What follows belongs to an exercise in optimizing a design on an open flow for small area, a short achievable clock period and few clock cycles; a production flow would make more cautious choices.
At most, simulation tests tie the RTL to the original design; equivalence was not proved.
The series may have gaps, and a smaller design here may also do less where the tests do not look.
For run 5, only the layout was checked, not whether the RTL still works.
Power and IR-drop figures of this design are not reliable: the tool's default activity estimate is inflated in some of its runs.

==> flow/design.v, too long to show whole: its modules and the start of the top module <==
// module PE: 2802 lines
module PE (
	input clk,
	input rst,
	input PE_en,
	input [13-1:0] i_config,
	input [32-1:0] ifmap,
	input [32-1:0] filter,
	input [32-1:0] ipsum,
	input ifmap_valid,
	input filter_valid,
	input ipsum_valid,
	input opsum_ready,
	output reg [32-1:0] opsum,
	output reg ifmap_ready,
	output reg filter_ready,
	output reg ipsum_ready,
	output reg opsum_valid
);
  // ...
==> flow/run.sh <==
#!/bin/bash
# synth_recipe.tcl (not shown) runs the flow's synth.tcl, then flattens the netlist and writes it again
# the make line also repeats each setting of config.mk as NAME=value (left out here)
make -C /OpenROAD-flow-scripts/flow DESIGN_CONFIG=/design/flow/config.mk WORK_HOME=/design/flow/orfs CLKGATE_MAP_FILE= SYNTH_SCRIPT=/design/flow/synth_recipe.tcl finish
==> flow/config.mk <==
export PLATFORM = sky130hd
export DESIGN_NAME = PE
export DESIGN_NICKNAME = PE
export VERILOG_FILES = /design/flow/design.v
export SDC_FILE = /design/flow/constraint.sdc
export NUM_CORES = 8
export LEC_CHECK = 0
export ABC_CLOCK_PERIOD_IN_PS = 3000
export CAP_MARGIN = 50
export CORE_MARGIN = 2
export CORE_UTILIZATION = 40
export SETUP_SLACK_MARGIN = 5
export SLEW_MARGIN = 50
export TNS_END_PERCENT = 100
==> flow/constraint.sdc <==
create_clock -name core_clock -period 12.0 [get_ports {clk}]
set_input_delay 2.4000 -clock core_clock [delete_from_list [all_inputs] [get_ports {clk}]]
set_output_delay 2.4000 -clock core_clock [all_outputs]
set_load 0.01 [all_outputs]
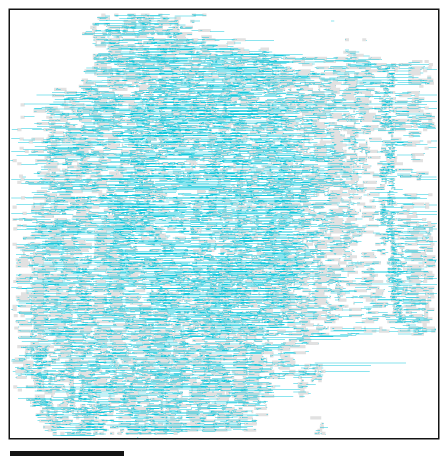
*M1 wires, run 1*
The bar under the picture is 100 µm long. Cells faint in the background.
The layer carries 73.6 mm of wire. The longest straight run is 99.8 µm. The layer holds 43% of the routed length. 4903 nets have wire on it. The wires run mostly horizontal.
Global Route met1 Usage: 34.40%
via count of the routed design: 33646
wire length reported by the detailed router: 172500 µm

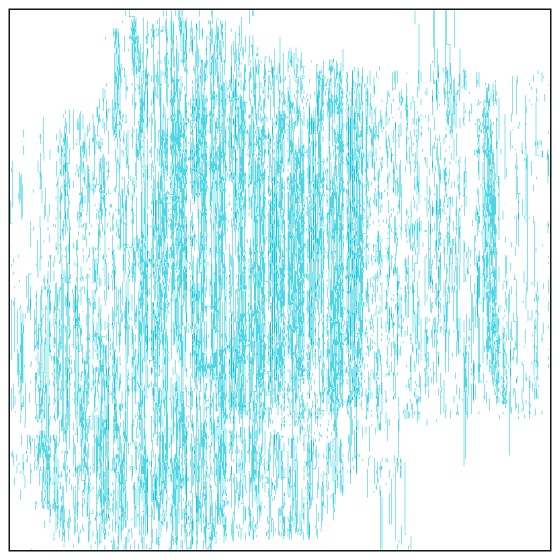
*Signal wires on met2, run 1*
The layer carries 76.9 mm of wire. The wires run mostly vertical. The longest straight run is 135 µm. The layer holds 45% of the routed length. 4449 nets have wire on it.

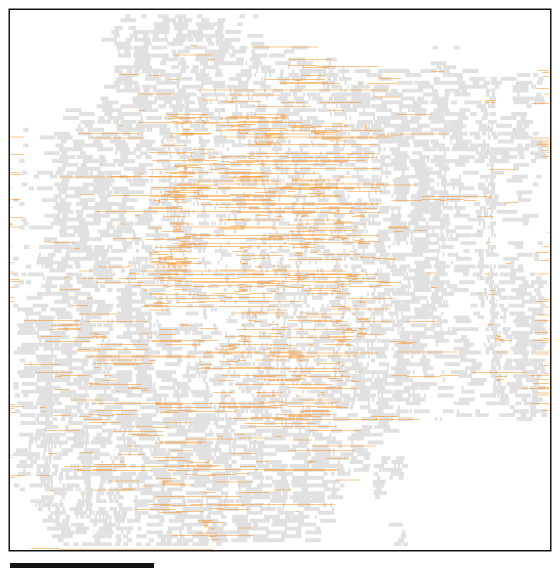
*Metal 3, run 1*
The bar under the picture is 100 µm long. Cells faint in the background.
The longest straight run is 152 µm. The wires run mostly horizontal.
routing usage on met3: 5.682%

==> results.txt, run 1 <==
The run finished with no timing, DRC or antenna violations. The logs give 4 for the number of antenna violations at the first check in global routing and 6070 for the number of placed instances with taps included. Summing all placed instances gives a cell area of 0.05928 mm². 152 I/O pins were placed.

By startpoint and endpoint, the worst setup path is classified as reg2reg. Dividing the detail-routed wire length by the instance count gives 27.62 µm. STA puts the critical path data arrival time at 6820 ps. The core region is 0.1373 mm².

Final-report max-slew violation count: 0. TritonCTS built the clock tree. Setup repair after global routing left no endpoint under its margin.

At the end of the flow the core is filled with cells to 45.40%. The first routing iteration left 3690 violations. The run gives 1 as the yosys synthesis warning count. The final hold violation count is 0, and the post-route fraction of the period consumed by the critical path is 53.04%.

After clock tree synthesis, the repair step resized 0 gates. Once detail routing completed, the nets flagged for antenna violations numbered 0. The logs give 3 for the number of levels the H-tree was split into and 1.054 for the last weighted congestion value of the routability-driven placer. Summing every instance area after synthesis gives 0.05526 mm². When the netlist entered floorplanning its net count stood at 5129. The aggregate global-route resource usage came out at 24.70%. The worst-case reg-to-reg path depth is 18.

The worst slack on hold paths was 420.3 ps. The number of port buffers was 151. In this run the core area contains 136 standard-cell rows. Setup slack closes at 5635 ps. The share of the Yosys chip area taken by registers is 45.06%. After synthesis, the largest area contributor takes up 43.15% of total cell area.

Buffers added to address setup during post-CTS repair amount to 0. Clock skew on the completed layout was measured at 73.13 ps.
Testbench counts for the RTL of run 1, summed over its fixed seeds: cycles 9,744.
[run 1: cells in the mapped netlist (4+ instances only)]
cell,number
sky130_fd_sc_hd__o21a_1,4
sky130_fd_sc_hd__nor4_1,4
sky130_fd_sc_hd__and3_1,25
sky130_fd_sc_hd__nand2b_1,18
sky130_fd_sc_hd__mux2_1,8
sky130_fd_sc_hd__o21bai_1,6
sky130_fd_sc_hd__buf_6,13
sky130_fd_sc_hd__nand3_1,21
sky130_fd_sc_hd__a22oi_1,21
sky130_fd_sc_hd__nor2b_1,49
sky130_fd_sc_hd__a211oi_1,10
sky130_fd_sc_hd__mux2_2,175
sky130_fd_sc_hd__inv_1,690
sky130_fd_sc_hd__buf_1,66
sky130_fd_sc_hd__xnor2_1,29
sky130_fd_sc_hd__o21ai_0,33
sky130_fd_sc_hd__o211ai_1,7
sky130_fd_sc_hd__mux2_4,63
sky130_fd_sc_hd__ha_1,65
sky130_fd_sc_hd__and2_1,298
sky130_fd_sc_hd__a21o_1,12
sky130_fd_sc_hd__dfrtp_1,39
sky130_fd_sc_hd__mux2i_1,32
sky130_fd_sc_hd__a21oi_1,38
sky130_fd_sc_hd__edfxtp_1,794
sky130_fd_sc_hd__clkbuf_1,59
sky130_fd_sc_hd__fa_1,750
sky130_fd_sc_hd__nor3_1,11
sky130_fd_sc_hd__o21ai_1,34
sky130_fd_sc_hd__a221o_1,16
sky130_fd_sc_hd__a31oi_1,6
sky130_fd_sc_hd__a222oi_1,70
sky130_fd_sc_hd__xor2_1,14
sky130_fd_sc_hd__nor2_1,42
sky130_fd_sc_hd__nand4_1,5
sky130_fd_sc_hd__a22o_1,22
sky130_fd_sc_hd__nand2_1,594
[run 1: cell families after synthesis]
group	count (synthesis)	synth area share, %
adders and majority gates	815	28.64
buffers and inverters	836	5.869
muxes	278	6.021
and+or+nand+nor	1081	9.360
AOI/OAI and AO/OA	308	4.327
xor gates and xnor gates	44	0.7245
DFF	836	45.06
[run 1: worst max-delay path, delay by kind of cell (launching register included)]
| family | cells | cell delay (ps) |
|---|---|---|
| AND/OR/NAND/NOR | 4 | 1250 |
| adder cells (fa/ha/maj) | 6 | 2630 |
| flip-flops | 1 | 420 |
| buffers and inverters | 6 | 910 |
| AO/OA/AOI/OAI | 2 | 850 |
[run 1: final cells by class]
cell class	count	area, µm²	share of cell area (%)
flip-flops and latches	836	24900	39.94
inverters	694	2606	4.181
diodes	3	7.507	0.01204
clock inverters	62	606.8	0.9734
clock buffers	110	2411	3.867
repair buffers	221	2082	3.340
well taps	1794	2245	3.601
multi-input cells	2526	27480	44.08
[run 1: routing by layer]
metal	vias to the layer above	wire length (µm)	GRT usage, %
li1	14142	-	-
met1	17531	73600	34.40
met2	1623	76850	37.76
met3	350	15160	5.682
met4	0	6911	9.237
met5	-	0	0
### Finished layout with every layer on, run 1

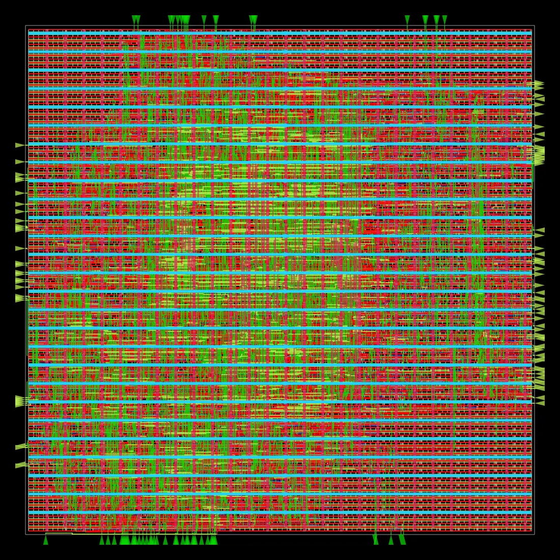

==> run 2: changes to the inputs <==
==> flow/config.mk (replaced) <==
export PLATFORM = sky130hd
export DESIGN_NAME = PE
export DESIGN_NICKNAME = PE
export VERILOG_FILES = /design/flow/design.v
export SDC_FILE = /design/flow/constraint.sdc
export NUM_CORES = 8
export LEC_CHECK = 0
export CAP_MARGIN = 20
export CORE_MARGIN = 2
export CORE_UTILIZATION = 40
export SETUP_SLACK_MARGIN = 5
export SLEW_MARGIN = 20
export TNS_END_PERCENT = 100
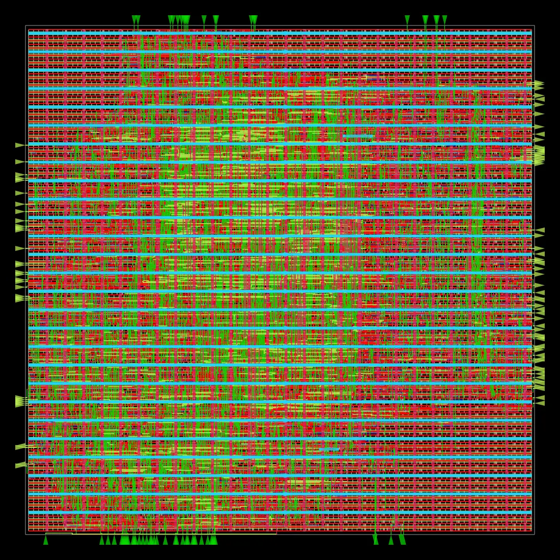
*Finished layout with every layer on, run 2*
die area: 0.1411 mm²
design area: 0.06226 mm²

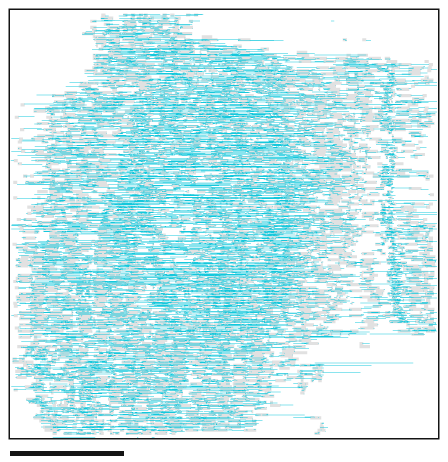
*M1 wires, run 2*
The bar under the picture is 100 µm long. Cells faint in the background.
The wires run mostly horizontal. 4925 nets have wire on it.
wire length reported by the detailed router: 172500 µm
Global Route met1 Usage: 34.50%
via count of the routed design: 33692

==> results.txt, run 2 <==
The run finished with no timing, DRC or antenna violations. By startpoint and endpoint, the worst setup path is classified as reg2reg. TritonCTS built the clock tree. Derived from the worst setup path, the maximum achievable clock frequency is 0.1520 GHz.

The area share of the largest cell type after synthesis works out to 43.15%. The logs give 0 for the count of unresolved DRC violations after routing and 0 for the final-report max-slew violation count. The number of antenna violations at the first check in global routing is 4. The last weighted congestion value of the routability-driven placer is 1.054, and the worst slack on hold paths is 433.9 ps. The layout filler cell count is 12306. The H-tree was split into 3 levels. The tools report the post-detailed-route count of antenna-violating nets as 0. The number of port buffers is 151.

The floorplan has 136 rows. The number of DRC markers in iteration 0 was 3594. The sequential fraction of the synthesis area was 45.06%; the routed wire length per instance was 27.66 µm. The number of instances resized during post-cts repair is 0.

Once placement completed, the tool counted placed cells totaling 6066. In the post-synthesis netlist, the cell with the most instances is sky130_fd_sc_hd__edfxtp_1. Setup repair after global routing left no endpoint under its margin.

After layout, the worst path uses 54.82% of the clock period. The tools report the total I/O pin count as 152. The final hold violation count came out at 0.

The final worst-path setup slack is 5422 ps. The tools report the number of nets produced by synthesis as 5129. The required arrival time at the worst endpoint is 12450 ps. The die boundary width is 375.7 µm.

After clock tree synthesis, the setup repair step added 0 buffers. The worst-case reg-to-reg path depth was 18; the worst clock skew was 80.90 ps.

The tools report the synthesized area as 0.05526 mm². The commonest cells after synthesis are sky130_fd_sc_hd__edfxtp_1 (794), sky130_fd_sc_hd__fa_1 (750), sky130_fd_sc_hd__inv_1 (690). For this run, the total global-route usage over all layers was measured as 24.67%. For the endpoint arrival time on the critical path, the log shows 7030 ps.
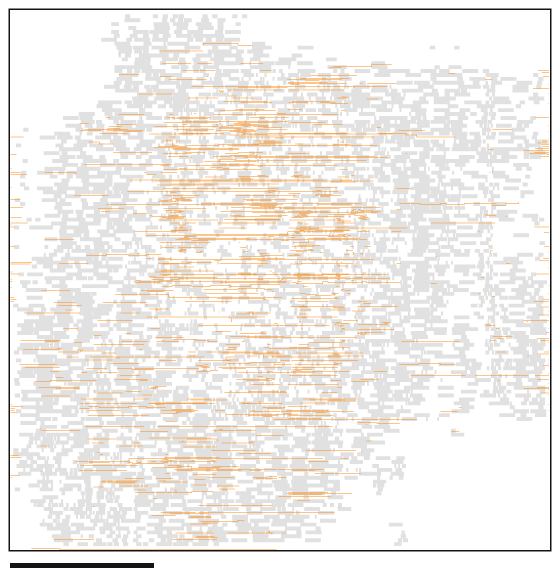
*Metal 3, run 2*
The bar under the picture is 100 µm long. Cells faint in the background.
routing usage on met3: 5.513%

[run 2: changes by cell type in the layout (fill, tap and decap cells not counted), sizes merged]
cell	change
clkbuf	-2
clkinv	-12
clkinvlp	+2
buf	-2
bufinv	+6
diode	-1
[run 2: logic make-up (layout without fill, tap and decap cells)]
kind of cell             Yosys count  count (layout)  synth area share, %
multiplexers                     278             278                6.021
other                              0               2                    0
XOR/XNOR                          44              44               0.7245
AO/OA/AOI/OAI                    308             308                4.327
flip-flops                       836             836                45.06
buffers and inverters            836            1079                5.869
adder cells (fa/ha/maj)          815             815                28.64
AND/OR/NAND/NOR                 1081            1081                9.360
[run 2: layout make-up]
type                    instances  area, µm²  area share (%)
diodes                          2      5.005        0.008038
clock buffers                 109       2366           3.800
clock inverters                58      763.2           1.226
inverters                     694       2605           4.184
multi-input cells            2526      27350           43.93
flip-flops and latches        836      24900           39.99
well taps                    1794       2245           3.605
repair buffers                218       2027           3.255
[run 2: routing by layer]
metal | vias up | GRT usage, % | routed length [µm]
li1 | 14121 | - | -
met1 | 17609 | 34.50 | 73510
met2 | 1614 | 37.87 | 76910
met3 | 344 | 5.513 | 15240
met4 | 4 | 8.797 | 6846
met5 | - | 0 | 33
[run 2: critical path, stage by stage (launching register included)]
cell                      delay (ps)
sky130_fd_sc_hd__dfrtp_1         410
sky130_fd_sc_hd__inv_1           150
sky130_fd_sc_hd__ha_1            160
sky130_fd_sc_hd__buf_4           270
sky130_fd_sc_hd__nor2b_2         470
sky130_fd_sc_hd__nor2b_1         190
sky130_fd_sc_hd__buf_4           250
sky130_fd_sc_hd__nor2b_1         650
sky130_fd_sc_hd__a22o_1          260
sky130_fd_sc_hd__a221o_1         560
sky130_fd_sc_hd__nand2_1         170
sky130_fd_sc_hd__fa_1            500
sky130_fd_sc_hd__fa_1            520
sky130_fd_sc_hd__inv_1            60
sky130_fd_sc_hd__fa_1            530
sky130_fd_sc_hd__inv_1            60
sky130_fd_sc_hd__fa_1            530
sky130_fd_sc_hd__inv_1            50
sky130_fd_sc_hd__fa_1            480
[run 2: through the flow]
stage	utilization (%)	cell area (µm²)
floorplan	-	55450
global placement	43.03	59090
detailed placement	43.04	59100
CTS	45.31	62230
global route	45.34	62260
finish	45.34	62260
==> run 3: changes to the inputs <==
--- a/flow/config.mk
+++ b/flow/config.mk
@@ -8,6 +8,4 @@
 export CAP_MARGIN = 20
 export CORE_MARGIN = 2
 export CORE_UTILIZATION = 40
-export SETUP_SLACK_MARGIN = 5
 export SLEW_MARGIN = 20
-export TNS_END_PERCENT = 100
==> results.txt, run 3 <==
The run finished with no timing, DRC or antenna violations. The number of post-CTS setup repair buffers was 0. Setup repair after global routing left no endpoint under its margin. For the number of levels the H-tree was split into, the log shows 3.

In this run the remaining antenna-violating nets after routing total 0. The tools report the number of antenna violations at the first check in global routing as 8. The logs give 7420 ps for the endpoint arrival time on the critical path and 24.62% for the aggregate global-route resource usage. The cell area that synthesis handed to floorplanning was 0.05526 mm². The floorplan core area was 0.1373 mm²; the die boundary width was 375.7 µm.

The detailed router finished its first iteration with 3651 violations. Entering global routing, the biggest net connects 84 pins. TritonCTS built the clock tree.

In this run, post-CTS repair resized a total of 0 instances. Adding up every negative setup slack in the final design gives 0 ps. The commonest cells after synthesis are sky130_fd_sc_hd__edfxtp_1 (794), sky130_fd_sc_hd__fa_1 (750), sky130_fd_sc_hd__inv_1 (690). The number of nets handed over by synthesis was 5129. The count of unresolved DRC violations after routing was 0.

The most common cell type on the critical path was sky130_fd_sc_hd__fa_1. Between clock sinks in the finished design, the worst skew comes to 73.41 ps. The post-route fraction of the period consumed by the critical path works out to 58.31%. For this configuration, the core starts out at a cell density of 40.24%.

The met3 wirelength from detailed routing came out at 15330 µm. Row generation in the floorplan step produced 136 rows. The number of antenna diodes in the final layout is 0.

The minimum clock period came out at 6998 ps. The area share of the largest cell type after synthesis works out to 43.15%. The tools report the final hold violation count as 0.

The signal on the critical path passes through inv_1, ha_1, buf_4, nor2b_1, nor2b_1, buf_4, nor2b_1, a22o_1, a221o_1, nand2_1, fa_1, fa_1, fa_1, fa_1, inv_1, fa_1. Routed signal wires occupy layers up through met5. For this run, the top clock speed supported by timing is 0.1429 GHz. Routability-driven placement finished with a final weighted congestion of 1.026. Required arrival time at the worst endpoint: 12420 ps. The first-pass iteration count of the detailed router is 8, and the largest incremental delay on the critical path is 780 ps. The fraction of final layout cells with drive strength greater than 1 works out to 10.43%. The final-report max-slew violation count came out at 0. The total cell area at the placement stage was 0.05890 mm².

The most common cell in the synthesized netlist is sky130_fd_sc_hd__edfxtp_1. The routed design uses 76140 µm of met2 wire. The number of port buffers works out to 151. The critical path is of the reg2reg type. The final worst-path setup slack was 5002 ps; the sequential fraction of the synthesis area was 45.06%. The logs give 0.1411 mm² for the overall die area and 73650 µm for the met1 wire length. The yosys synthesis warning count was 1. Dividing the detail-routed wire length by the instance count gives 27.52 µm.

The number of cells on the worst reg-to-reg path is 16. For this design, the sink count on the clock tree is 836. The slowest stage of the critical path is the sky130_fd_sc_hd__nor2b_1 cell.

In this run the count of I/O pins placed on the die edge is 152. The pin slew with the least headroom to its limit is 1214 ps, and the worst hold path stage count is 0. The final instance area came out at 0.06207 mm².

The height of the die came out at 375.7 µm.
==> run 3: area by class of cell <==
cell class              count  area, µm²
multi-input cells        2526      27190
fillers                 12366      75250
inverters                 694       2605
clock inverters            61      724.4
well taps                1794       2245
flip-flops and latches    836      24900
clock buffers             113       2424
repair buffers            211       1974
==> run 3: worst max-delay path, delay by kind of cell, from the launching register on <==
family                   cells  cell delay, ps
AO/OA/AOI/OAI                2             810
AND/OR/NAND/NOR              4            1880
buffers and inverters        4             740
flip-flops                   1             410
adder cells (fa/ha/maj)      6            2800
==> run 3: per-layer routing <==
layer	global-route usage, %	vias to the layer above
met5	0	-
met2	37.41	1703
met4	8.873	2
met3	5.609	337
met1	34.64	17536
li1	-	14129
==> run 3: metrics by stage <==
step	utilization (%)	cells	hold slack [ps]
floorplan	-	4198	400.3
detailed placement	42.89	6060	414.7
global route	45.20	6235	445.5
CTS	45.18	6234	422.3
global placement	42.89	6060	402.2
finish	45.20	6235	427.5
==> run 3: cells by family (layout without fill, tap and decap cells) <==
logic type | after synthesis | in the layout | synth area share, %
xor+xnor | 44 | 44 | 0.7245
flops | 836 | 836 | 45.06
fa+ha+maj | 815 | 815 | 28.64
compound gates | 308 | 308 | 4.327
buf+inv | 836 | 1079 | 5.869
simple gates | 1081 | 1081 | 9.360
mux | 278 | 278 | 6.021
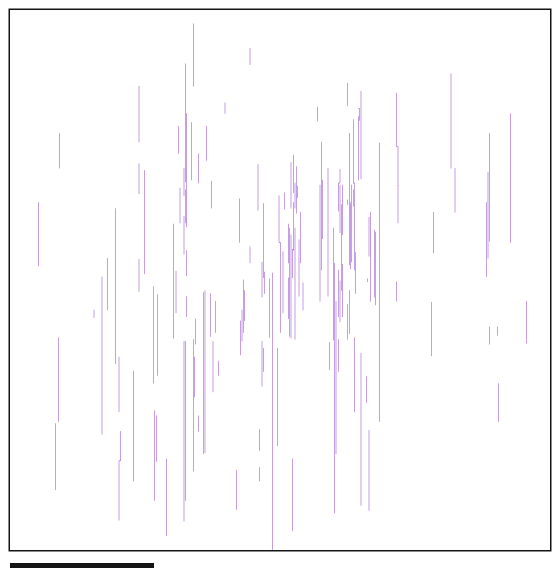
*The metal 4 layer, run 3*
The bar under the picture is 100 µm long.
The wires run mostly vertical. The layer holds 3.8% of the routed length. 93 nets have wire on it. The longest straight run is 194 µm.

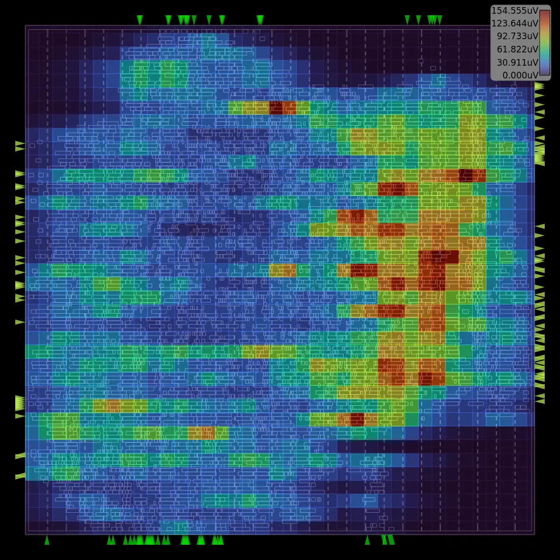
*IR drop map, run 3*

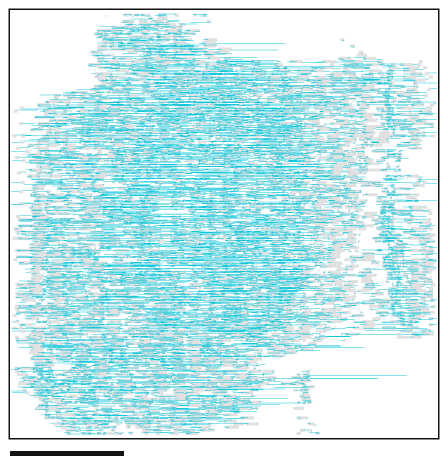
*M1 wires, run 3*
The bar under the picture is 100 µm long. Cells faint in the background.
wire length reported by the detailed router: 171600 µm
Global Route met1 Usage: 34.64%
via count of the routed design: 33707

### Metal 3, run 3

The bar under the picture is 100 µm long. Cells faint in the background.
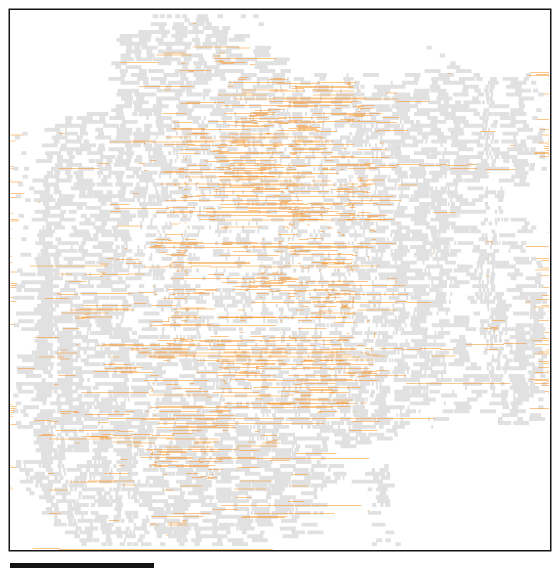

==> run 4: changes to the inputs <==
==> flow/flow/run.sh (new file) <==
#!/bin/bash
# Standard ORFS layout, with repair_timing asked for more setup margin than the clock needs.
set -euo pipefail
bash standard.sh SETUP_SLACK_MARGIN=8 TNS_END_PERCENT=100 finish > standard.log 2>&1
==> flow/standard.sh (new file) <==
#!/bin/bash
# synth_recipe.tcl (not shown) runs the flow's synth.tcl, then flattens the netlist and writes it again
# the make line also repeats each setting of config.mk as NAME=value (left out here)
make -C /OpenROAD-flow-scripts/flow DESIGN_CONFIG=/design/flow/config.mk WORK_HOME=/design/flow/orfs CLKGATE_MAP_FILE= SYNTH_SCRIPT=/design/flow/synth_recipe.tcl "${@:-finish}"
removed: flow/run.sh
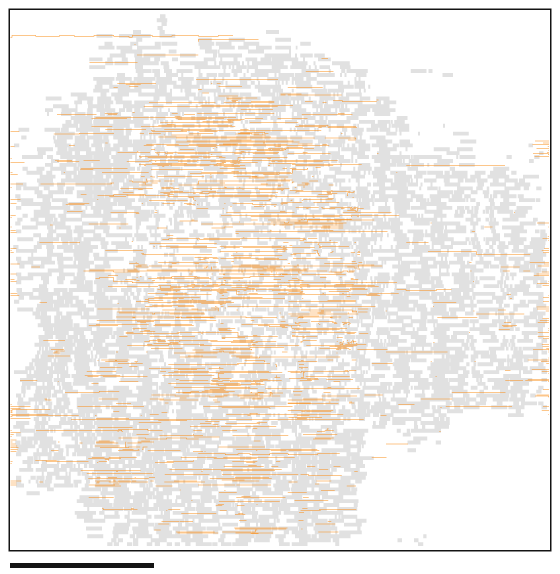
*Metal 3, run 4*
The bar under the picture is 100 µm long. Cells faint in the background.
The layer carries 17100 µm of wire. 615 nets have wire on it. The longest straight run is 203 µm.
via count of the routed design: 35317
routing usage on met3: 6.103%

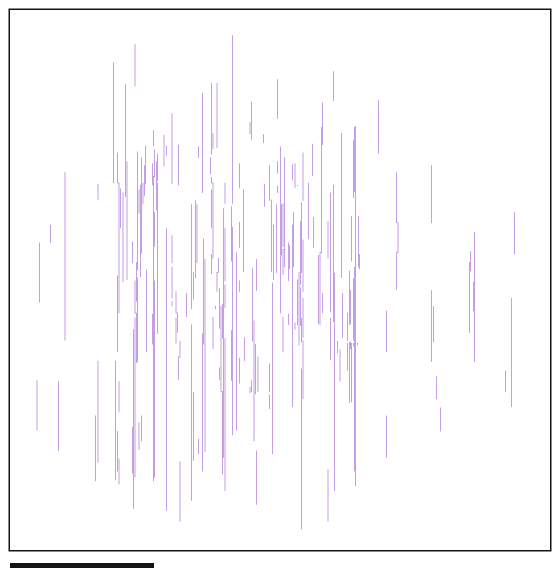
*The metal 4 layer, run 4*
The bar under the picture is 100 µm long.
wire length reported by the detailed router: 179600 µm

==> results.txt, run 4 <==
Yosys instantiated no cell more often than sky130_fd_sc_hd__edfxtp_1. STA puts the critical path data arrival time at 5480 ps. The congestion estimate from routability-driven global placement came to 1.011. Subtracting the final worst setup slack from the clock period gives 5069 ps. The aggregate global-route resource usage was 25.55%; the worst-case reg-to-reg path depth was 16. The met1 wire length is 71650 µm, and the height of the die is 375.7 µm.

The setup path with the least slack is of type reg2reg. STA puts the critical path data required time at 12410 ps. Entering global routing, the biggest net connects 158 pins.

Counting every sink on the clock net gives 836. Walking the worst path, the cells encountered are inv_4, ha_4, nor2b_4, buf_4, and2_4, a222oi_1, o21ai_4, buf_4, buf_6, nand2_2, fa_2, fa_2, fa_2, fa_2, inv_2, fa_2. The number of placed instances with taps included is 6036.

The detailed route wirelength on metal2 was 81790 µm. The post-detailed-route count of antenna-violating nets was 0. In this run the tool buffered the top-level ports with 151 buffer cells. For the maximum frequency from static timing analysis, the log shows 0.1973 GHz.

For the final database, setup skew stands at 82.12 ps. In this design, the critical path's most frequently occurring cell is sky130_fd_sc_hd__fa_2. The cell with the biggest individual delay on the critical path is sky130_fd_sc_hd__fa_2.

The flow ran to the end and the layout has no timing, DRC or antenna violations. With fillers left out, the area of the finished cells amounts to 0.06841 mm². The tools report the number of levels the H-tree was split into as 3. The number of nets in the synthesized netlist is 5129.

For the count of unresolved DRC violations after routing, the log shows 0. The met3 wirelength from detailed routing is 17050 µm, and the yosys synthesis warning count is 1. The uppermost layer routed was met5.

The detailed router finished its first iteration with 3385 violations. 152 I/O pins were placed. In this run the cell area of the synthesized design comes to 0.05526 mm².

The worst path meets setup with 6931 ps of slack. The final standard cell count with taps included and fillers excluded is 6519, and the starting density of the core is 40.24%. The largest incremental delay on the critical path was 570 ps; the total cell area at the placement stage was 0.05962 mm².

The worst hold path was traced through 0 stages. The number of antenna violations at the first check in global routing was 7. The first detailed-routing pass ran for 7 iterations.

The overall die area was 0.1411 mm². The post-route netlist has 33.34% of its cells at a drive strength greater than 1. The final core utilization is 49.82%. The floorplan has 136 rows. The worst slack on hold paths is 427.0 ps. At the pin with the least slew margin, the transition time is 1041 ps.

The area share of the largest cell type after synthesis works out to 43.15%. TritonCTS built the clock tree.
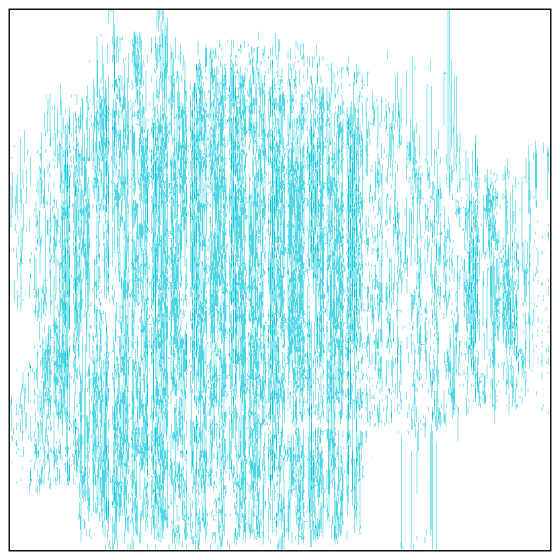
*Signal wires on met2, run 4*
The longest straight run is 124 µm. The wires run mostly vertical. 4806 nets have wire on it. The layer holds 46% of the routed length. The layer carries 81.8 mm of wire.

run 4: cell count changes in the layout (fill, tap and decap cells not counted), moves of 71 or more:
cell,previous run,this run
sky130_fd_sc_hd__inv_1,689,514
sky130_fd_sc_hd__fa_1,750,399
sky130_fd_sc_hd__and2_1,298,200
sky130_fd_sc_hd__buf_6,0,93
sky130_fd_sc_hd__buf_4,59,150
sky130_fd_sc_hd__nand2_1,594,523
sky130_fd_sc_hd__and2_4,0,99
sky130_fd_sc_hd__fa_2,0,351
sky130_fd_sc_hd__inv_2,3,172
run 4: logic make-up (layout without fill, tap and decap cells):
group                      count (synthesis)  after routing  synth area share (%)
adders and majority gates                815            815                 28.64
other                                      0              1                     0
xor gates and xnor gates                  44             44                0.7245
and+or+nand+nor                         1081           1089                 9.360
muxes                                    278            278                 6.021
AOI/OAI and AO/OA                        308            309                 4.327
DFF                                      836            836                 45.06
buffers and inverters                    836           1353                 5.869
run 4: metal layers:
layer | vias up | GRT usage [%]
li1 | 14752 | -
met1 | 18251 | 33.79
met2 | 1850 | 40.40
met3 | 460 | 6.103
met4 | 4 | 10.70
met5 | - | 0
run 4: final cells by class:
cell class / instances / area (µm²) / area share [%]
well taps: 1794 / 2245 / 3.281
flip-flops and latches: 836 / 24910 / 36.42
clock inverters: 66 / 863.3 / 1.262
diodes: 1 / 2.502 / 0.003658
multi-input cells: 2535 / 29730 / 43.47
repair buffers: 493 / 5754 / 8.412
inverters: 694 / 2626 / 3.839
clock buffers: 100 / 2268 / 3.316
run 4: repair_timing:
action,CTS,global route
cloned,27,4
buffers inserted,235,49
setup endpoints to repair,527,418
pin swaps,306,171
endpoints found under the hold margin,0,0
gates resized for setup,666,138
run 4: critical path, delay by kind of cell, from the launching register on:
kind | cells | cell delay [ps]
adders and majority gates | 6 | 2670
AOI/OAI and AO/OA | 2 | 600
buffers and inverters | 5 | 540
DFF | 1 | 450
and+or+nand+nor | 3 | 440
==> run 5: changes to the inputs <==
--- a/flow/design.v
+++ b/flow/design.v
@@ -28,9 +28,12 @@
 wire i_fire = ifmap_valid & ifmap_ready;
 wire p_fire = ipsum_valid & ipsum_ready;
 reg vA, lA, vB, lB, olast;
-reg [1:0] np;                       
-wire o_free = !opsum_valid | opsum_ready;
-wire c_go = vB & (np != 2'd0) & o_free;    
+reg np;                             
+reg sfull, slast;                   
+reg [31:0] sk_o;
+wire o_take = !opsum_valid | opsum_ready;
+wire hasp = np;
+wire c_go = vB & hasp & !sfull;            
 wire adv = !vB | c_go;                     
 wire job_end = opsum_valid & opsum_ready & olast;
 reg [383:0] fmem;
@@ -48,25 +51,34 @@
 end
 always @(posedge clk or posedge rst) begin
 	if (rst) begin
-		kw <= 3'd0; fr <= 2'd0; fdone <= 1'b0; filter_ready <= 1'b1;
+		kw <= 3'd0; fr <= 2'd0; fdone <= 1'b0; filter_ready <= 1'b0; kwd <= 3'd0;
 	end else if (job_end) begin
-		kw <= 3'd0; fr <= 2'd0; fdone <= 1'b0; filter_ready <= 1'b1;
+		kw <= 3'd0; fr <= 2'd0; fdone <= 1'b0; filter_ready <= 1'b1; kwd <= 3'd0;
 	end else if (f_fire) begin
+		kwd <= kw;
 		fr <= f_rowlast ? 2'd0 : fr + 2'd1;
 		if (f_rowlast) kw <= kw + 3'd1;
-		if (f_last) begin fdone <= 1'b1; filter_ready <= 1'b0; end
+		if (f_last) fdone <= 1'b1;
+		filter_ready <= !f_last;
+	end else begin
+		filter_ready <= !fdone;
+		kwd <= kw;
 	end
 end
-reg [31:0] q0, q1, q2, q3, q4;
+reg [31:0] q0, q1, q2, q3;
 reg [2:0] nq;
 reg [4:0] ci;      
 reg [1:0] ki;      
 reg idone;         
+reg [3:0] sk0;     
+reg sk1, sk2, sk3;
+reg [11:0] xen;    
 wire [1:0] nout_m1 = cdw ? cq : cp;
 wire last_in_col = (ki == nout_m1);
 wire last_col = (ci == ccol);
 wire win_ok = (nq > {1'b0, crs}) & (!last_in_col | last_col | !cst | (nq >= 3'd2));
-wire filt_ok = cdw ? (kw != 3'd0) : (kw > {1'b0, ki});
+reg [2:0] kwd;     
+wire filt_ok = cdw ? (kwd != 3'd0) : (kwd > {1'b0, ki});
 wire fin_ok = !(last_in_col & last_col) | fdone;
 wire can_issue = busy & !idone & win_ok & filt_ok & fin_ok;
 wire issue = can_issue & adv;
@@ -76,34 +88,42 @@
 always @(posedge clk) begin
 	if (i_fire && nq_pop == 3'd0) q0 <= iword; else if (pop) q0 <= cst ? q2 : q1;
 	if (i_fire && nq_pop == 3'd1) q1 <= iword; else if (pop) q1 <= cst ? q3 : q2;
-	if (i_fire && nq_pop == 3'd2) q2 <= iword; else if (pop) q2 <= cst ? q4 : q3;
-	if (i_fire && nq_pop == 3'd3) q3 <= iword; else if (pop) q3 <= q4;
-	if (i_fire && nq_pop == 3'd4) q4 <= iword;
+	if (i_fire && nq_pop == 3'd2) q2 <= iword; else if (pop && !cst) q2 <= q3;
+	if (i_fire && nq_pop == 3'd3) q3 <= iword;
 end
 wire [2:0] nq_next = nq_pop + {2'b0, i_fire};
+reg [31:0] p0;
+wire np_next = (np & !c_go) | p_fire;
+wire vB_next = adv ? vA : vB;
+wire sfull_next = !o_take & (sfull | c_go);
+wire c_go_next = vB_next & np_next & !sfull_next;
+wire adv_n = !vB_next | c_go_next;
+wire [1:0] ki_n = issue ? (last_in_col ? 2'd0 : ki + 2'd1) : ki;
+wire [4:0] ci_n = (issue & last_in_col & !last_col) ? ci + 5'd1 : ci;
+wire idone_n = idone | (issue & last_in_col & last_col);
+wire lic_n = (ki_n == nout_m1);
+wire lc_n = (ci_n == ccol);
+wire filt_ok_n = cdw ? (kw != 3'd0) : (kw > {1'b0, ki_n});
+wire pop_n = busy & !job_end & !idone_n & filt_ok_n & adv_n & lic_n & !lc_n;
 always @(posedge clk or posedge rst) begin
 	if (rst) begin
-		nq <= 3'd0; ifmap_ready <= 1'b1;
+		nq <= 3'd0; ifmap_ready <= 1'b0;
 	end else if (job_end) begin
 		nq <= 3'd0; ifmap_ready <= 1'b1;
 	end else begin
 		nq <= nq_next;
-		ifmap_ready <= (nq_next != 3'd5);
+		ifmap_ready <= (nq_next != 3'd4) | pop_n;
 	end
 end
-reg [31:0] p0, p1;
-wire [1:0] np_go = np - {1'b0, c_go};
-wire [1:0] np_next = np_go + {1'b0, p_fire};
 always @(posedge clk) begin
-	if (p_fire && np_go == 2'd0) p0 <= ipsum; else if (c_go) p0 <= p1;
-	if (p_fire && np_go == 2'd1) p1 <= ipsum;
+	if (p_fire) p0 <= ipsum;
 end
 always @(posedge clk or posedge rst) begin
 	if (rst) begin
-		np <= 2'd0; ipsum_ready <= 1'b1;
+		np <= 1'b0; ipsum_ready <= 1'b0;
 	end else begin
 		np <= np_next;
-		ipsum_ready <= (np_next != 2'd2);
+		ipsum_ready <= !np_next | c_go_next;
 	end
 end
 always @(posedge clk or posedge rst) begin
@@ -111,12 +131,15 @@
 		busy <= 1'b0;
 		cdw <= 1'b0; crs <= 2'd0; cst <= 1'b0; cp <= 2'd0; ccol <= 5'd0; cq <= 2'd0;
 		ci <= 5'd0; ki <= 2'd0; idone <= 1'b0;
+		sk0 <= 4'd0; sk1 <= 1'b0; sk2 <= 1'b0; sk3 <= 1'b0; xen <= 12'd0;
 	end else begin
 		if (PE_en && !busy) begin
 			busy <= 1'b1;
 			cdw <= i_config[12]; crs <= i_config[11:10]; cst <= i_config[9];
 			cp <= i_config[8:7]; ccol <= i_config[6:2]; cq <= i_config[1:0];
 		end
+		sk0 <= sk0_n; sk1 <= sk1_n; sk2 <= sk2_n; sk3 <= sk3_n;
+		xen <= xen_n;
 		if (job_end) begin
 			busy <= 1'b0; ci <= 5'd0; ki <= 2'd0; idone <= 1'b0;
 		end else if (issue) begin
@@ -132,35 +155,59 @@
 always @(posedge clk or posedge rst) begin
 	if (rst) begin
 		vA <= 1'b0; lA <= 1'b0; vB <= 1'b0; lB <= 1'b0;
-		opsum_valid <= 1'b0; olast <= 1'b0;
+		opsum_valid <= 1'b0; olast <= 1'b0; sfull <= 1'b0; slast <= 1'b0;
 	end else begin
 		if (adv) begin
 			vA <= can_issue; lA <= last_in_col & last_col;
 			vB <= vA; lB <= lA;
 		end
-		opsum_valid <= c_go | (opsum_valid & !opsum_ready);
-		if (c_go) olast <= lB;
+		if (o_take) begin
+			opsum_valid <= sfull | c_go;
+			olast <= sfull ? slast : lB;
+			sfull <= 1'b0;
+		end else if (c_go) begin
+			sfull <= 1'b1;
+			slast <= lB;
+		end
 	end
 end
-wire [3:0] kh = 4'b0001 << ki;
-wire [7:0] fs00, fs01, fs02, fs03, fs10, fs11, fs12, fs13, fs20, fs21, fs22, fs23;
-wire [7:0] xs00, xs01, xs02, xs03, xs10, xs11, xs12, xs13, xs20, xs21, xs22, xs23;
-function [7:0] fsel(input [1:0] r, input [1:0] ch);
-	integer k;
-	reg en;
-	reg s;
-	begin
-		en = (r <= crs) & (cdw | (ch <= cq));
-		fsel = 8'd0;
-		for (k = 0; k < 4; k = k + 1) begin
-			s = en & (cdw ? (k == 0 && kh[ch]) : kh[k]);
-			fsel = fsel | ({8{s}} & fmem[(k*3 + r)*32 + ch*8 +: 8]);
+reg [11:0] xen_n;
+reg [3:0] sk0_n;
+reg sk1_n, sk2_n, sk3_n;
+always @(*) begin
+	sk0_n = sk0; sk1_n = sk1; sk2_n = sk2; sk3_n = sk3;
+	xen_n = xen;
+	if (PE_en && !busy) begin
+		for (i = 0; i < 12; i = i + 1)
+			xen_n[i] = (i / 4 <= i_config[11:10]) & (i_config[12] | (i % 4 <= i_config[1:0]));
+		sk0_n = i_config[12] ? 4'b0001 : 4'b1111; sk1_n = 1'b0; sk2_n = 1'b0; sk3_n = 1'b0;
+	end else if (issue) begin
+		if (cdw) begin
+			sk0_n = last_in_col ? 4'b0001 : {sk0[2:0], 1'b0};
+		end else begin
+			sk0_n = {4{last_in_col}};
+			sk1_n = !last_in_col & (ki == 2'd0);
+			sk2_n = !last_in_col & (ki == 2'd1);
+			sk3_n = !last_in_col & (ki == 2'd2);
 		end
 	end
-endfunction
-assign fs00 = fsel(2'd0, 2'd0); assign fs01 = fsel(2'd0, 2'd1); assign fs02 = fsel(2'd0, 2'd2); assign fs03 = fsel(2'd0, 2'd3);
-assign fs10 = fsel(2'd1, 2'd0); assign fs11 = fsel(2'd1, 2'd1); assign fs12 = fsel(2'd1, 2'd2); assign fs13 = fsel(2'd1, 2'd3);
-assign fs20 = fsel(2'd2, 2'd0); assign fs21 = fsel(2'd2, 2'd1); assign fs22 = fsel(2'd2, 2'd2); assign fs23 = fsel(2'd2, 2'd3);
+end
+wire [7:0] fs00, fs01, fs02, fs03, fs10, fs11, fs12, fs13, fs20, fs21, fs22, fs23;
+wire [7:0] xs00, xs01, xs02, xs03, xs10, xs11, xs12, xs13, xs20, xs21, xs22, xs23;
+reg [95:0] fsr;
+integer fr_i, fc_i;
+always @(posedge clk) begin
+	for (fr_i = 0; fr_i < 3; fr_i = fr_i + 1)
+		for (fc_i = 0; fc_i < 4; fc_i = fc_i + 1)
+			fsr[fr_i*32 + fc_i*8 +: 8] <= {8{xen_n[fr_i*4 + fc_i]}} & (
+				  ({8{sk0_n[fc_i]}} & fmem[(0*3 + fr_i)*32 + fc_i*8 +: 8])
+				| ({8{sk1_n}} & fmem[(1*3 + fr_i)*32 + fc_i*8 +: 8])
+				| ({8{sk2_n}} & fmem[(2*3 + fr_i)*32 + fc_i*8 +: 8])
+				| ({8{sk3_n}} & fmem[(3*3 + fr_i)*32 + fc_i*8 +: 8]));
+end
+assign {fs03, fs02, fs01, fs00} = fsr[31:0];
+assign {fs13, fs12, fs11, fs10} = fsr[63:32];
+assign {fs23, fs22, fs21, fs20} = fsr[95:64];
 assign {xs03, xs02, xs01, xs00} = q0;
 assign {xs13, xs12, xs11, xs10} = q1;
 assign {xs23, xs22, xs21, xs20} = q2;
@@ -2797,6 +2844,7 @@
 		cb_18_0 <= t_2224;
 		cb_18_1 <= t_2254;
 	end
-	if (c_go) opsum <= result;
+	if (o_take) opsum <= sfull ? sk_o : result;
+	if (!o_take && c_go) sk_o <= result;
 end
 endmodule
==> flow/flow/run.sh (replaced) <==
#!/bin/bash
# Layout flow: the standard synthesis, then a netlist pass (fapol.py) that
# re-polarises full adders to drop the inverters synthesis leaves between them,
# then the standard ORFS layout with repair_timing asked for extra setup margin.
set -euo pipefail
RES=$PWD/orfs/results/sky130hd/PE/base
LIB=$FLOW_HOME/platforms/sky130hd/lib/sky130_fd_sc_hd__tt_025C_1v80.lib
bash standard.sh synth > synth.log 2>&1
cp $RES/1_2_yosys.v $RES/1_2_yosys.orig.v
python3 flow/fapol.py $LIB $RES/1_2_yosys.orig.v $RES/1_2_yosys.v > fapol.log 2>&1
rm -f $RES/1_synth.odb
bash standard.sh SETUP_SLACK_MARGIN=8.2 TNS_END_PERCENT=100 'BUFFER_PORTS_ARGS=-buffer_cell sky130_fd_sc_hd__buf_2' finish > standard.log 2>&1
==> flow/flow/fapol.py (new file) <==
#!/usr/bin/env python3
"""Re-polarise full adders (and simple gates) in a mapped sky130hd netlist.

A full adder is self-dual: FA(~a, ~b, ~c) = (~cout, ~sum).  Yosys' extract_fa
leaves inverters between chained fa cells.  This pass chooses, for every fa
cell, whether it computes the true or the complemented function, and for some
simple gates whether to use the cell or its complement (nand2 <-> and2, ...),
so that as few inverters as possible are needed.  It then removes every
inverter and adds back one inverter per signal whose complement is still
read.  Flip-flops, ports and all other cells keep their function and names.

usage: fapol.py LIBERTY IN.v OUT.v [report]
"""
import re, sys, random, math
from collections import defaultdict, Counter

lib, fin, fout = sys.argv[1:4]
rng = random.Random(1)

# ---- liberty: pin directions and areas
txt = open(lib).read()
pindir, AREA = {}, {}
for chunk in re.split(r'\n\s*cell\s*\(', txt)[1:]:
    nm = re.match(r'\s*"?(\w+)"?', chunk).group(1)
    am = re.search(r'area\s*:\s*([\d.]+)', chunk)
    if am:
        AREA[nm] = float(am.group(1))
    d = {}
    for pm in re.finditer(r'\bpin\s*\(\s*"?(\w+)"?\s*\)\s*\{[^{}]*?direction\s*:\s*"?(\w+)"?', chunk, re.S):
        d[pm.group(1)] = pm.group(2)
    pindir[nm] = d
INV = AREA["sky130_fd_sc_hd__inv_1"]

# ---- netlist
src = open(fin).read()
inst_re = re.compile(r'^  (sky130_fd_sc_hd__\w+)\s+(\\\S+ |\S+)\s*\((.*?)\);\n', re.M | re.S)
pin_re = re.compile(r'\.(\w+)\(\s*(\\\S+ |[^()]*?)\s*\)')
insts = []
for m in inst_re.finditer(src):
    pins = [(p, n.strip()) for p, n in pin_re.findall(m.group(3))]
    insts.append(dict(typ=m.group(1), name=m.group(2), pins=pins, span=m.span()))
if re.search(r'^\s*assign\s', src, re.M):
    sys.exit("fapol: netlist has assign statements; not handled")
outports = set()
for m in re.finditer(r'^\s*output\s+(\[(\d+):(\d+)\]\s+)?(\w+);', src, re.M):
    if m.group(1):
        hi, lo = int(m.group(2)), int(m.group(3))
        for b in range(min(hi, lo), max(hi, lo) + 1):
            outports.add(f"{m.group(4)}[{b}]")
    else:
        outports.add(m.group(4))

def is_inv(t): return re.fullmatch(r'sky130_fd_sc_hd__(inv|clkinv)_\d+', t) is not None
def is_fa(t): return re.fullmatch(r'sky130_fd_sc_hd__fa_\d+', t) is not None

driver = {}
for i, ins in enumerate(insts):
    for p, n in ins['pins']:
        if pindir[ins['typ']].get(p) == 'output' and n:
            driver[n] = (i, p)

def root(n):
    par = 0
    for _ in range(1000):
        if n in driver and is_inv(insts[driver[n][0]]['typ']):
            n = dict(insts[driver[n][0]]['pins'])['A']
            par ^= 1
        else:
            return n, par
    sys.exit("fapol: inverter loop")

cons = defaultdict(list)          # root -> [(inst or None, pin/port, parity)]
for i, ins in enumerate(insts):
    if is_inv(ins['typ']):
        continue
    for p, n in ins['pins']:
        if pindir[ins['typ']].get(p) == 'input' and n and not n.startswith("1'"):
            r, par = root(n)
            cons[r].append((i, p, par))
for n in outports:
    r, par = root(n)
    cons[r].append((None, n, par))

fas = [i for i, ins in enumerate(insts) if is_fa(ins['typ'])]
s = {i: 0 for i in fas}
fa_of_root = {}
for i in fas:
    for p, n in insts[i]['pins']:
        if p in ('SUM', 'COUT'):
            fa_of_root[n] = i
fa_inroots = defaultdict(set)
for r, lst in cons.items():
    for ci, p, par in lst:
        if ci is not None and ci in s:
            fa_inroots[ci].add(r)

COMP = {}
for a, b in [("nand2_1", "and2_1"), ("nor2_1", "or2_1"), ("xor2_1", "xnor2_1"),
             ("nand3_1", "and3_1"), ("nor3_1", "or3_1"), ("a21oi_1", "a21o_1"),
             ("o21ai_0", "o21a_1"), ("a22oi_1", "a22o_1"), ("o22ai_1", "o22a_1"),
             ("mux2i_1", "mux2_1"), ("a211oi_1", "a211o_1"), ("o211ai_1", "o211a_1"),
             ("nand4_1", "and4_1"), ("nor4_1", "or4_1"), ("a31oi_1", "a31o_1"),
             ("o31ai_1", "o31a_1")]:
    COMP["sky130_fd_sc_hd__" + a] = "sky130_fd_sc_hd__" + b
    COMP["sky130_fd_sc_hd__" + b] = "sky130_fd_sc_hd__" + a
gates = {}
for i, ins in enumerate(insts):
    if ins['typ'] in COMP:
        outs = [n for p, n in ins['pins'] if pindir[ins['typ']].get(p) == 'output']
        if len(outs) == 1 and outs[0] in cons:
            gates[i] = outs[0]
g_of_root = {n: i for i, n in gates.items()}
gs = {i: 0 for i in gates}

def pol(r):
    if r in fa_of_root: return s[fa_of_root[r]]
    if r in g_of_root: return gs[g_of_root[r]]
    return 0
def need_inv(r):
    pi = pol(r)
    for ci, p, par in cons[r]:
        if par ^ (s[ci] if (ci is not None and ci in s) else 0) != pi:
            return 1
    return 0
def affected(i):
    rs = set(fa_inroots[i])
    for p, n in insts[i]['pins']:
        if p in ('SUM', 'COUT') and n in cons:
            rs.add(n)
    return rs
def gdelta(i):
    t0 = insts[i]['typ']
    return AREA[COMP[t0]] - AREA[t0]

ninv_old = sum(1 for ins in insts if is_inv(ins['typ']))
before = sum(need_inv(r) for r in cons)

# ---- simulated annealing over fa polarities and gate types
moves = [("f", i) for i in fas] + [("g", i) for i in gates]
cur = before * INV
best_cost, best = cur, (dict(s), dict(gs))
T0, T1, N = 4.0, 0.02, 400000
for step in range(N):
    T = T0 * (T1 / T0) ** (step / N)
    kind, i = moves[rng.randrange(len(moves))]
    if kind == "f":
        rs = affected(i)
        c0 = sum(need_inv(r) for r in rs) * INV
        s[i] ^= 1
        d = sum(need_inv(r) for r in rs) * INV - c0
        if d <= 0 or rng.random() < math.exp(-d / T):
            cur += d
        else:
            s[i] ^= 1
    else:
        r = gates[i]
        c0 = need_inv(r) * INV
        gs[i] ^= 1
        d = need_inv(r) * INV + (gdelta(i) if gs[i] else -gdelta(i)) - c0
        if d <= 0 or rng.random() < math.exp(-d / T):
            cur += d
        else:
            gs[i] ^= 1
    if cur < best_cost - 1e-9:
        best_cost, best = cur, (dict(s), dict(gs))
s, gs = best
for i in gates:
    if gs[i]:
        old_t = insts[i]['typ']; new_t = COMP[old_t]
        oo = [p for p, dd in pindir[old_t].items() if dd == 'output']
        no = [p for p, dd in pindir[new_t].items() if dd == 'output']
        assert len(oo) == 1 and len(no) == 1
        insts[i]['pins'] = [((no[0] if p == oo[0] else p), n) for p, n in insts[i]['pins']]
        assert set(p for p, n in insts[i]['pins']) <= set(pindir[new_t]), (old_t, new_t)
        insts[i]['typ'] = new_t
after = sum(need_inv(r) for r in cons)

# ---- rebuild
def fmt(n):
    return n.rstrip() + ' ' if n.startswith('\\') else n
newinv, newwires = {}, []
def phys(r, want):
    if want == pol(r):
        return r
    if r not in newinv:
        k = len(newinv)
        newinv[r] = f"fapol_n{k}"
        newwires.append((f"fapol_inv{k}", r, f"fapol_n{k}"))
    return newinv[r]
newpins = {}
for r, lst in cons.items():
    for ci, p, par in lst:
        req = par ^ (s[ci] if (ci is not None and ci in s) else 0)
        newpins[(ci, p)] = phys(r, req)

out, pos = [], 0
for i, ins in enumerate(insts):
    a, b = ins['span']
    out.append(src[pos:a]); pos = b
    if is_inv(ins['typ']):
        continue
    pins = [(p, newpins.get((i, p), n)) for p, n in ins['pins']]
    body = ",\n".join(f"    .{p}({fmt(n)})" for p, n in pins)
    out.append(f"  {ins['typ']} {ins['name']} (\n{body}\n  );\n")
tail = src[pos:]
extra = []
for n in sorted(outports):
    pn = newpins[(None, n)]
    if pn != n:
        extra.append(f"  sky130_fd_sc_hd__buf_1 fapol_obuf{len(extra)} (\n    .A({fmt(pn)}),\n    .X({n})\n  );\n")
decl = "".join(f"  wire {w};\n" for _, _, w in newwires)
invs = "".join(f"  sky130_fd_sc_hd__inv_1 {nm} (\n    .A({fmt(r)}),\n    .Y({w})\n  );\n" for nm, r, w in newwires)
res = "".join(out)
hdr_end = res.index(');\n') + 3
res = res[:hdr_end] + decl + res[hdr_end:]
tail = tail.replace("endmodule", invs + "".join(extra) + "endmodule", 1)
open(fout, "w").write(res + tail)
print(f"fapol: {len(fas)} fa cells, {sum(s.values())} flipped; {sum(gs.values())} gates swapped; "
      f"inverters {ninv_old} -> {len(newwires)}, port buffers {len(extra)}; area change "
      f"{(len(newwires) - ninv_old) * INV + sum(gdelta(i) * 0 for i in gates):.0f} um2 (inverters only)")
if len(sys.argv) > 4:
    c = Counter()
    for nm, r, w in newwires:
        t = (insts[driver[r][0]]['typ'][18:] + "." + driver[r][1]) if r in driver else "port"
        kinds = Counter(insts[ci]['typ'][18:] if ci is not None else 'port' for ci, p, par in cons[r])
        c[(t, tuple(sorted(kinds)))] += 1
    for k, v in c.most_common(15): print(v, k)
--- a/flow/config.mk
+++ b/flow/config.mk
@@ -8,4 +8,6 @@
 export CAP_MARGIN = 20
 export CORE_MARGIN = 2
 export CORE_UTILIZATION = 40
+export CTS_CLUSTER_DIAMETER = 80
+export CTS_CLUSTER_SIZE = 30
 export SLEW_MARGIN = 20
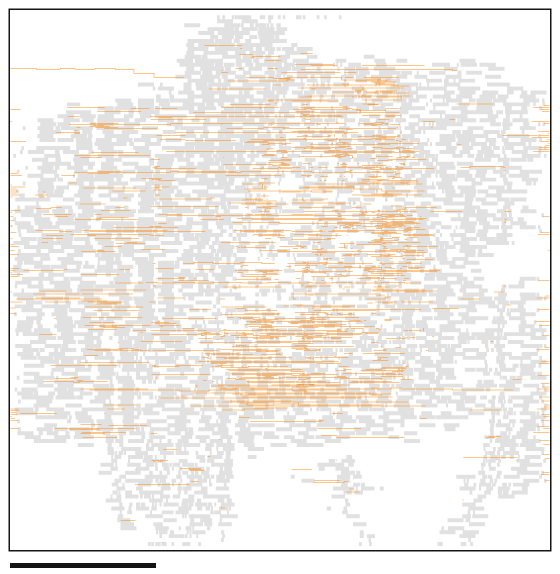
*Metal 3, run 5*
The bar under the picture is 100 µm long. Cells faint in the background.
544 nets have wire on it. The wires run mostly horizontal. The longest straight run is 162 µm. The layer carries 16300 µm of wire. The layer holds 9.8% of the routed length.

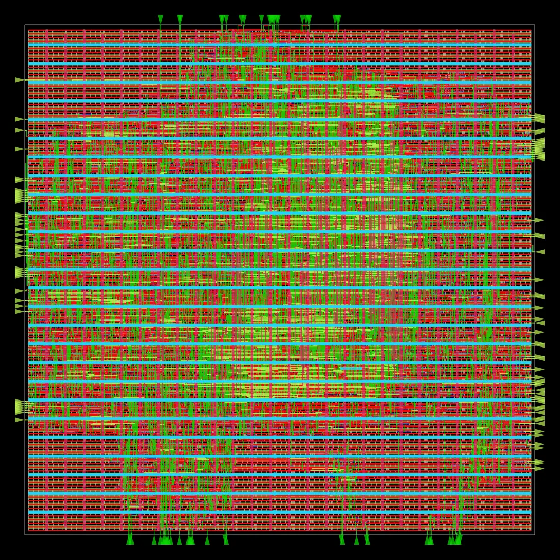
*Finished layout with every layer on, run 5*
die area: 0.1375 mm²
Final Non-Filler Cells: 5796

==> results.txt, run 5 <==
After detailed routing, the number of vias per cell comes to 5.667. The run finished with no timing, DRC or antenna violations. The sum of negative setup slack is 0 ps, and the final-report max-slew violation count is 0. Number of levels the H-tree was split into: 2. The die boundary width was 370.8 µm; the worst clock skew was 92.29 ps. At the end of routability-driven placement, the weighted congestion stood at 1.039.

The number of nets produced by synthesis is 4611, and the number of antenna violations at the first check in global routing is 10. The initialized floorplan defines 134 standard-cell rows. The logs give 3520 for the number of DRC markers in iteration 0 and 6.103% for the met3 track demand over resource.

The global routing stage identified its most utilized layer as met2. The post-route fraction of the period consumed by the critical path works out to 31.80%. Flip-flop and latch area: 0.02664 mm². For the worst setup path, the data arrival time is 4230 ps. Startpoint-to-endpoint class of the critical path: reg2reg.

The logs give 32845 for the detailed-route via count and 0.05382 mm² for the synthesized area. Timing would allow up to 0.2621 GHz. The run gives 37.95% as the met2 demand-to-capacity share in global routing. Across every metal layer, demand over resource in global routing totals 24.41%. Once detail routing completed, the nets flagged for antenna violations numbered 0. The met1 usage in global routing was 33.00%.

For the pin with the worst max-slew slack, the measured transition is 1002 ps. The routed wire length per instance was 28.74 µm; the required arrival time at the worst endpoint was 12410 ps. Subtracting the final worst setup slack from the clock period gives 3816 ps.

The tools report the area taken by multi-input logic gates as 0.02648 mm². TritonCTS built the clock tree. The logs give 8184 ps for the final worst-path setup slack and 0 for the final hold violation count. The tools report the category of the worst setup path capture point as a flop. The pin count of the biggest net entering global routing was 74; the height of the die was 370.8 µm.

CTS saw 923 sinks. Yosys synthesis warning count: 1. The layout filler cell count came out at 11880. For the worst flop-to-flop path, the logic depth is 8. The fraction of final layout cells with drive strength greater than 1 was 19.16%. For the starting density of the core, the log shows 40.33%. The first-pass iteration count of the detailed router is 6.
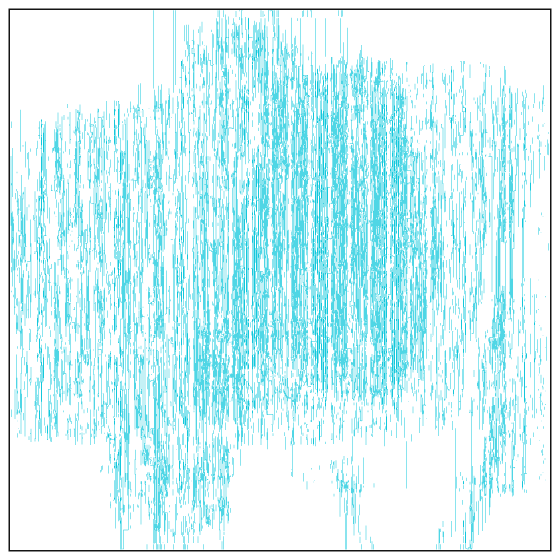
*Signal wires on met2, run 5*
The longest straight run is 115 µm. 4249 nets have wire on it. The layer carries 75.0 mm of wire. The wires run mostly vertical. The layer holds 45% of the routed length.

## run 5: changes by cell type in the layout (fill, tap and decap cells not counted), moves of 124 or more
cell | previous run | this run
sky130_fd_sc_hd__buf_2 | 0 | 151
sky130_fd_sc_hd__inv_2 | 172 | 2
sky130_fd_sc_hd__fa_2 | 351 | 11
sky130_fd_sc_hd__inv_1 | 514 | 198
sky130_fd_sc_hd__fa_1 | 399 | 739
sky130_fd_sc_hd__clkdlybuf4s50_1 | 124 | 0
sky130_fd_sc_hd__nand2_1 | 523 | 678
## run 5: layout make-up
cell class / count / area share (%)
Tap cell: 1768 / 3.620
Multi-Input combinational cell: 2463 / 43.33
Clock inverter: 33 / 0.8108
Sequential cell: 923 / 43.60
Antenna cell: 4 / 0.01638
Clock buffer: 60 / 2.109
Inverter: 202 / 1.247
Timing Repair Buffer: 343 / 5.272
## run 5: metal layers
layer  wire length [µm]  share of wire (%)  vias to the layer above
met4               8200                4.9                        2
met3              16310                9.8                      492
met2              75050                 45                     1856
met5                 13             0.0078                        -
li1                   -                  -                    13399
met1              67020                 40                    17096
## run 5: critical path: stages (launching register included)
cell,delay [ps]
sky130_fd_sc_hd__edfxtp_1,510
sky130_fd_sc_hd__buf_4,200
sky130_fd_sc_hd__nand2_1,100
sky130_fd_sc_hd__fa_1,530
sky130_fd_sc_hd__fa_1,480
sky130_fd_sc_hd__fa_1,620
sky130_fd_sc_hd__fa_1,470
sky130_fd_sc_hd__fa_1,560
sky130_fd_sc_hd__inv_1,40
## run 5: stage by stage
stage | cells | util [%] | hold WS (ps) | instance area, µm²
final | 5796 | 45.79 | 418.7 | 61110
after global routing | 5794 | 45.79 | 435.9 | 61100
after CTS | 5766 | 45.44 | 424.9 | 60650
after detailed placement | 5539 | 42.53 | 412.5 | 56750
after global placement | 5538 | 42.51 | 407.5 | 56730
after floorplan | 3681 | - | 400.3 | 53980
## run 5: what timing repair did
item	4_1_cts	5_1_grt
cloned	1	1
pin swaps	5	13
setup buffers	133	25
resized for setup	127	60
hold buffers	0	0
endpoints found under the setup margin	406	248
==> run 6: changes to the inputs <==
--- a/flow/design.v
+++ b/flow/design.v
@@ -101,10 +101,13 @@
 wire [1:0] ki_n = issue ? (last_in_col ? 2'd0 : ki + 2'd1) : ki;
 wire [4:0] ci_n = (issue & last_in_col & !last_col) ? ci + 5'd1 : ci;
 wire idone_n = idone | (issue & last_in_col & last_col);
+wire fdone_n = fdone | (f_fire & f_last);
 wire lic_n = (ki_n == nout_m1);
 wire lc_n = (ci_n == ccol);
+wire win_ok_n = (nq_next > {1'b0, crs}) & (!lic_n | lc_n | !cst | (nq_next >= 3'd2));
 wire filt_ok_n = cdw ? (kw != 3'd0) : (kw > {1'b0, ki_n});
-wire pop_n = busy & !job_end & !idone_n & filt_ok_n & adv_n & lic_n & !lc_n;
+wire fin_ok_n = !(lic_n & lc_n) | fdone_n;
+wire pop_n = busy & !job_end & !idone_n & win_ok_n & filt_ok_n & fin_ok_n & adv_n & lic_n & !lc_n;
 always @(posedge clk or posedge rst) begin
 	if (rst) begin
 		nq <= 3'd0; ifmap_ready <= 1'b0;
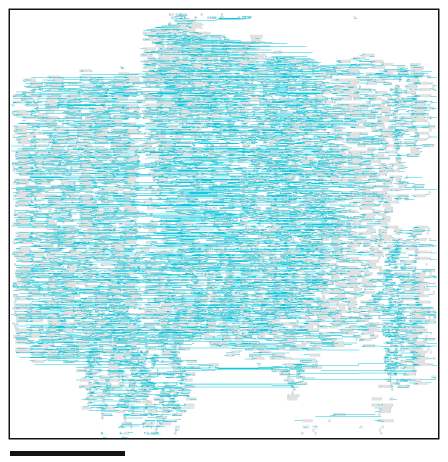
*M1 wires, run 6*
The bar under the picture is 100 µm long. Cells faint in the background.
The longest straight run is 111 µm. The layer carries 71.0 mm of wire.
via count of the routed design: 33667
Global Route met1 Usage: 34.82%
wire length reported by the detailed router: 172000 µm

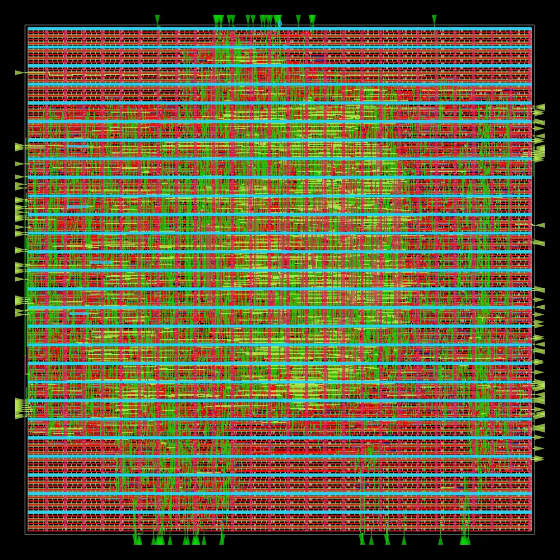
*Finished layout with every layer on, run 6*
vertical die dimension: 372.5 µm
Final Non-Filler Cells: 6010

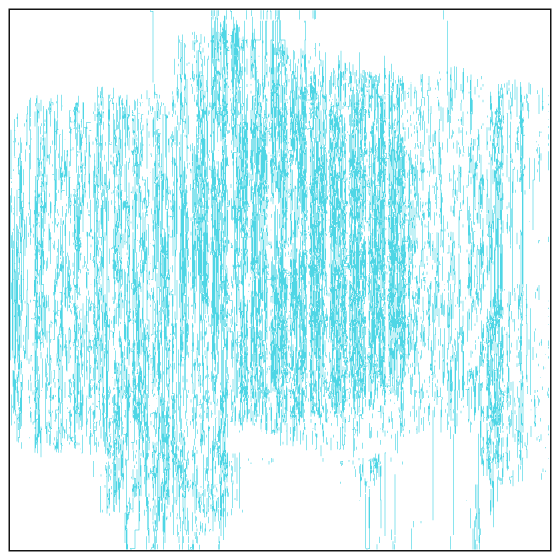
*Signal wires on met2, run 6*
The wires run mostly vertical. 4292 nets have wire on it. The longest straight run is 166 µm. The layer carries 77.9 mm of wire. The layer holds 45% of the routed length.
met2 Usage GRT: 38.56%

==> results.txt, run 6 <==
The yosys synthesis warning count was 1. Setup repair after global routing could not meet its margin everywhere. Pin slew with the least headroom to its limit: 1104 ps. Counting I/O delays and the setup requirement, the final critical path takes 3816 ps.

In the layout the commonest cells are sky130_fd_sc_hd__edfxtp_1 (762), sky130_fd_sc_hd__fa_1 (730), sky130_fd_sc_hd__nand2_1 (717), sky130_fd_sc_hd__and2_1 (245), sky130_fd_sc_hd__inv_1 (240). The post-layout net count is 5112, and the fraction of final layout cells with drive strength greater than 1 is 17.87%. The aggregate global-route resource usage is 24.68%, and the pin count of the biggest net entering global routing is 80. The number of port buffers was 151; the floorplan core area was 0.1351 mm².

The run gives 73.06 ps as the worst clock skew. The worst min-delay path class is reg2reg. The logs give 0 for the final hold violation count and 3823 for the number of DRC markers in iteration 0. Worst hold path stage count: 0. The tools report the starting density of the core as 40.20%.

The routed wire length per instance is 28.62 µm, and the maximum frequency from static timing analysis is 0.2621 GHz. At the worst endpoint, the required time is 12430 ps. STA classifies the critical path startpoint as a flop. The tools report the count of unresolved DRC violations after routing as 0. The detail route stage leaves a number of antenna-violating nets equal to 0. The flop-to-flop setup slack is 8180 ps, and the post-route fraction of the period consumed by the critical path is 31.80%. Counting the fill cells in the layout gives 12005.

Setup total negative slack on the finished layout was measured at 0 ps. Worst-case reg-to-reg path depth: 7. In this run the horizontal extent of the chip is 372.5 µm. Relative to the synthesized area, the layout overhead comes to 13.24%. In this run the tightest slew margin relative to its limit is 26.40%. The total clock sinks was 923; the final-report max-slew violation count was 0. The insertion delay to the later sink of the worst-skew pair is 710 ps. The most common cell after layout, fill and taps aside was sky130_fd_sc_hd__edfxtp_1.

The floorplan has 135 rows. The TritonCTS buffer count is 53.

The number of levels the H-tree was split into is 2, and the last weighted congestion value of the routability-driven placer is 1.033. The first detailed-routing pass took 5 iterations. The startpoint-to-endpoint class of the critical path is reg2reg. TritonCTS built the clock tree. The category of the worst setup path capture point was a flop.

For the total I/O pin count, the log shows 152. The flow ran to the end and the layout has no timing, DRC or antenna violations. The logs give 4250 ps for the endpoint arrival time on the critical path and 14 for the number of antenna violations at the first check in global routing. Counting every net in the synthesized netlist gives 4825. Averaged over all synthesized cells, the footprint is 13.95 µm².

The synthesized area came out at 0.05432 mm². The worst-path maximum fanout came out at 8. After detailed routing, the number of vias per cell comes to 5.602.

The tools report the overall die area as 0.1388 mm².
Testbench counts for the RTL of run 6, summed over its fixed seeds: cycles 9,840.
## run 6: changes by cell type in the layout (fill, tap and decap cells not counted), moves of 25 or more
| cell | change |
|---|---|
| sky130_fd_sc_hd__and2_1 | +82 |
| sky130_fd_sc_hd__a222oi_1 | -73 |
| sky130_fd_sc_hd__a22oi_1 | +72 |
| sky130_fd_sc_hd__o2bb2ai_1 | -72 |
| sky130_fd_sc_hd__a31oi_1 | +70 |
| sky130_fd_sc_hd__o21ai_0 | +69 |
| sky130_fd_sc_hd__inv_1 | +42 |
| sky130_fd_sc_hd__nand2_1 | +39 |
| sky130_fd_sc_hd__mux2_2 | -25 |
## run 6: metal layers
metal / part of all wire [%] / up-vias / global-route usage (%) / wire (µm)
li1: - / 13858 / - / -
met1: 41 / 17566 / 34.82 / 71010
met2: 45 / 1794 / 38.56 / 77950
met3: 9.4 / 441 / 4.630 / 16160
met4: 4.0 / 8 / 8.171 / 6872
met5: 0.031 / - / 0 / 54
## run 6: area by class of cell
cell class | count | area (µm²) | share of cell area (%)
Clock buffer | 67 | 1383 | 2.247
Clock inverter | 31 | 540.5 | 0.8787
Inverter | 243 | 923.4 | 1.501
Antenna cell | 4 | 10.01 | 0.01627
Tap cell | 1781 | 2228 | 3.622
Timing Repair Buffer | 333 | 2900 | 4.715
Multi-Input combinational cell | 2628 | 26950 | 43.80
Sequential cell | 923 | 26590 | 43.22
## run 6: stage by stage
step	setup WS (ps)	instances	hold WS [ps]	instance area [µm²]	util, %
after global placement	7094	5754	405.1	57270	42.38
after detailed placement	7022	5754	405.6	57270	42.39
after CTS	8203	5967	433.3	60870	45.05
final	8184	6010	430.4	61520	45.52
after floorplan	8009	3895	400.3	54430	-
after global routing	8149	6006	446.9	61510	45.52
## run 6: worst max-delay path, stage by stage (launching register included)
cell and delay, ps:
sky130_fd_sc_hd__dfxtp_1 780, sky130_fd_sc_hd__nand2_1 150, sky130_fd_sc_hd__fa_1 480, sky130_fd_sc_hd__fa_1 530
sky130_fd_sc_hd__fa_1 540, sky130_fd_sc_hd__fa_1 470, sky130_fd_sc_hd__fa_1 560, sky130_fd_sc_hd__inv_1 40
## run 6: timing repair
item,4_1_cts,5_1_grt
pin swaps,4,24
setup endpoints to repair,399,202
gates cloned,3,2
gates resized for setup,117,71
hold buffers,0,0
buffers inserted,112,36
==> run 7: changes to the inputs <==
--- a/flow/flow/run.sh
+++ b/flow/flow/run.sh
@@ -9,4 +9,4 @@
 cp $RES/1_2_yosys.v $RES/1_2_yosys.orig.v
 python3 flow/fapol.py $LIB $RES/1_2_yosys.orig.v $RES/1_2_yosys.v > fapol.log 2>&1
 rm -f $RES/1_synth.odb
-bash standard.sh SETUP_SLACK_MARGIN=8.2 TNS_END_PERCENT=100 'BUFFER_PORTS_ARGS=-buffer_cell sky130_fd_sc_hd__buf_2' finish > standard.log 2>&1
+bash standard.sh SETUP_SLACK_MARGIN=8 TNS_END_PERCENT=100 'BUFFER_PORTS_ARGS=-buffer_cell sky130_fd_sc_hd__buf_2' finish > standard.log 2>&1
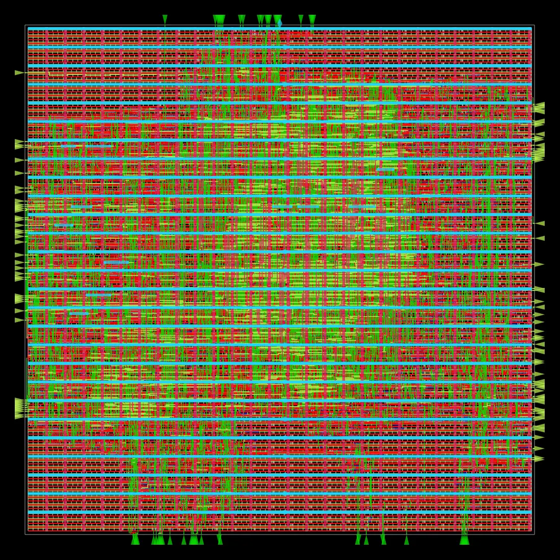
*Finished layout with every layer on, run 7*
final core utilization: 44.32%
die area: 0.1388 mm²

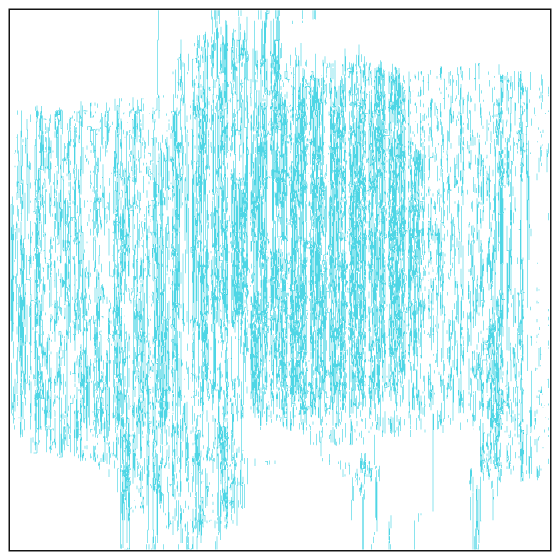
*Signal wires on met2, run 7*
The wires run mostly vertical. The longest straight run is 143 µm. The layer carries 76.2 mm of wire. 4209 nets have wire on it.

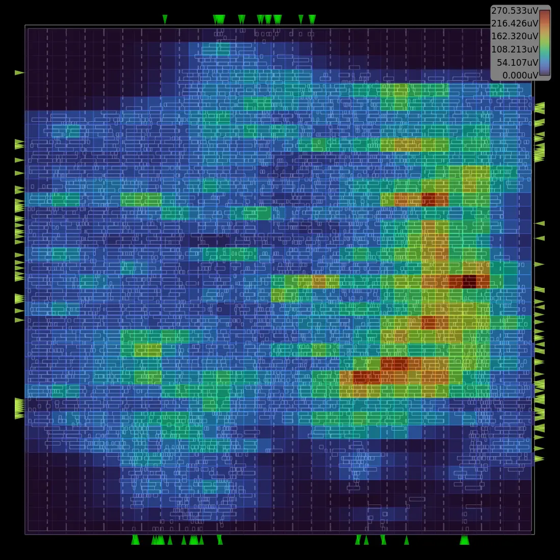
*IR drop map, run 7*

==> results.txt, run 7 <==
The run finished with no timing, DRC or antenna violations. In this run the vertical extent of the chip is 372.5 µm. Setup repair after global routing could not meet its margin everywhere. TritonCTS buffer count: 51. After detailed routing, the number of remaining DRC violations is 0.

The tree is rooted in a sky130_fd_sc_hd__clkbuf_16. The worst hold path stage count was 0; the die boundary width was 372.5 µm. The library cell used most frequently in the layout, excluding fill and tap cells, is sky130_fd_sc_hd__edfxtp_1.

The core region is 0.1351 mm². Of the available clock period, the critical path in the final layout requires 33.28%. For the final database, setup skew stands at 76.79 ps. At the pin with the least slew margin, the transition time is 1137 ps. The clock drives 923 sinks. Final hold violation count: 0.

TritonCTS built the clock tree. The number of antenna violations at the first check in global routing came out at 20. The flop-to-flop setup slack is 8010 ps, and the fraction of final layout cells with drive strength greater than 1 is 13.89%.

For the worst relative slew slack, the log shows 24.23%. The min-delay analysis places its worst path in the category reg2reg. The worst-path maximum fanout is 10. The final layout contains routed wiring with a total length of 170000 µm. Counting I/O delays and the setup requirement, the final critical path takes 3994 ps. Clock latency on the worst-skew pair, taken at its later pin, is 720 ps.

The total I/O pin count was 152. Entering global routing, the biggest net connects 83 pins. For the final routed database, the setup TNS stands at 0 ps. By startpoint and endpoint, the worst setup path is classified as reg2reg.

Summing every instance area after synthesis gives 0.05432 mm². The worst-case reg-to-reg path depth is 7. The post-synthesis average cell area came out at 13.95 µm².

At the worst endpoint, the arrival time is 4420 ps. The post-detailed-route count of antenna-violating nets is 0, and the number of vias per cell after detailed routing is 5.594. The category of the worst setup path capture point is a flop.

Global routing used 24.60% of the available tracks across all layers. The logs give 135 for the number of placement rows and 5011 for the post-layout net count. The last weighted congestion value of the routability-driven placer was 1.023.

For the number of DRC markers in iteration 0, the log shows 3602. The number of nets handed over by synthesis was 4825. The starting density of the core is 40.20%. For the final-report max-slew violation count, the log shows 0.

The yosys synthesis warning count was 1. The number of port buffers is 151.
[run 7: final cells by class]
type / count / area [µm²]
well taps: 1781 / 2228
inverters: 243 / 923.4
multi-input cells: 2627 / 26820
fillers: 12168 / 75230
clock inverters: 31 / 474.2
repair buffers: 235 / 1605
flip-flops and latches: 923 / 26480
clock buffers: 65 / 1350
diodes: 4 / 10.01
[run 7: worst max-delay path, stage by stage, from the launching register on]
cell                       delay, ps
sky130_fd_sc_hd__edfxtp_1        810
sky130_fd_sc_hd__nand2_1         160
sky130_fd_sc_hd__fa_1            460
sky130_fd_sc_hd__fa_1            440
sky130_fd_sc_hd__fa_1            610
sky130_fd_sc_hd__fa_1            610
sky130_fd_sc_hd__fa_1            570
sky130_fd_sc_hd__inv_1            50
[run 7: layer usage]
metal	global-route usage [%]	share of wire, %
met2	38.16	45
met3	6.424	10
met1	33.92	41
met5	0	0.089
met4	7.731	3.7
[run 7: repair_timing]
action                     CTS  global route
hold buffers                 0             0
pin swaps                    0             4
cloned                       2             2
resized for setup           37            39
setup endpoints to repair  294           214
setup buffers               18            31
[run 7: stage by stage]
| step | setup WS (ps) | instance area [µm²] | util, % | std cells |
|---|---|---|---|---|
| 6_report | 8006 | 59900 | 44.32 | 5909 |
| 3_3_place_gp | 7004 | 57250 | 42.37 | 5754 |
| 4_1_cts | 7894 | 59390 | 43.95 | 5871 |
| 5_1_grt | 7887 | 59890 | 44.32 | 5907 |
| 3_5_place_dp | 6951 | 57260 | 42.38 | 5755 |
| 2_1_floorplan | 8000 | 54400 | - | 3895 |
### M1 wires, run 7

The bar under the picture is 100 µm long. Cells faint in the background.
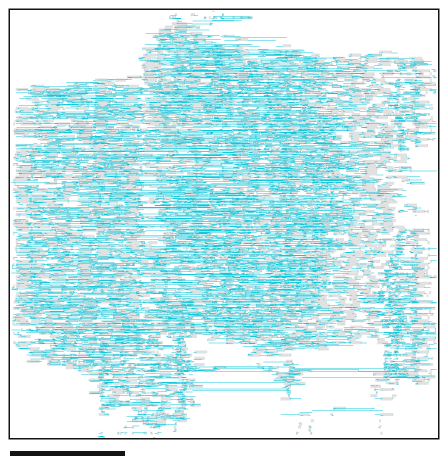

==> run 8: changes to the inputs <==
--- a/flow/config.mk
+++ b/flow/config.mk
@@ -8,6 +8,4 @@
 export CAP_MARGIN = 20
 export CORE_MARGIN = 2
 export CORE_UTILIZATION = 40
-export CTS_CLUSTER_DIAMETER = 80
-export CTS_CLUSTER_SIZE = 30
 export SLEW_MARGIN = 20
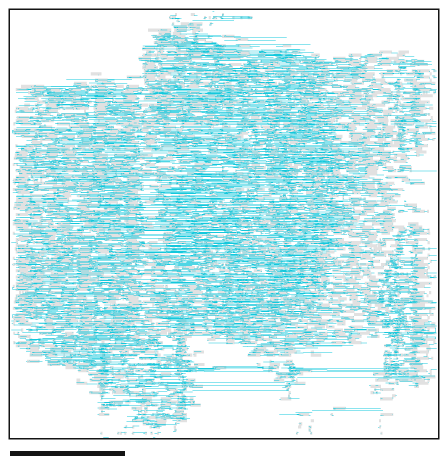
*M1 wires, run 8*
The bar under the picture is 100 µm long. Cells faint in the background.
The layer carries 69.7 mm of wire. The wires run mostly horizontal.
via count of the routed design: 33464
wire length reported by the detailed router: 172100 µm
Global Route met1 Usage: 33.98%

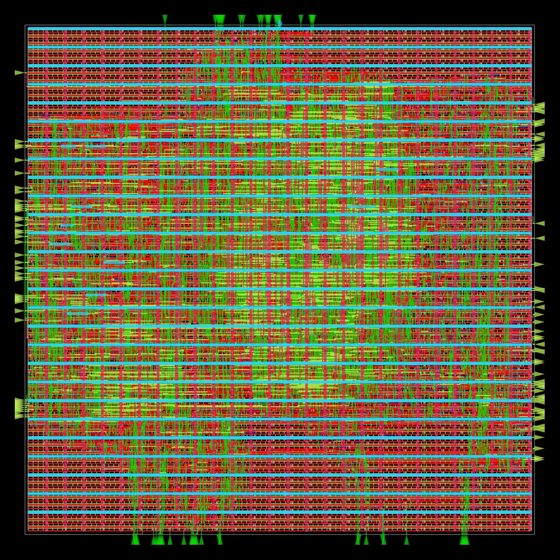
*Finished layout with every layer on, run 8*
boundary pin count: 152
Final Non-Filler Cells: 5987

==> results.txt, run 8 <==
The run finished with no timing, DRC or antenna violations. TritonCTS built the clock tree. The number of antenna violations at the first check in global routing is 22. Dividing the detail-routed wire length by the instance count gives 28.74 µm.

The final-report max-slew violation count was 0. The final core utilization is 45.29%. The endpoint arrival time on the critical path came out at 4450 ps.

The number of placement rows was 135; the yosys synthesis warning count was 1. In the post-route analysis, the smallest setup slack over all paths is 8017 ps. STA classifies the critical path startpoint as a flop. After detailed routing, the number of remaining DRC violations is 0. The pin count of the biggest net entering global routing was 83.

The signal on the critical path passes through nand2_1, fa_1, fa_1, inv_1, fa_1, fa_1, fa_1. The routed design could run at a clock period as short as 3983 ps. For the maximum frequency from static timing analysis, the log shows 0.2511 GHz.

The layout filler cell count is 12089, and the total clock sinks is 923. For the pin with the worst max-slew slack, the measured transition is 1130 ps. The run gives 24.68% as the worst relative slew slack.

Setup repair after global routing could not meet its margin everywhere. After layout, the worst path uses 33.19% of the clock period. The last weighted congestion value of the routability-driven placer is 1.023, and the number of port buffers is 151. The post-synthesis average cell area was 13.95 µm².

The die is 372.5 µm tall. STA puts the critical path data required time at 12470 ps. Startpoint-to-endpoint class of the critical path: reg2reg.

After detailed routing, the number of vias per cell comes to 5.589. The most common cell after layout, fill and taps aside was sky130_fd_sc_hd__edfxtp_1. The worst slack on hold paths was 414.9 ps; the area growth from synthesis to layout was 12.65%. The top cell types in the final layout, fill and taps aside, are sky130_fd_sc_hd__edfxtp_1 (762), sky130_fd_sc_hd__fa_1 (749), sky130_fd_sc_hd__nand2_1 (719), sky130_fd_sc_hd__and2_1 (246), sky130_fd_sc_hd__inv_1 (240). The run gives 3581 as the number of DRC markers in iteration 0.

OpenSTA, run right after detailed placement, puts the worst setup slack at 6951 ps. The fraction of final layout cells with drive strength greater than 1 is 14.98%. The TritonCTS buffer count was 97. The tools report the overall die area as 0.1388 mm². The first detailed-routing pass ran for 6 iterations. The final instance area is 0.06120 mm². The largest incremental delay on the critical path is 910 ps.

The H-tree was split into 3 levels. STA classifies the critical path endpoint as a flop. For the floorplan core area, the log shows 0.1351 mm². The cell at the root of the clock tree was sky130_fd_sc_hd__clkbuf_16. The final hold violation count was 0; the total cell area at the placement stage was 0.05726 mm². The run gives 40.20% as the starting density of the core. Among all stages on the critical path, the largest delay is contributed by sky130_fd_sc_hd__dfxtp_1. The worst-path maximum fanout came out at 8. The most common cell type on the critical path was sky130_fd_sc_hd__fa_1.

The tools report the post-layout net count as 5046.
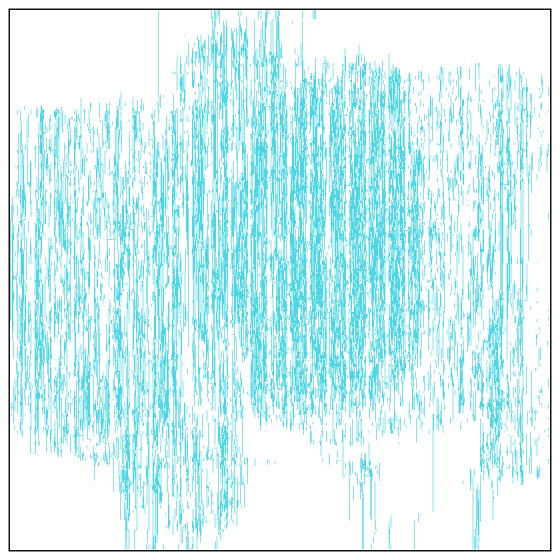
*Signal wires on met2, run 8*
4273 nets have wire on it. The layer holds 45% of the routed length. The wires run mostly vertical. The longest straight run is 114 µm. The layer carries 76.9 mm of wire.
met2 Usage GRT: 38.27%

run 8: worst max-delay path, delay by kind of cell, from the launching register on:
kind	cells	cell delay, ps
adders and majority gates	5	2560
buffers and inverters	1	50
and+or+nand+nor	1	170
DFF	1	910
run 8: routing by layer:
| metal | global-route usage [%] | wire length, µm | vias up | part of all wire [%] |
|---|---|---|---|---|
| li1 | - | - | 13770 | - |
| met1 | 33.98 | 69660 | 17394 | 40 |
| met2 | 38.27 | 76890 | 1814 | 45 |
| met3 | 7.368 | 18770 | 466 | 11 |
| met4 | 8.519 | 6621 | 20 | 3.8 |
| met5 | 0 | 128 | - | 0.074 |
run 8: layout make-up:
type | count | area, µm² | share of cell area, %
well taps | 1781 | 2228 | 3.641
multi-input cells | 2627 | 26830 | 43.84
inverters | 243 | 923.4 | 1.509
clock inverters | 63 | 713.2 | 1.165
repair buffers | 224 | 1443 | 2.357
diodes | 6 | 15.01 | 0.02453
clock buffers | 120 | 2574 | 4.206
flip-flops and latches | 923 | 26470 | 43.26
run 8: timing repair:
action	CTS	global route
gates cloned	2	2
setup endpoints to repair	278	208
pin swaps	1	2
gates resized for setup	34	40
setup buffers	12	26
==> run 9: changes to the inputs <==
--- a/flow/config.mk
+++ b/flow/config.mk
@@ -8,4 +8,6 @@
 export CAP_MARGIN = 20
 export CORE_MARGIN = 2
 export CORE_UTILIZATION = 40
+export CTS_CLUSTER_DIAMETER = 70
+export CTS_CLUSTER_SIZE = 25
 export SLEW_MARGIN = 20
==> results.txt, run 9 <==
The run finished with no timing, DRC or antenna violations. In the layout the commonest cells are sky130_fd_sc_hd__edfxtp_1 (762), sky130_fd_sc_hd__fa_1 (749), sky130_fd_sc_hd__nand2_1 (719), sky130_fd_sc_hd__and2_1 (246), sky130_fd_sc_hd__inv_1 (240). Buffers inserted to repair hold after CTS numbered 0.

Setup repair after global routing could not meet its margin everywhere. After layout, the worst path uses 33.41% of the clock period. Counting instances, the worst hold path has a depth of 0. The synthesized area is 0.05432 mm². The logs give 7990 ps for the flop-to-flop setup slack and 3546 for the number of DRC markers in iteration 0. The tools report the first-pass iteration count of the detailed router as 7. Timing would allow up to 0.2495 GHz. The count of unresolved DRC violations after routing is 0. Insertion delay to the later sink of the worst-skew pair: 720 ps. The run gives 0.1351 mm² as the floorplan core area.

The final standard cell count with taps included and fillers excluded was 5936. STA classifies the critical path endpoint as a flop. Clock tree synthesis found a total of 923 sinks.

The height of the die is 372.5 µm, and the final core utilization is 44.70%. Yosys synthesis warning count: 1. Measured along the x axis, the die boundary spans 372.5 µm.

The final hold violation count was 0. Summed over all failing endpoints, the final setup total negative slack is 0 ps. The multi-input combinational cells in the finished layout cover a total of 0.02682 mm². Dividing the detail-routed wire length by the instance count gives 28.78 µm. Averaged over all synthesized cells, the footprint is 13.95 µm². After the last flow step, the layout net total stands at 5028.

The run gives 0.02648 mm² as the flip-flop and latch area.
## run 9: routing by layer
layer	global-route usage (%)	part of all wire, %	wire length (µm)	vias up
met5	0	0.089	152	-
met3	6.701	10	17470	434
met1	34.09	41	69920	17378
li1	-	-	-	13692
met4	8.364	3.8	6474	22
met2	38.19	45	76810	1746
## run 9: critical path, cell delays in order, from the launching register on
cell	delay, ps
sky130_fd_sc_hd__dfxtp_1	840
sky130_fd_sc_hd__nand2_1	170
sky130_fd_sc_hd__fa_1	530
sky130_fd_sc_hd__fa_1	500
sky130_fd_sc_hd__inv_1	50
sky130_fd_sc_hd__fa_1	670
sky130_fd_sc_hd__fa_1	490
sky130_fd_sc_hd__fa_1	490
## run 9: stage by stage
step	hold slack, ps	area [µm²]
2_1_floorplan	400.3	54400
3_3_place_gp	408.0	57250
3_5_place_dp	405.2	57260
4_1_cts	425.5	59850
5_1_grt	437.1	60400
6_report	423.7	60410
## run 9: what timing repair did
| action | 4_1_cts | 5_1_grt |
|---|---|---|
| hold endpoints to repair | 0 | 0 |
| resized for setup | 35 | 42 |
| gates cloned | 2 | 2 |
| pin swaps | 0 | 2 |
| buffers inserted | 14 | 37 |
| setup endpoints to repair | 264 | 203 |
## run 9: cell type report
type                       instances  area share (%)
multi-input combinational       2627           44.41
sequential                       923           43.83
clock inverter                    45           1.005
timing repair buffer             237           2.695
inverter                         243           1.529
tap                             1781           3.689
clock buffer                      75           2.825
antenna                            5         0.02071
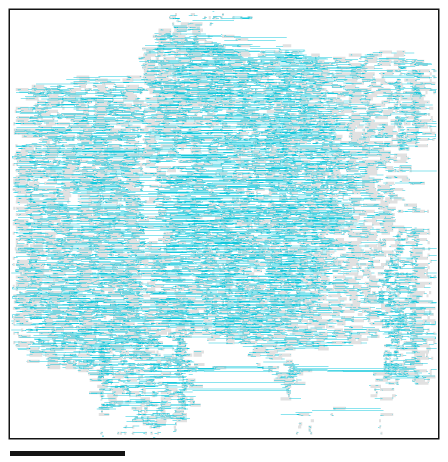
*M1 wires, run 9*
The bar under the picture is 100 µm long. Cells faint in the background.
via count of the routed design: 33272
Global Route met1 Usage: 34.09%
wire length reported by the detailed router: 170800 µm

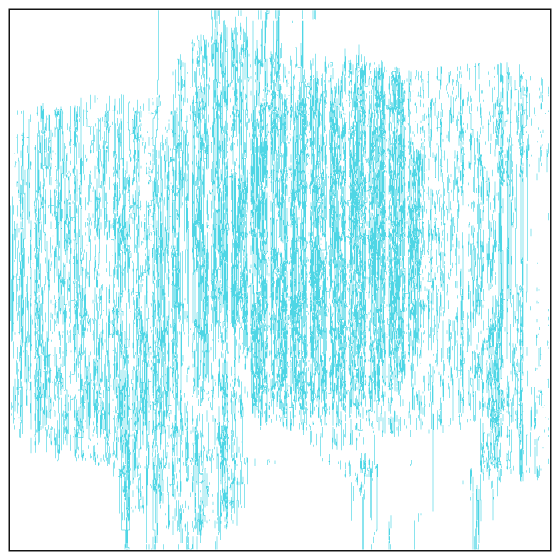
*Signal wires on met2, run 9*
met2 Usage GRT: 38.19%

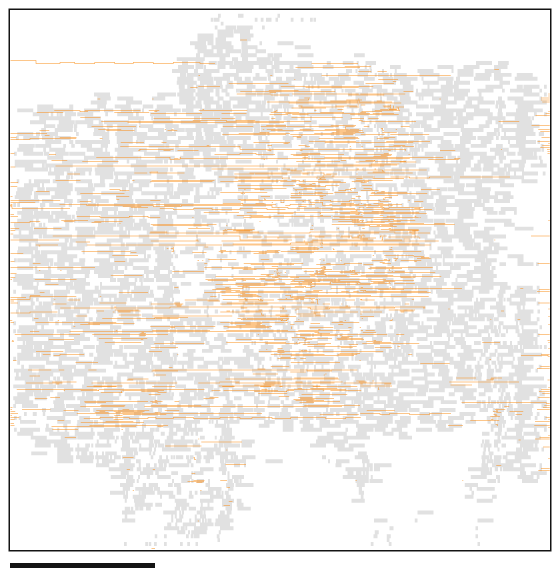
*Metal 3, run 9*
The bar under the picture is 100 µm long. Cells faint in the background.
The longest straight run is 227 µm. 539 nets have wire on it. The layer holds 10% of the routed length. The layer carries 17500 µm of wire. The wires run mostly horizontal.
routing usage on met3: 6.701%

### IR drop map, run 9

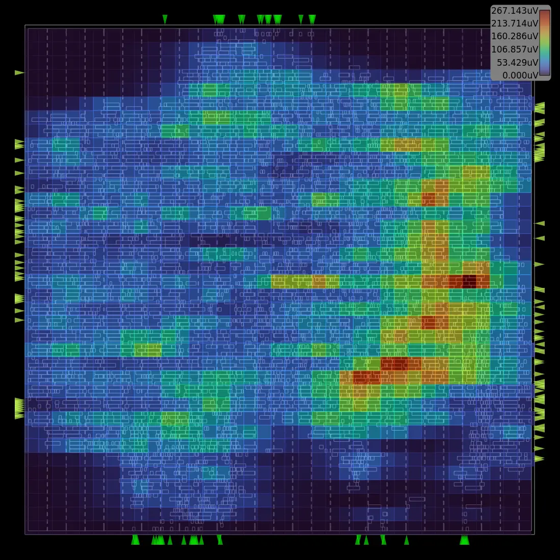

==> run 10: changes to the inputs <==
--- a/flow/design.v
+++ b/flow/design.v
@@ -142,7 +142,10 @@
 			cp <= i_config[8:7]; ccol <= i_config[6:2]; cq <= i_config[1:0];
 		end
 		sk0 <= sk0_n; sk1 <= sk1_n; sk2 <= sk2_n; sk3 <= sk3_n;
-		xen <= xen_n;
+		if (PE_en && !busy) begin
+			for (i = 0; i < 12; i = i + 1)
+				xen[i] <= (i / 4 <= i_config[11:10]) & (i_config[12] | (i % 4 <= i_config[1:0]));
+		end
 		if (job_end) begin
 			busy <= 1'b0; ci <= 5'd0; ki <= 2'd0; idone <= 1'b0;
 		end else if (issue) begin
@@ -174,15 +177,11 @@
 		end
 	end
 end
-reg [11:0] xen_n;
 reg [3:0] sk0_n;
 reg sk1_n, sk2_n, sk3_n;
 always @(*) begin
 	sk0_n = sk0; sk1_n = sk1; sk2_n = sk2; sk3_n = sk3;
-	xen_n = xen;
 	if (PE_en && !busy) begin
-		for (i = 0; i < 12; i = i + 1)
-			xen_n[i] = (i / 4 <= i_config[11:10]) & (i_config[12] | (i % 4 <= i_config[1:0]));
 		sk0_n = i_config[12] ? 4'b0001 : 4'b1111; sk1_n = 1'b0; sk2_n = 1'b0; sk3_n = 1'b0;
 	end else if (issue) begin
 		if (cdw) begin
@@ -202,18 +201,21 @@
 always @(posedge clk) begin
 	for (fr_i = 0; fr_i < 3; fr_i = fr_i + 1)
 		for (fc_i = 0; fc_i < 4; fc_i = fc_i + 1)
-			fsr[fr_i*32 + fc_i*8 +: 8] <= {8{xen_n[fr_i*4 + fc_i]}} & (
+			fsr[fr_i*32 + fc_i*8 +: 8] <=
 				  ({8{sk0_n[fc_i]}} & fmem[(0*3 + fr_i)*32 + fc_i*8 +: 8])
 				| ({8{sk1_n}} & fmem[(1*3 + fr_i)*32 + fc_i*8 +: 8])
 				| ({8{sk2_n}} & fmem[(2*3 + fr_i)*32 + fc_i*8 +: 8])
-				| ({8{sk3_n}} & fmem[(3*3 + fr_i)*32 + fc_i*8 +: 8]));
+				| ({8{sk3_n}} & fmem[(3*3 + fr_i)*32 + fc_i*8 +: 8]);
 end
 assign {fs03, fs02, fs01, fs00} = fsr[31:0];
 assign {fs13, fs12, fs11, fs10} = fsr[63:32];
 assign {fs23, fs22, fs21, fs20} = fsr[95:64];
-assign {xs03, xs02, xs01, xs00} = q0;
-assign {xs13, xs12, xs11, xs10} = q1;
-assign {xs23, xs22, xs21, xs20} = q2;
+wire [31:0] xm0 = q0 & {{8{xen[3]}}, {8{xen[2]}}, {8{xen[1]}}, {8{xen[0]}}};
+wire [31:0] xm1 = q1 & {{8{xen[7]}}, {8{xen[6]}}, {8{xen[5]}}, {8{xen[4]}}};
+wire [31:0] xm2 = q2 & {{8{xen[11]}}, {8{xen[10]}}, {8{xen[9]}}, {8{xen[8]}}};
+assign {xs03, xs02, xs01, xs00} = xm0;
+assign {xs13, xs12, xs11, xs10} = xm1;
+assign {xs23, xs22, xs21, xs20} = xm2;
 reg ca_0_0;
 reg ca_0_1;
 reg ca_1_0;
--- a/flow/config.mk
+++ b/flow/config.mk
@@ -8,6 +8,4 @@
 export CAP_MARGIN = 20
 export CORE_MARGIN = 2
 export CORE_UTILIZATION = 40
-export CTS_CLUSTER_DIAMETER = 70
-export CTS_CLUSTER_SIZE = 25
 export SLEW_MARGIN = 20
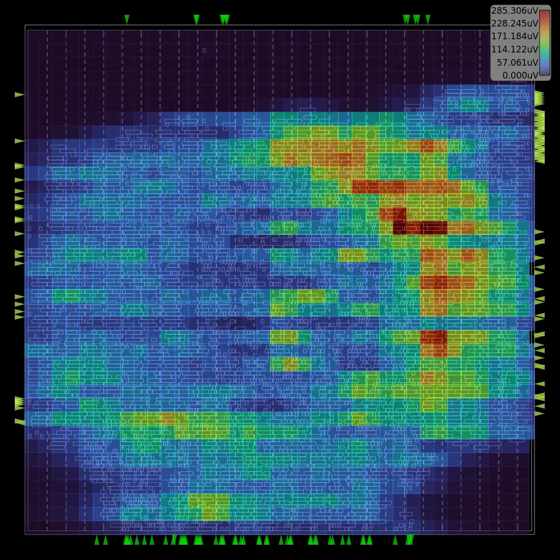
*IR drop map, run 10*

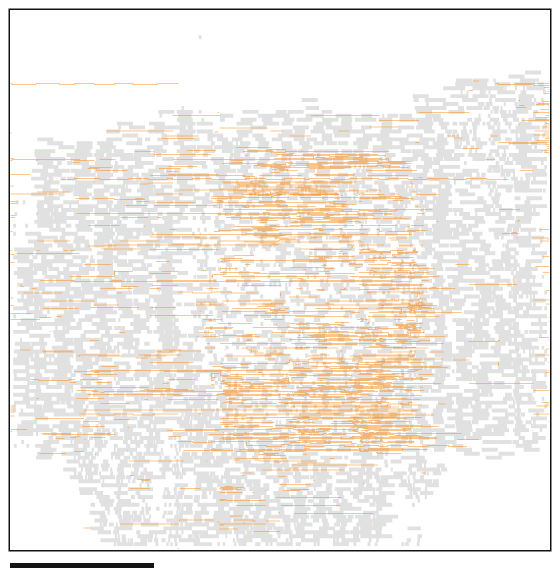
*Metal 3, run 10*
The bar under the picture is 100 µm long. Cells faint in the background.
The layer carries 20000 µm of wire. The longest straight run is 234 µm. 570 nets have wire on it. The wires run mostly horizontal. The layer holds 11% of the routed length.

==> results.txt, run 10 <==
Walking the worst path, the cells encountered are nand3_1, fa_1, fa_1, inv_1, fa_1, fa_1, fa_1. For this run, the total global-route usage over all layers was measured as 25.10%. The run gives 0.05469 mm² as the synthesized area. The worst setup path is captured at a flop. Number of antenna violations at the first check in global routing: 20. The detail route stage leaves a number of antenna-violating nets equal to 0.

For the final database, setup skew stands at 77.38 ps. Along the worst path, the maximum fanout reaches 9. The flop-to-flop setup slack was 7980 ps.

The min-delay analysis places its worst path in the category reg2reg. The run finished with no timing, DRC or antenna violations. The most common cell after layout, fill and taps aside is sky130_fd_sc_hd__edfxtp_1. The congestion estimate from routability-driven global placement came to 1.020.

Counting stages on the worst path, the most repeated cell is sky130_fd_sc_hd__fa_1. STA classifies the critical path startpoint as a flop. The yosys synthesis warning count came out at 1. For the first-pass iteration count of the detailed router, the log shows 6.

The post-synthesis average cell area was 14.85 µm²; the total clock sinks was 923. Adding up every negative setup slack in the final design gives 0 ps. For the starting density of the core, the log shows 40.32%.

For this run, the top clock speed supported by timing is 0.2490 GHz. The pin slew with the least headroom to its limit came out at 1112 ps. The minimum clock period was 4016 ps; the area growth from synthesis to layout was 12.85%.

The tools report the total I/O pin count as 152. The post-route fraction of the period consumed by the critical path was 33.47%. Setup repair after global routing could not meet its margin everywhere. The number of buffer and inverter stages on the critical path is 1. The logs give 0.02737 mm² for the area taken by multi-input logic gates and 176900 µm for the final wirelength. For the overall die area, the log shows 0.1397 mm².

The fraction of final layout cells with drive strength greater than 1 is 16.27%. The final hold violation count is 0. Entering global routing, the biggest net connects 66 pins.

The run gives 0.1356 mm² as the floorplan core area. The run gives 33979 as the detailed-route via count.
Testbench counts for the RTL of run 10, summed over its fixed seeds: cycles 9,840.
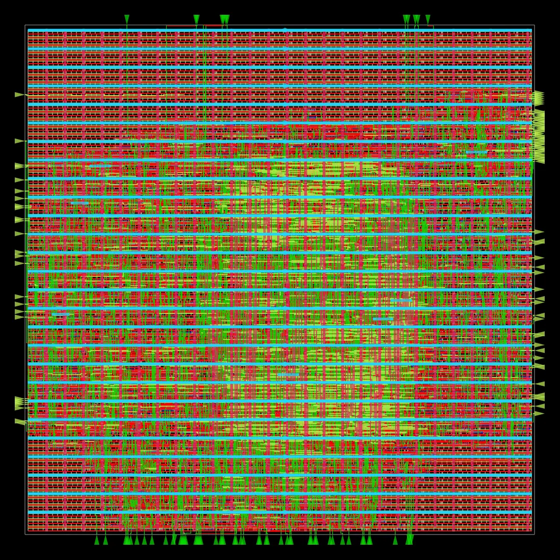
*Finished layout with every layer on, run 10*
site row count: 135
Die Wd: 373.8 µm

[run 10: metal layers]
layer / up-vias / share of wire, % / global-route usage, %
met5: - / 0.051 / 0
met4: 14 / 4.7 / 10.66
met3: 460 / 11 / 7.139
met2: 1999 / 45 / 38.68
met1: 17744 / 39 / 33.31
li1: 13762 / - / -
[run 10: area by class of cell]
cell class / instances / share of cell area (%)
clock inverters: 63 / 1.170
inverters: 117 / 0.7278
repair buffers: 245 / 3.136
clock buffers: 116 / 4.097
multi-input cells: 2464 / 44.35
diodes: 8 / 0.03244
flip-flops and latches: 923 / 42.88
well taps: 1781 / 3.610
[run 10: stage by stage]
| stage | setup WS, ps | hold slack (ps) | instances |
|---|---|---|---|
| 2_1_floorplan | 7862 | 400.3 | 3682 |
| 3_3_place_gp | 6788 | 407.9 | 5475 |
| 3_5_place_dp | 6721 | 406.3 | 5476 |
| 4_1_cts | 7948 | 415.7 | 5680 |
| 5_1_grt | 7956 | 435.2 | 5712 |
| 6_report | 7984 | 420.1 | 5717 |
[run 10: timing repair]
action / in CTS / in global routing
setup endpoints to repair: 254 / 277
gates cloned: 5 / 6
gates resized for setup: 61 / 55
pin swaps: 3 / 11
setup buffers: 20 / 23
==> run 11: changes to the inputs <==
--- a/flow/flow/run.sh
+++ b/flow/flow/run.sh
@@ -9,4 +9,4 @@
 cp $RES/1_2_yosys.v $RES/1_2_yosys.orig.v
 python3 flow/fapol.py $LIB $RES/1_2_yosys.orig.v $RES/1_2_yosys.v > fapol.log 2>&1
 rm -f $RES/1_synth.odb
-bash standard.sh SETUP_SLACK_MARGIN=8 TNS_END_PERCENT=100 'BUFFER_PORTS_ARGS=-buffer_cell sky130_fd_sc_hd__buf_2' finish > standard.log 2>&1
+bash standard.sh SETUP_SLACK_MARGIN=8 TNS_END_PERCENT=100 finish > standard.log 2>&1
==> results.txt, run 11 <==
Most common cell after layout, fill and taps aside: sky130_fd_sc_hd__edfxtp_1. The tools report the flop-to-flop setup slack as 7970 ps. The flow ran to the end and the layout has no timing, DRC or antenna violations. The setup path with the least slack is of type reg2reg. CTS saw 923 sinks. For this design, the CTS-stage hold fixing added 0 buffers. The cell with the biggest individual delay on the critical path was sky130_fd_sc_hd__dfxtp_1.

Synthesis produced a netlist with a net count of 4612. The clock arrives with 97.84 ps of skew. At the pin with the least slew margin, the transition time is 1124 ps. For the number of antenna violations at the first check in global routing, the log shows 10. In this run the tightest slew margin relative to its limit is 25.06%. The fraction of final layout cells with drive strength greater than 1 works out to 13.53%.

The mapped netlist covers 0.05469 mm². The cell that appears most often on the critical path is sky130_fd_sc_hd__fa_1. Wires add up to 181800 µm.

In this run, placement finished with an instance count of 5468. The last weighted congestion value of the routability-driven placer was 1.007.

The final hold violation count is 0, and the pin count of the biggest net entering global routing is 71. The minimum clock period came out at 4034 ps. OpenSTA, run right after detailed placement, puts the worst setup slack at 6698 ps.

The run gives 33829 as the detailed-route via count. Largest incremental delay on the critical path: 970 ps. Number of vias per cell after detailed routing: 5.884. Insertion delay to the later sink of the worst-skew pair: 760 ps. Final-report max-slew violation count: 0. Setup repair after global routing could not meet its margin everywhere. STA classifies the critical path endpoint as a flop.

Static timing analysis puts the maximum clock frequency at 0.2479 GHz. In this run the worst hold path is classified as reg2reg. The number of levels the H-tree was split into is 3. Leaving out fill and tap cells, the most frequent cells in the layout are sky130_fd_sc_hd__edfxtp_1 (762), sky130_fd_sc_hd__fa_1 (730), sky130_fd_sc_hd__and3_1 (465), sky130_fd_sc_hd__nand3_1 (251), sky130_fd_sc_hd__nand2_1 (159).

Routed wire length per instance: 31.62 µm. Measured in cells, the most critical reg-to-reg path has a length of 6.
run 11: metrics by stage:
stage / hold WS, ps / cell area, µm²
global route: 426.3 / 62890
finish: 418.9 / 62910
floorplan: 400.3 / 54800
detailed placement: 407.2 / 58150
global placement: 408.6 / 58070
CTS: 420.6 / 62000
run 11: what timing repair did:
| action | in CTS | in global routing |
|---|---|---|
| cloned | 7 | 7 |
| resized for setup | 127 | 66 |
| endpoints found under the hold margin | 0 | 0 |
| pin swaps | 12 | 15 |
| endpoints found under the setup margin | 442 | 184 |
| setup buffers | 37 | 46 |
run 11: critical path: cells and delay by family (launching register included):
kind                     cells  cell delay (ps)
AND/OR/NAND/NOR              1              320
flip-flops                   1              970
adder cells (fa/ha/maj)      5             2440
run 11: layout make-up:
class / instances / area (µm²) / share of cell area, %
Inverter: 117 / 449.2 / 0.7140
Tap cell: 1781 / 2228 / 3.542
Sequential cell: 923 / 26480 / 42.10
Timing Repair Buffer: 278 / 3173 / 5.044
Clock inverter: 48 / 500.5 / 0.7956
Clock buffer: 130 / 2631 / 4.183
Antenna cell: 6 / 15.01 / 0.02387
Multi-Input combinational cell: 2466 / 27430 / 43.60
run 11: per-layer routing:
metal	part of all wire (%)	GRT usage, %	vias up
met1	38	33.30	17644
met5	0.038	0	-
met2	45	40.76	1837
met4	6.7	13.51	6
li1	-	-	13825
met3	9.7	6.789	517
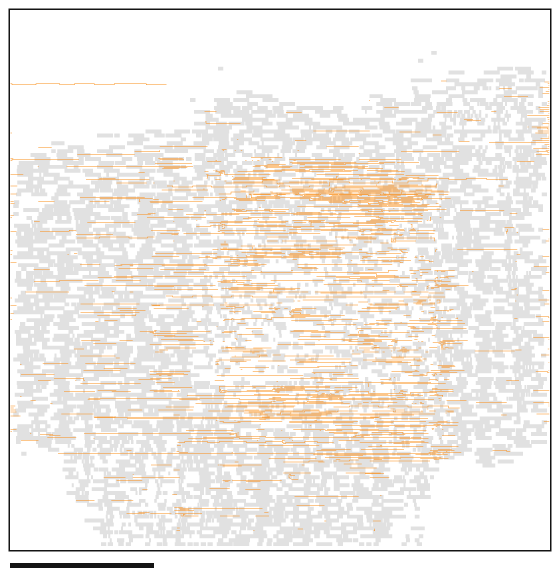
*Metal 3, run 11*
The bar under the picture is 100 µm long. Cells faint in the background.
552 nets have wire on it. The layer holds 9.7% of the routed length. The wires run mostly horizontal. The layer carries 17600 µm of wire.

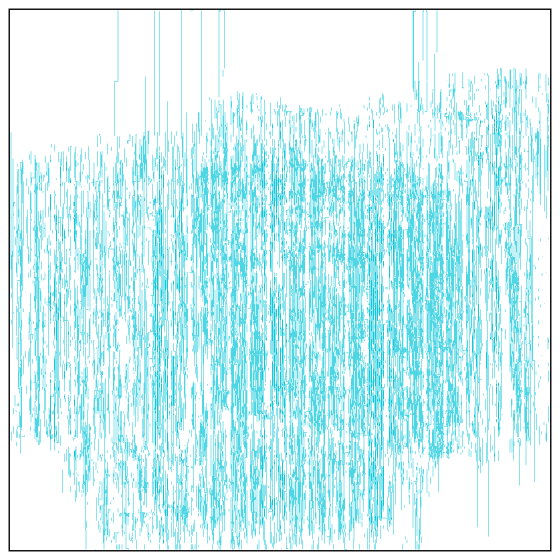
*Signal wires on met2, run 11*
The longest straight run is 143 µm. The layer carries 82.6 mm of wire. The wires run mostly vertical. The layer holds 45% of the routed length. 4164 nets have wire on it.

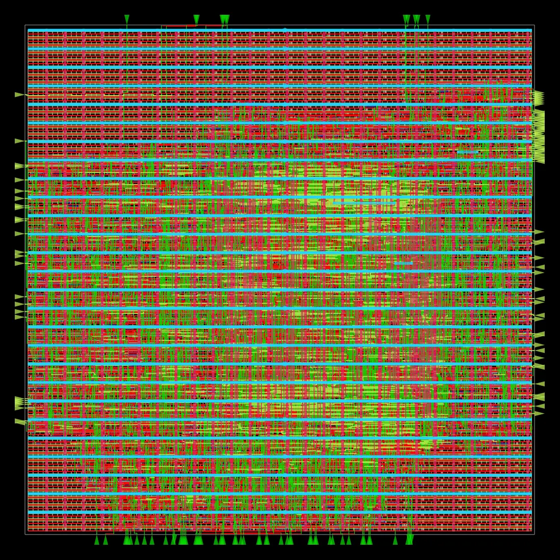
*Finished layout with every layer on, run 11*
design area: 0.06291 mm²
vertical die dimension: 373.8 µm
die area: 0.1397 mm²
final core utilization: 46.38%
Final Non-Filler Cells: 5749

### M1 wires, run 11

The bar under the picture is 100 µm long. Cells faint in the background.
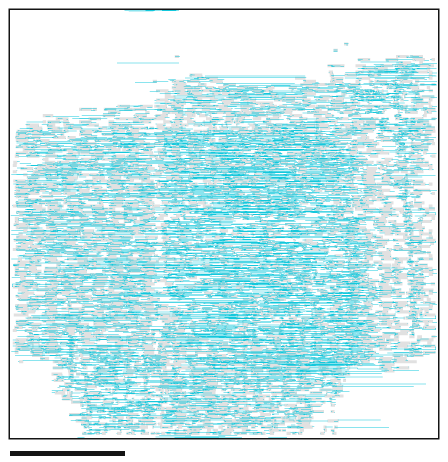

==> run 12: changes to the inputs <==
--- a/flow/flow/run.sh
+++ b/flow/flow/run.sh
@@ -9,4 +9,4 @@
 cp $RES/1_2_yosys.v $RES/1_2_yosys.orig.v
 python3 flow/fapol.py $LIB $RES/1_2_yosys.orig.v $RES/1_2_yosys.v > fapol.log 2>&1
 rm -f $RES/1_synth.odb
-bash standard.sh SETUP_SLACK_MARGIN=8 TNS_END_PERCENT=100 finish > standard.log 2>&1
+bash standard.sh SETUP_SLACK_MARGIN=8 TNS_END_PERCENT=100 'BUFFER_PORTS_ARGS=-buffer_cell sky130_fd_sc_hd__buf_1' finish > standard.log 2>&1
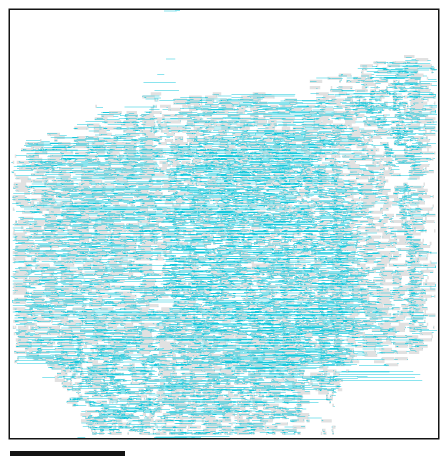
*M1 wires, run 12*
The bar under the picture is 100 µm long. Cells faint in the background.
The longest straight run is 101 µm. The layer holds 38% of the routed length. 4364 nets have wire on it. The layer carries 67.1 mm of wire. The wires run mostly horizontal.

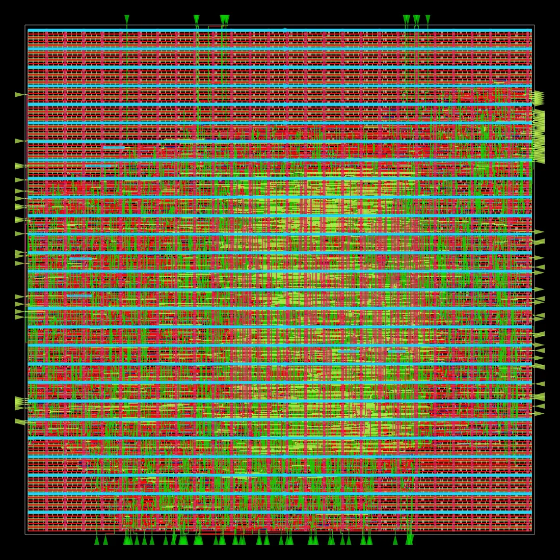
*Finished layout with every layer on, run 12*
final core utilization: 45.47%
Final Non-Filler Cells: 5735
wire length reported by the detailed router: 176100 µm
design area: 0.06168 mm²

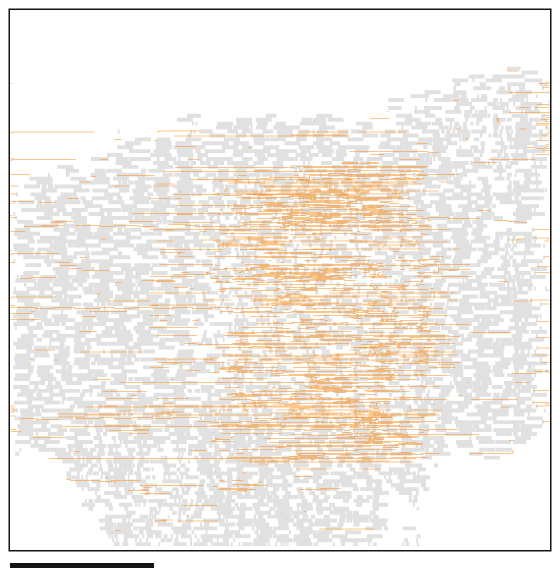
*Metal 3, run 12*
The bar under the picture is 100 µm long. Cells faint in the background.
The longest straight run is 254 µm. 587 nets have wire on it. The layer carries 20.2 mm of wire. The layer holds 12% of the routed length. The wires run mostly horizontal.

==> results.txt, run 12 <==
In the layout the commonest cells are sky130_fd_sc_hd__edfxtp_1 (762), sky130_fd_sc_hd__fa_1 (737), sky130_fd_sc_hd__and3_1 (464), sky130_fd_sc_hd__nand3_1 (252), sky130_fd_sc_hd__nand2_1 (159). The post-synthesis average cell area is 14.85 µm². The floorplan has 135 rows. Cells with a size suffix above 1 make up 12.81% of the layout.

The die covers 0.1397 mm². In this run, the number of DRC markers left after iteration 0 of detailed routing was 4459. Final-report max-slew violation count: 0. The number of nets produced by synthesis came out at 4612. Counting tap cells, the placed design contains a total of 5470 instances. The die boundary width is 373.8 µm, and the TritonCTS buffer count is 94.

The first-pass iteration count of the detailed router was 6; the synthesized area was 0.05469 mm². Adding up every negative setup slack in the final design gives 0 ps. The post-route fraction of the period consumed by the critical path came out at 33.65%. For this run, the total global-route usage over all layers was measured as 25.00%. The final hold violation count was 0. Once routing completed, OpenROAD measured the worst setup slack at 7962 ps.

After layout, the minimum clock period comes to 4038 ps. Input and output buffers added on the ports amount to 151. At the later pin of the worst-skew pair, clock insertion delay measures 750 ps. For the yosys synthesis warning count, the log shows 1. The logs give 3 for the number of levels the H-tree was split into and 28.24% for the worst relative slew slack. The worst setup path is captured at a flop.

Measured along the y axis, the die boundary spans 373.8 µm. The worst clock skew was 65.69 ps. The floorplan core area was 0.1356 mm².

Entering global routing, the biggest net connects 73 pins. The logs give 1.034 for the last weighted congestion value of the routability-driven placer and 7040 ps for the setup slack at placement. The number of antenna violations at the first check in global routing is 22, and the detailed-route via count is 34335. The tools report the required arrival time at the worst endpoint as 12460 ps. For the post-detailed-route count of antenna-violating nets, the log shows 0.

Leaving out fill and tap cells, the most frequent cell in the layout is sky130_fd_sc_hd__edfxtp_1. The flow ran to the end and the layout has no timing, DRC or antenna violations. Worst-path maximum fanout: 8.
run 12: final cells by class:
class	count	area share, %
flip-flops and latches	923	42.93
clock inverters	51	0.8682
repair buffers	267	3.400
well taps	1781	3.613
inverters	117	0.7283
multi-input cells	2462	44.29
clock buffers	122	4.130
diodes	12	0.04869
run 12: layer usage:
metal	part of all wire (%)	global-route usage, %
met3	11	7.880
met4	5.9	12.64
met5	0.049	0
met1	38	32.31
met2	44	37.96
run 12: worst max-delay path, stage by stage, from the launching register on:
cell                      delay [ps]
sky130_fd_sc_hd__dfxtp_1         850
sky130_fd_sc_hd__and3_1          340
sky130_fd_sc_hd__fa_1            470
sky130_fd_sc_hd__fa_1            440
sky130_fd_sc_hd__inv_1            80
sky130_fd_sc_hd__fa_1            500
sky130_fd_sc_hd__fa_1            590
sky130_fd_sc_hd__fa_1            470
run 12: repair_timing:
action,in CTS,in global routing
endpoints found under the setup margin,370,337
cloned,4,7
resized for setup,54,77
setup buffers,21,48
pin swaps,2,6

==> re-timing with driven ports <==
Ports are ideal in the flow. The routed layouts listed here were re-timed in OpenROAD.
Step 1 assumes that a clkbuf_16 drives the clock port and a buf_2 every other input.
Step 2 adds t to the input delays and takes it off the output delays; t is the mean of the earliest and latest rising clock arrival at the registers after step 1. Input paths then give back, and output paths get back, about the clock's delay inside the block.
a / b / c = no drivers / after step 1 / after step 2; a / b = the first two.
run	shift t [ns]	setup slack, ns	worst setup path at the end	clock arrival spread, ns
run 1	0.781	5.635 / 5.635 / 5.635	register to register	0.073 / 0.073
run 2	0.777	5.422 / 5.422 / 5.422	register to register	0.081 / 0.080
run 3	0.789	5.002 / 5.002 / 5.002	register to register	0.073 / 0.074
run 4	0.794	6.931 / 6.931 / 6.912	input to register	0.082 / 0.082
run 5	0.754	8.184 / 8.184 / 7.592	input to register	0.094 / 0.093
run 6	0.750	8.184 / 8.184 / 7.562	input to register	0.074 / 0.073
run 7	0.762	8.006 / 8.006 / 7.401	input to register	0.078 / 0.078
run 8	0.801	8.017 / 8.017 / 7.377	input to register	0.028 / 0.028
run 9	0.772	7.991 / 7.991 / 7.411	input to register	0.043 / 0.043
run 10	0.804	7.984 / 7.984 / 7.487	input to register	0.078 / 0.078
run 11	0.788	7.966 / 7.966 / 7.322	input to register	0.098 / 0.098
run 12	0.793	7.962 / 7.962 / 7.219	input to register	0.067 / 0.067
After both steps setup and hold are still met in every run listed. For run 12, which loses most, drivers alone change the setup slack by 0.000 ns; drivers and shift together by -0.743 ns.
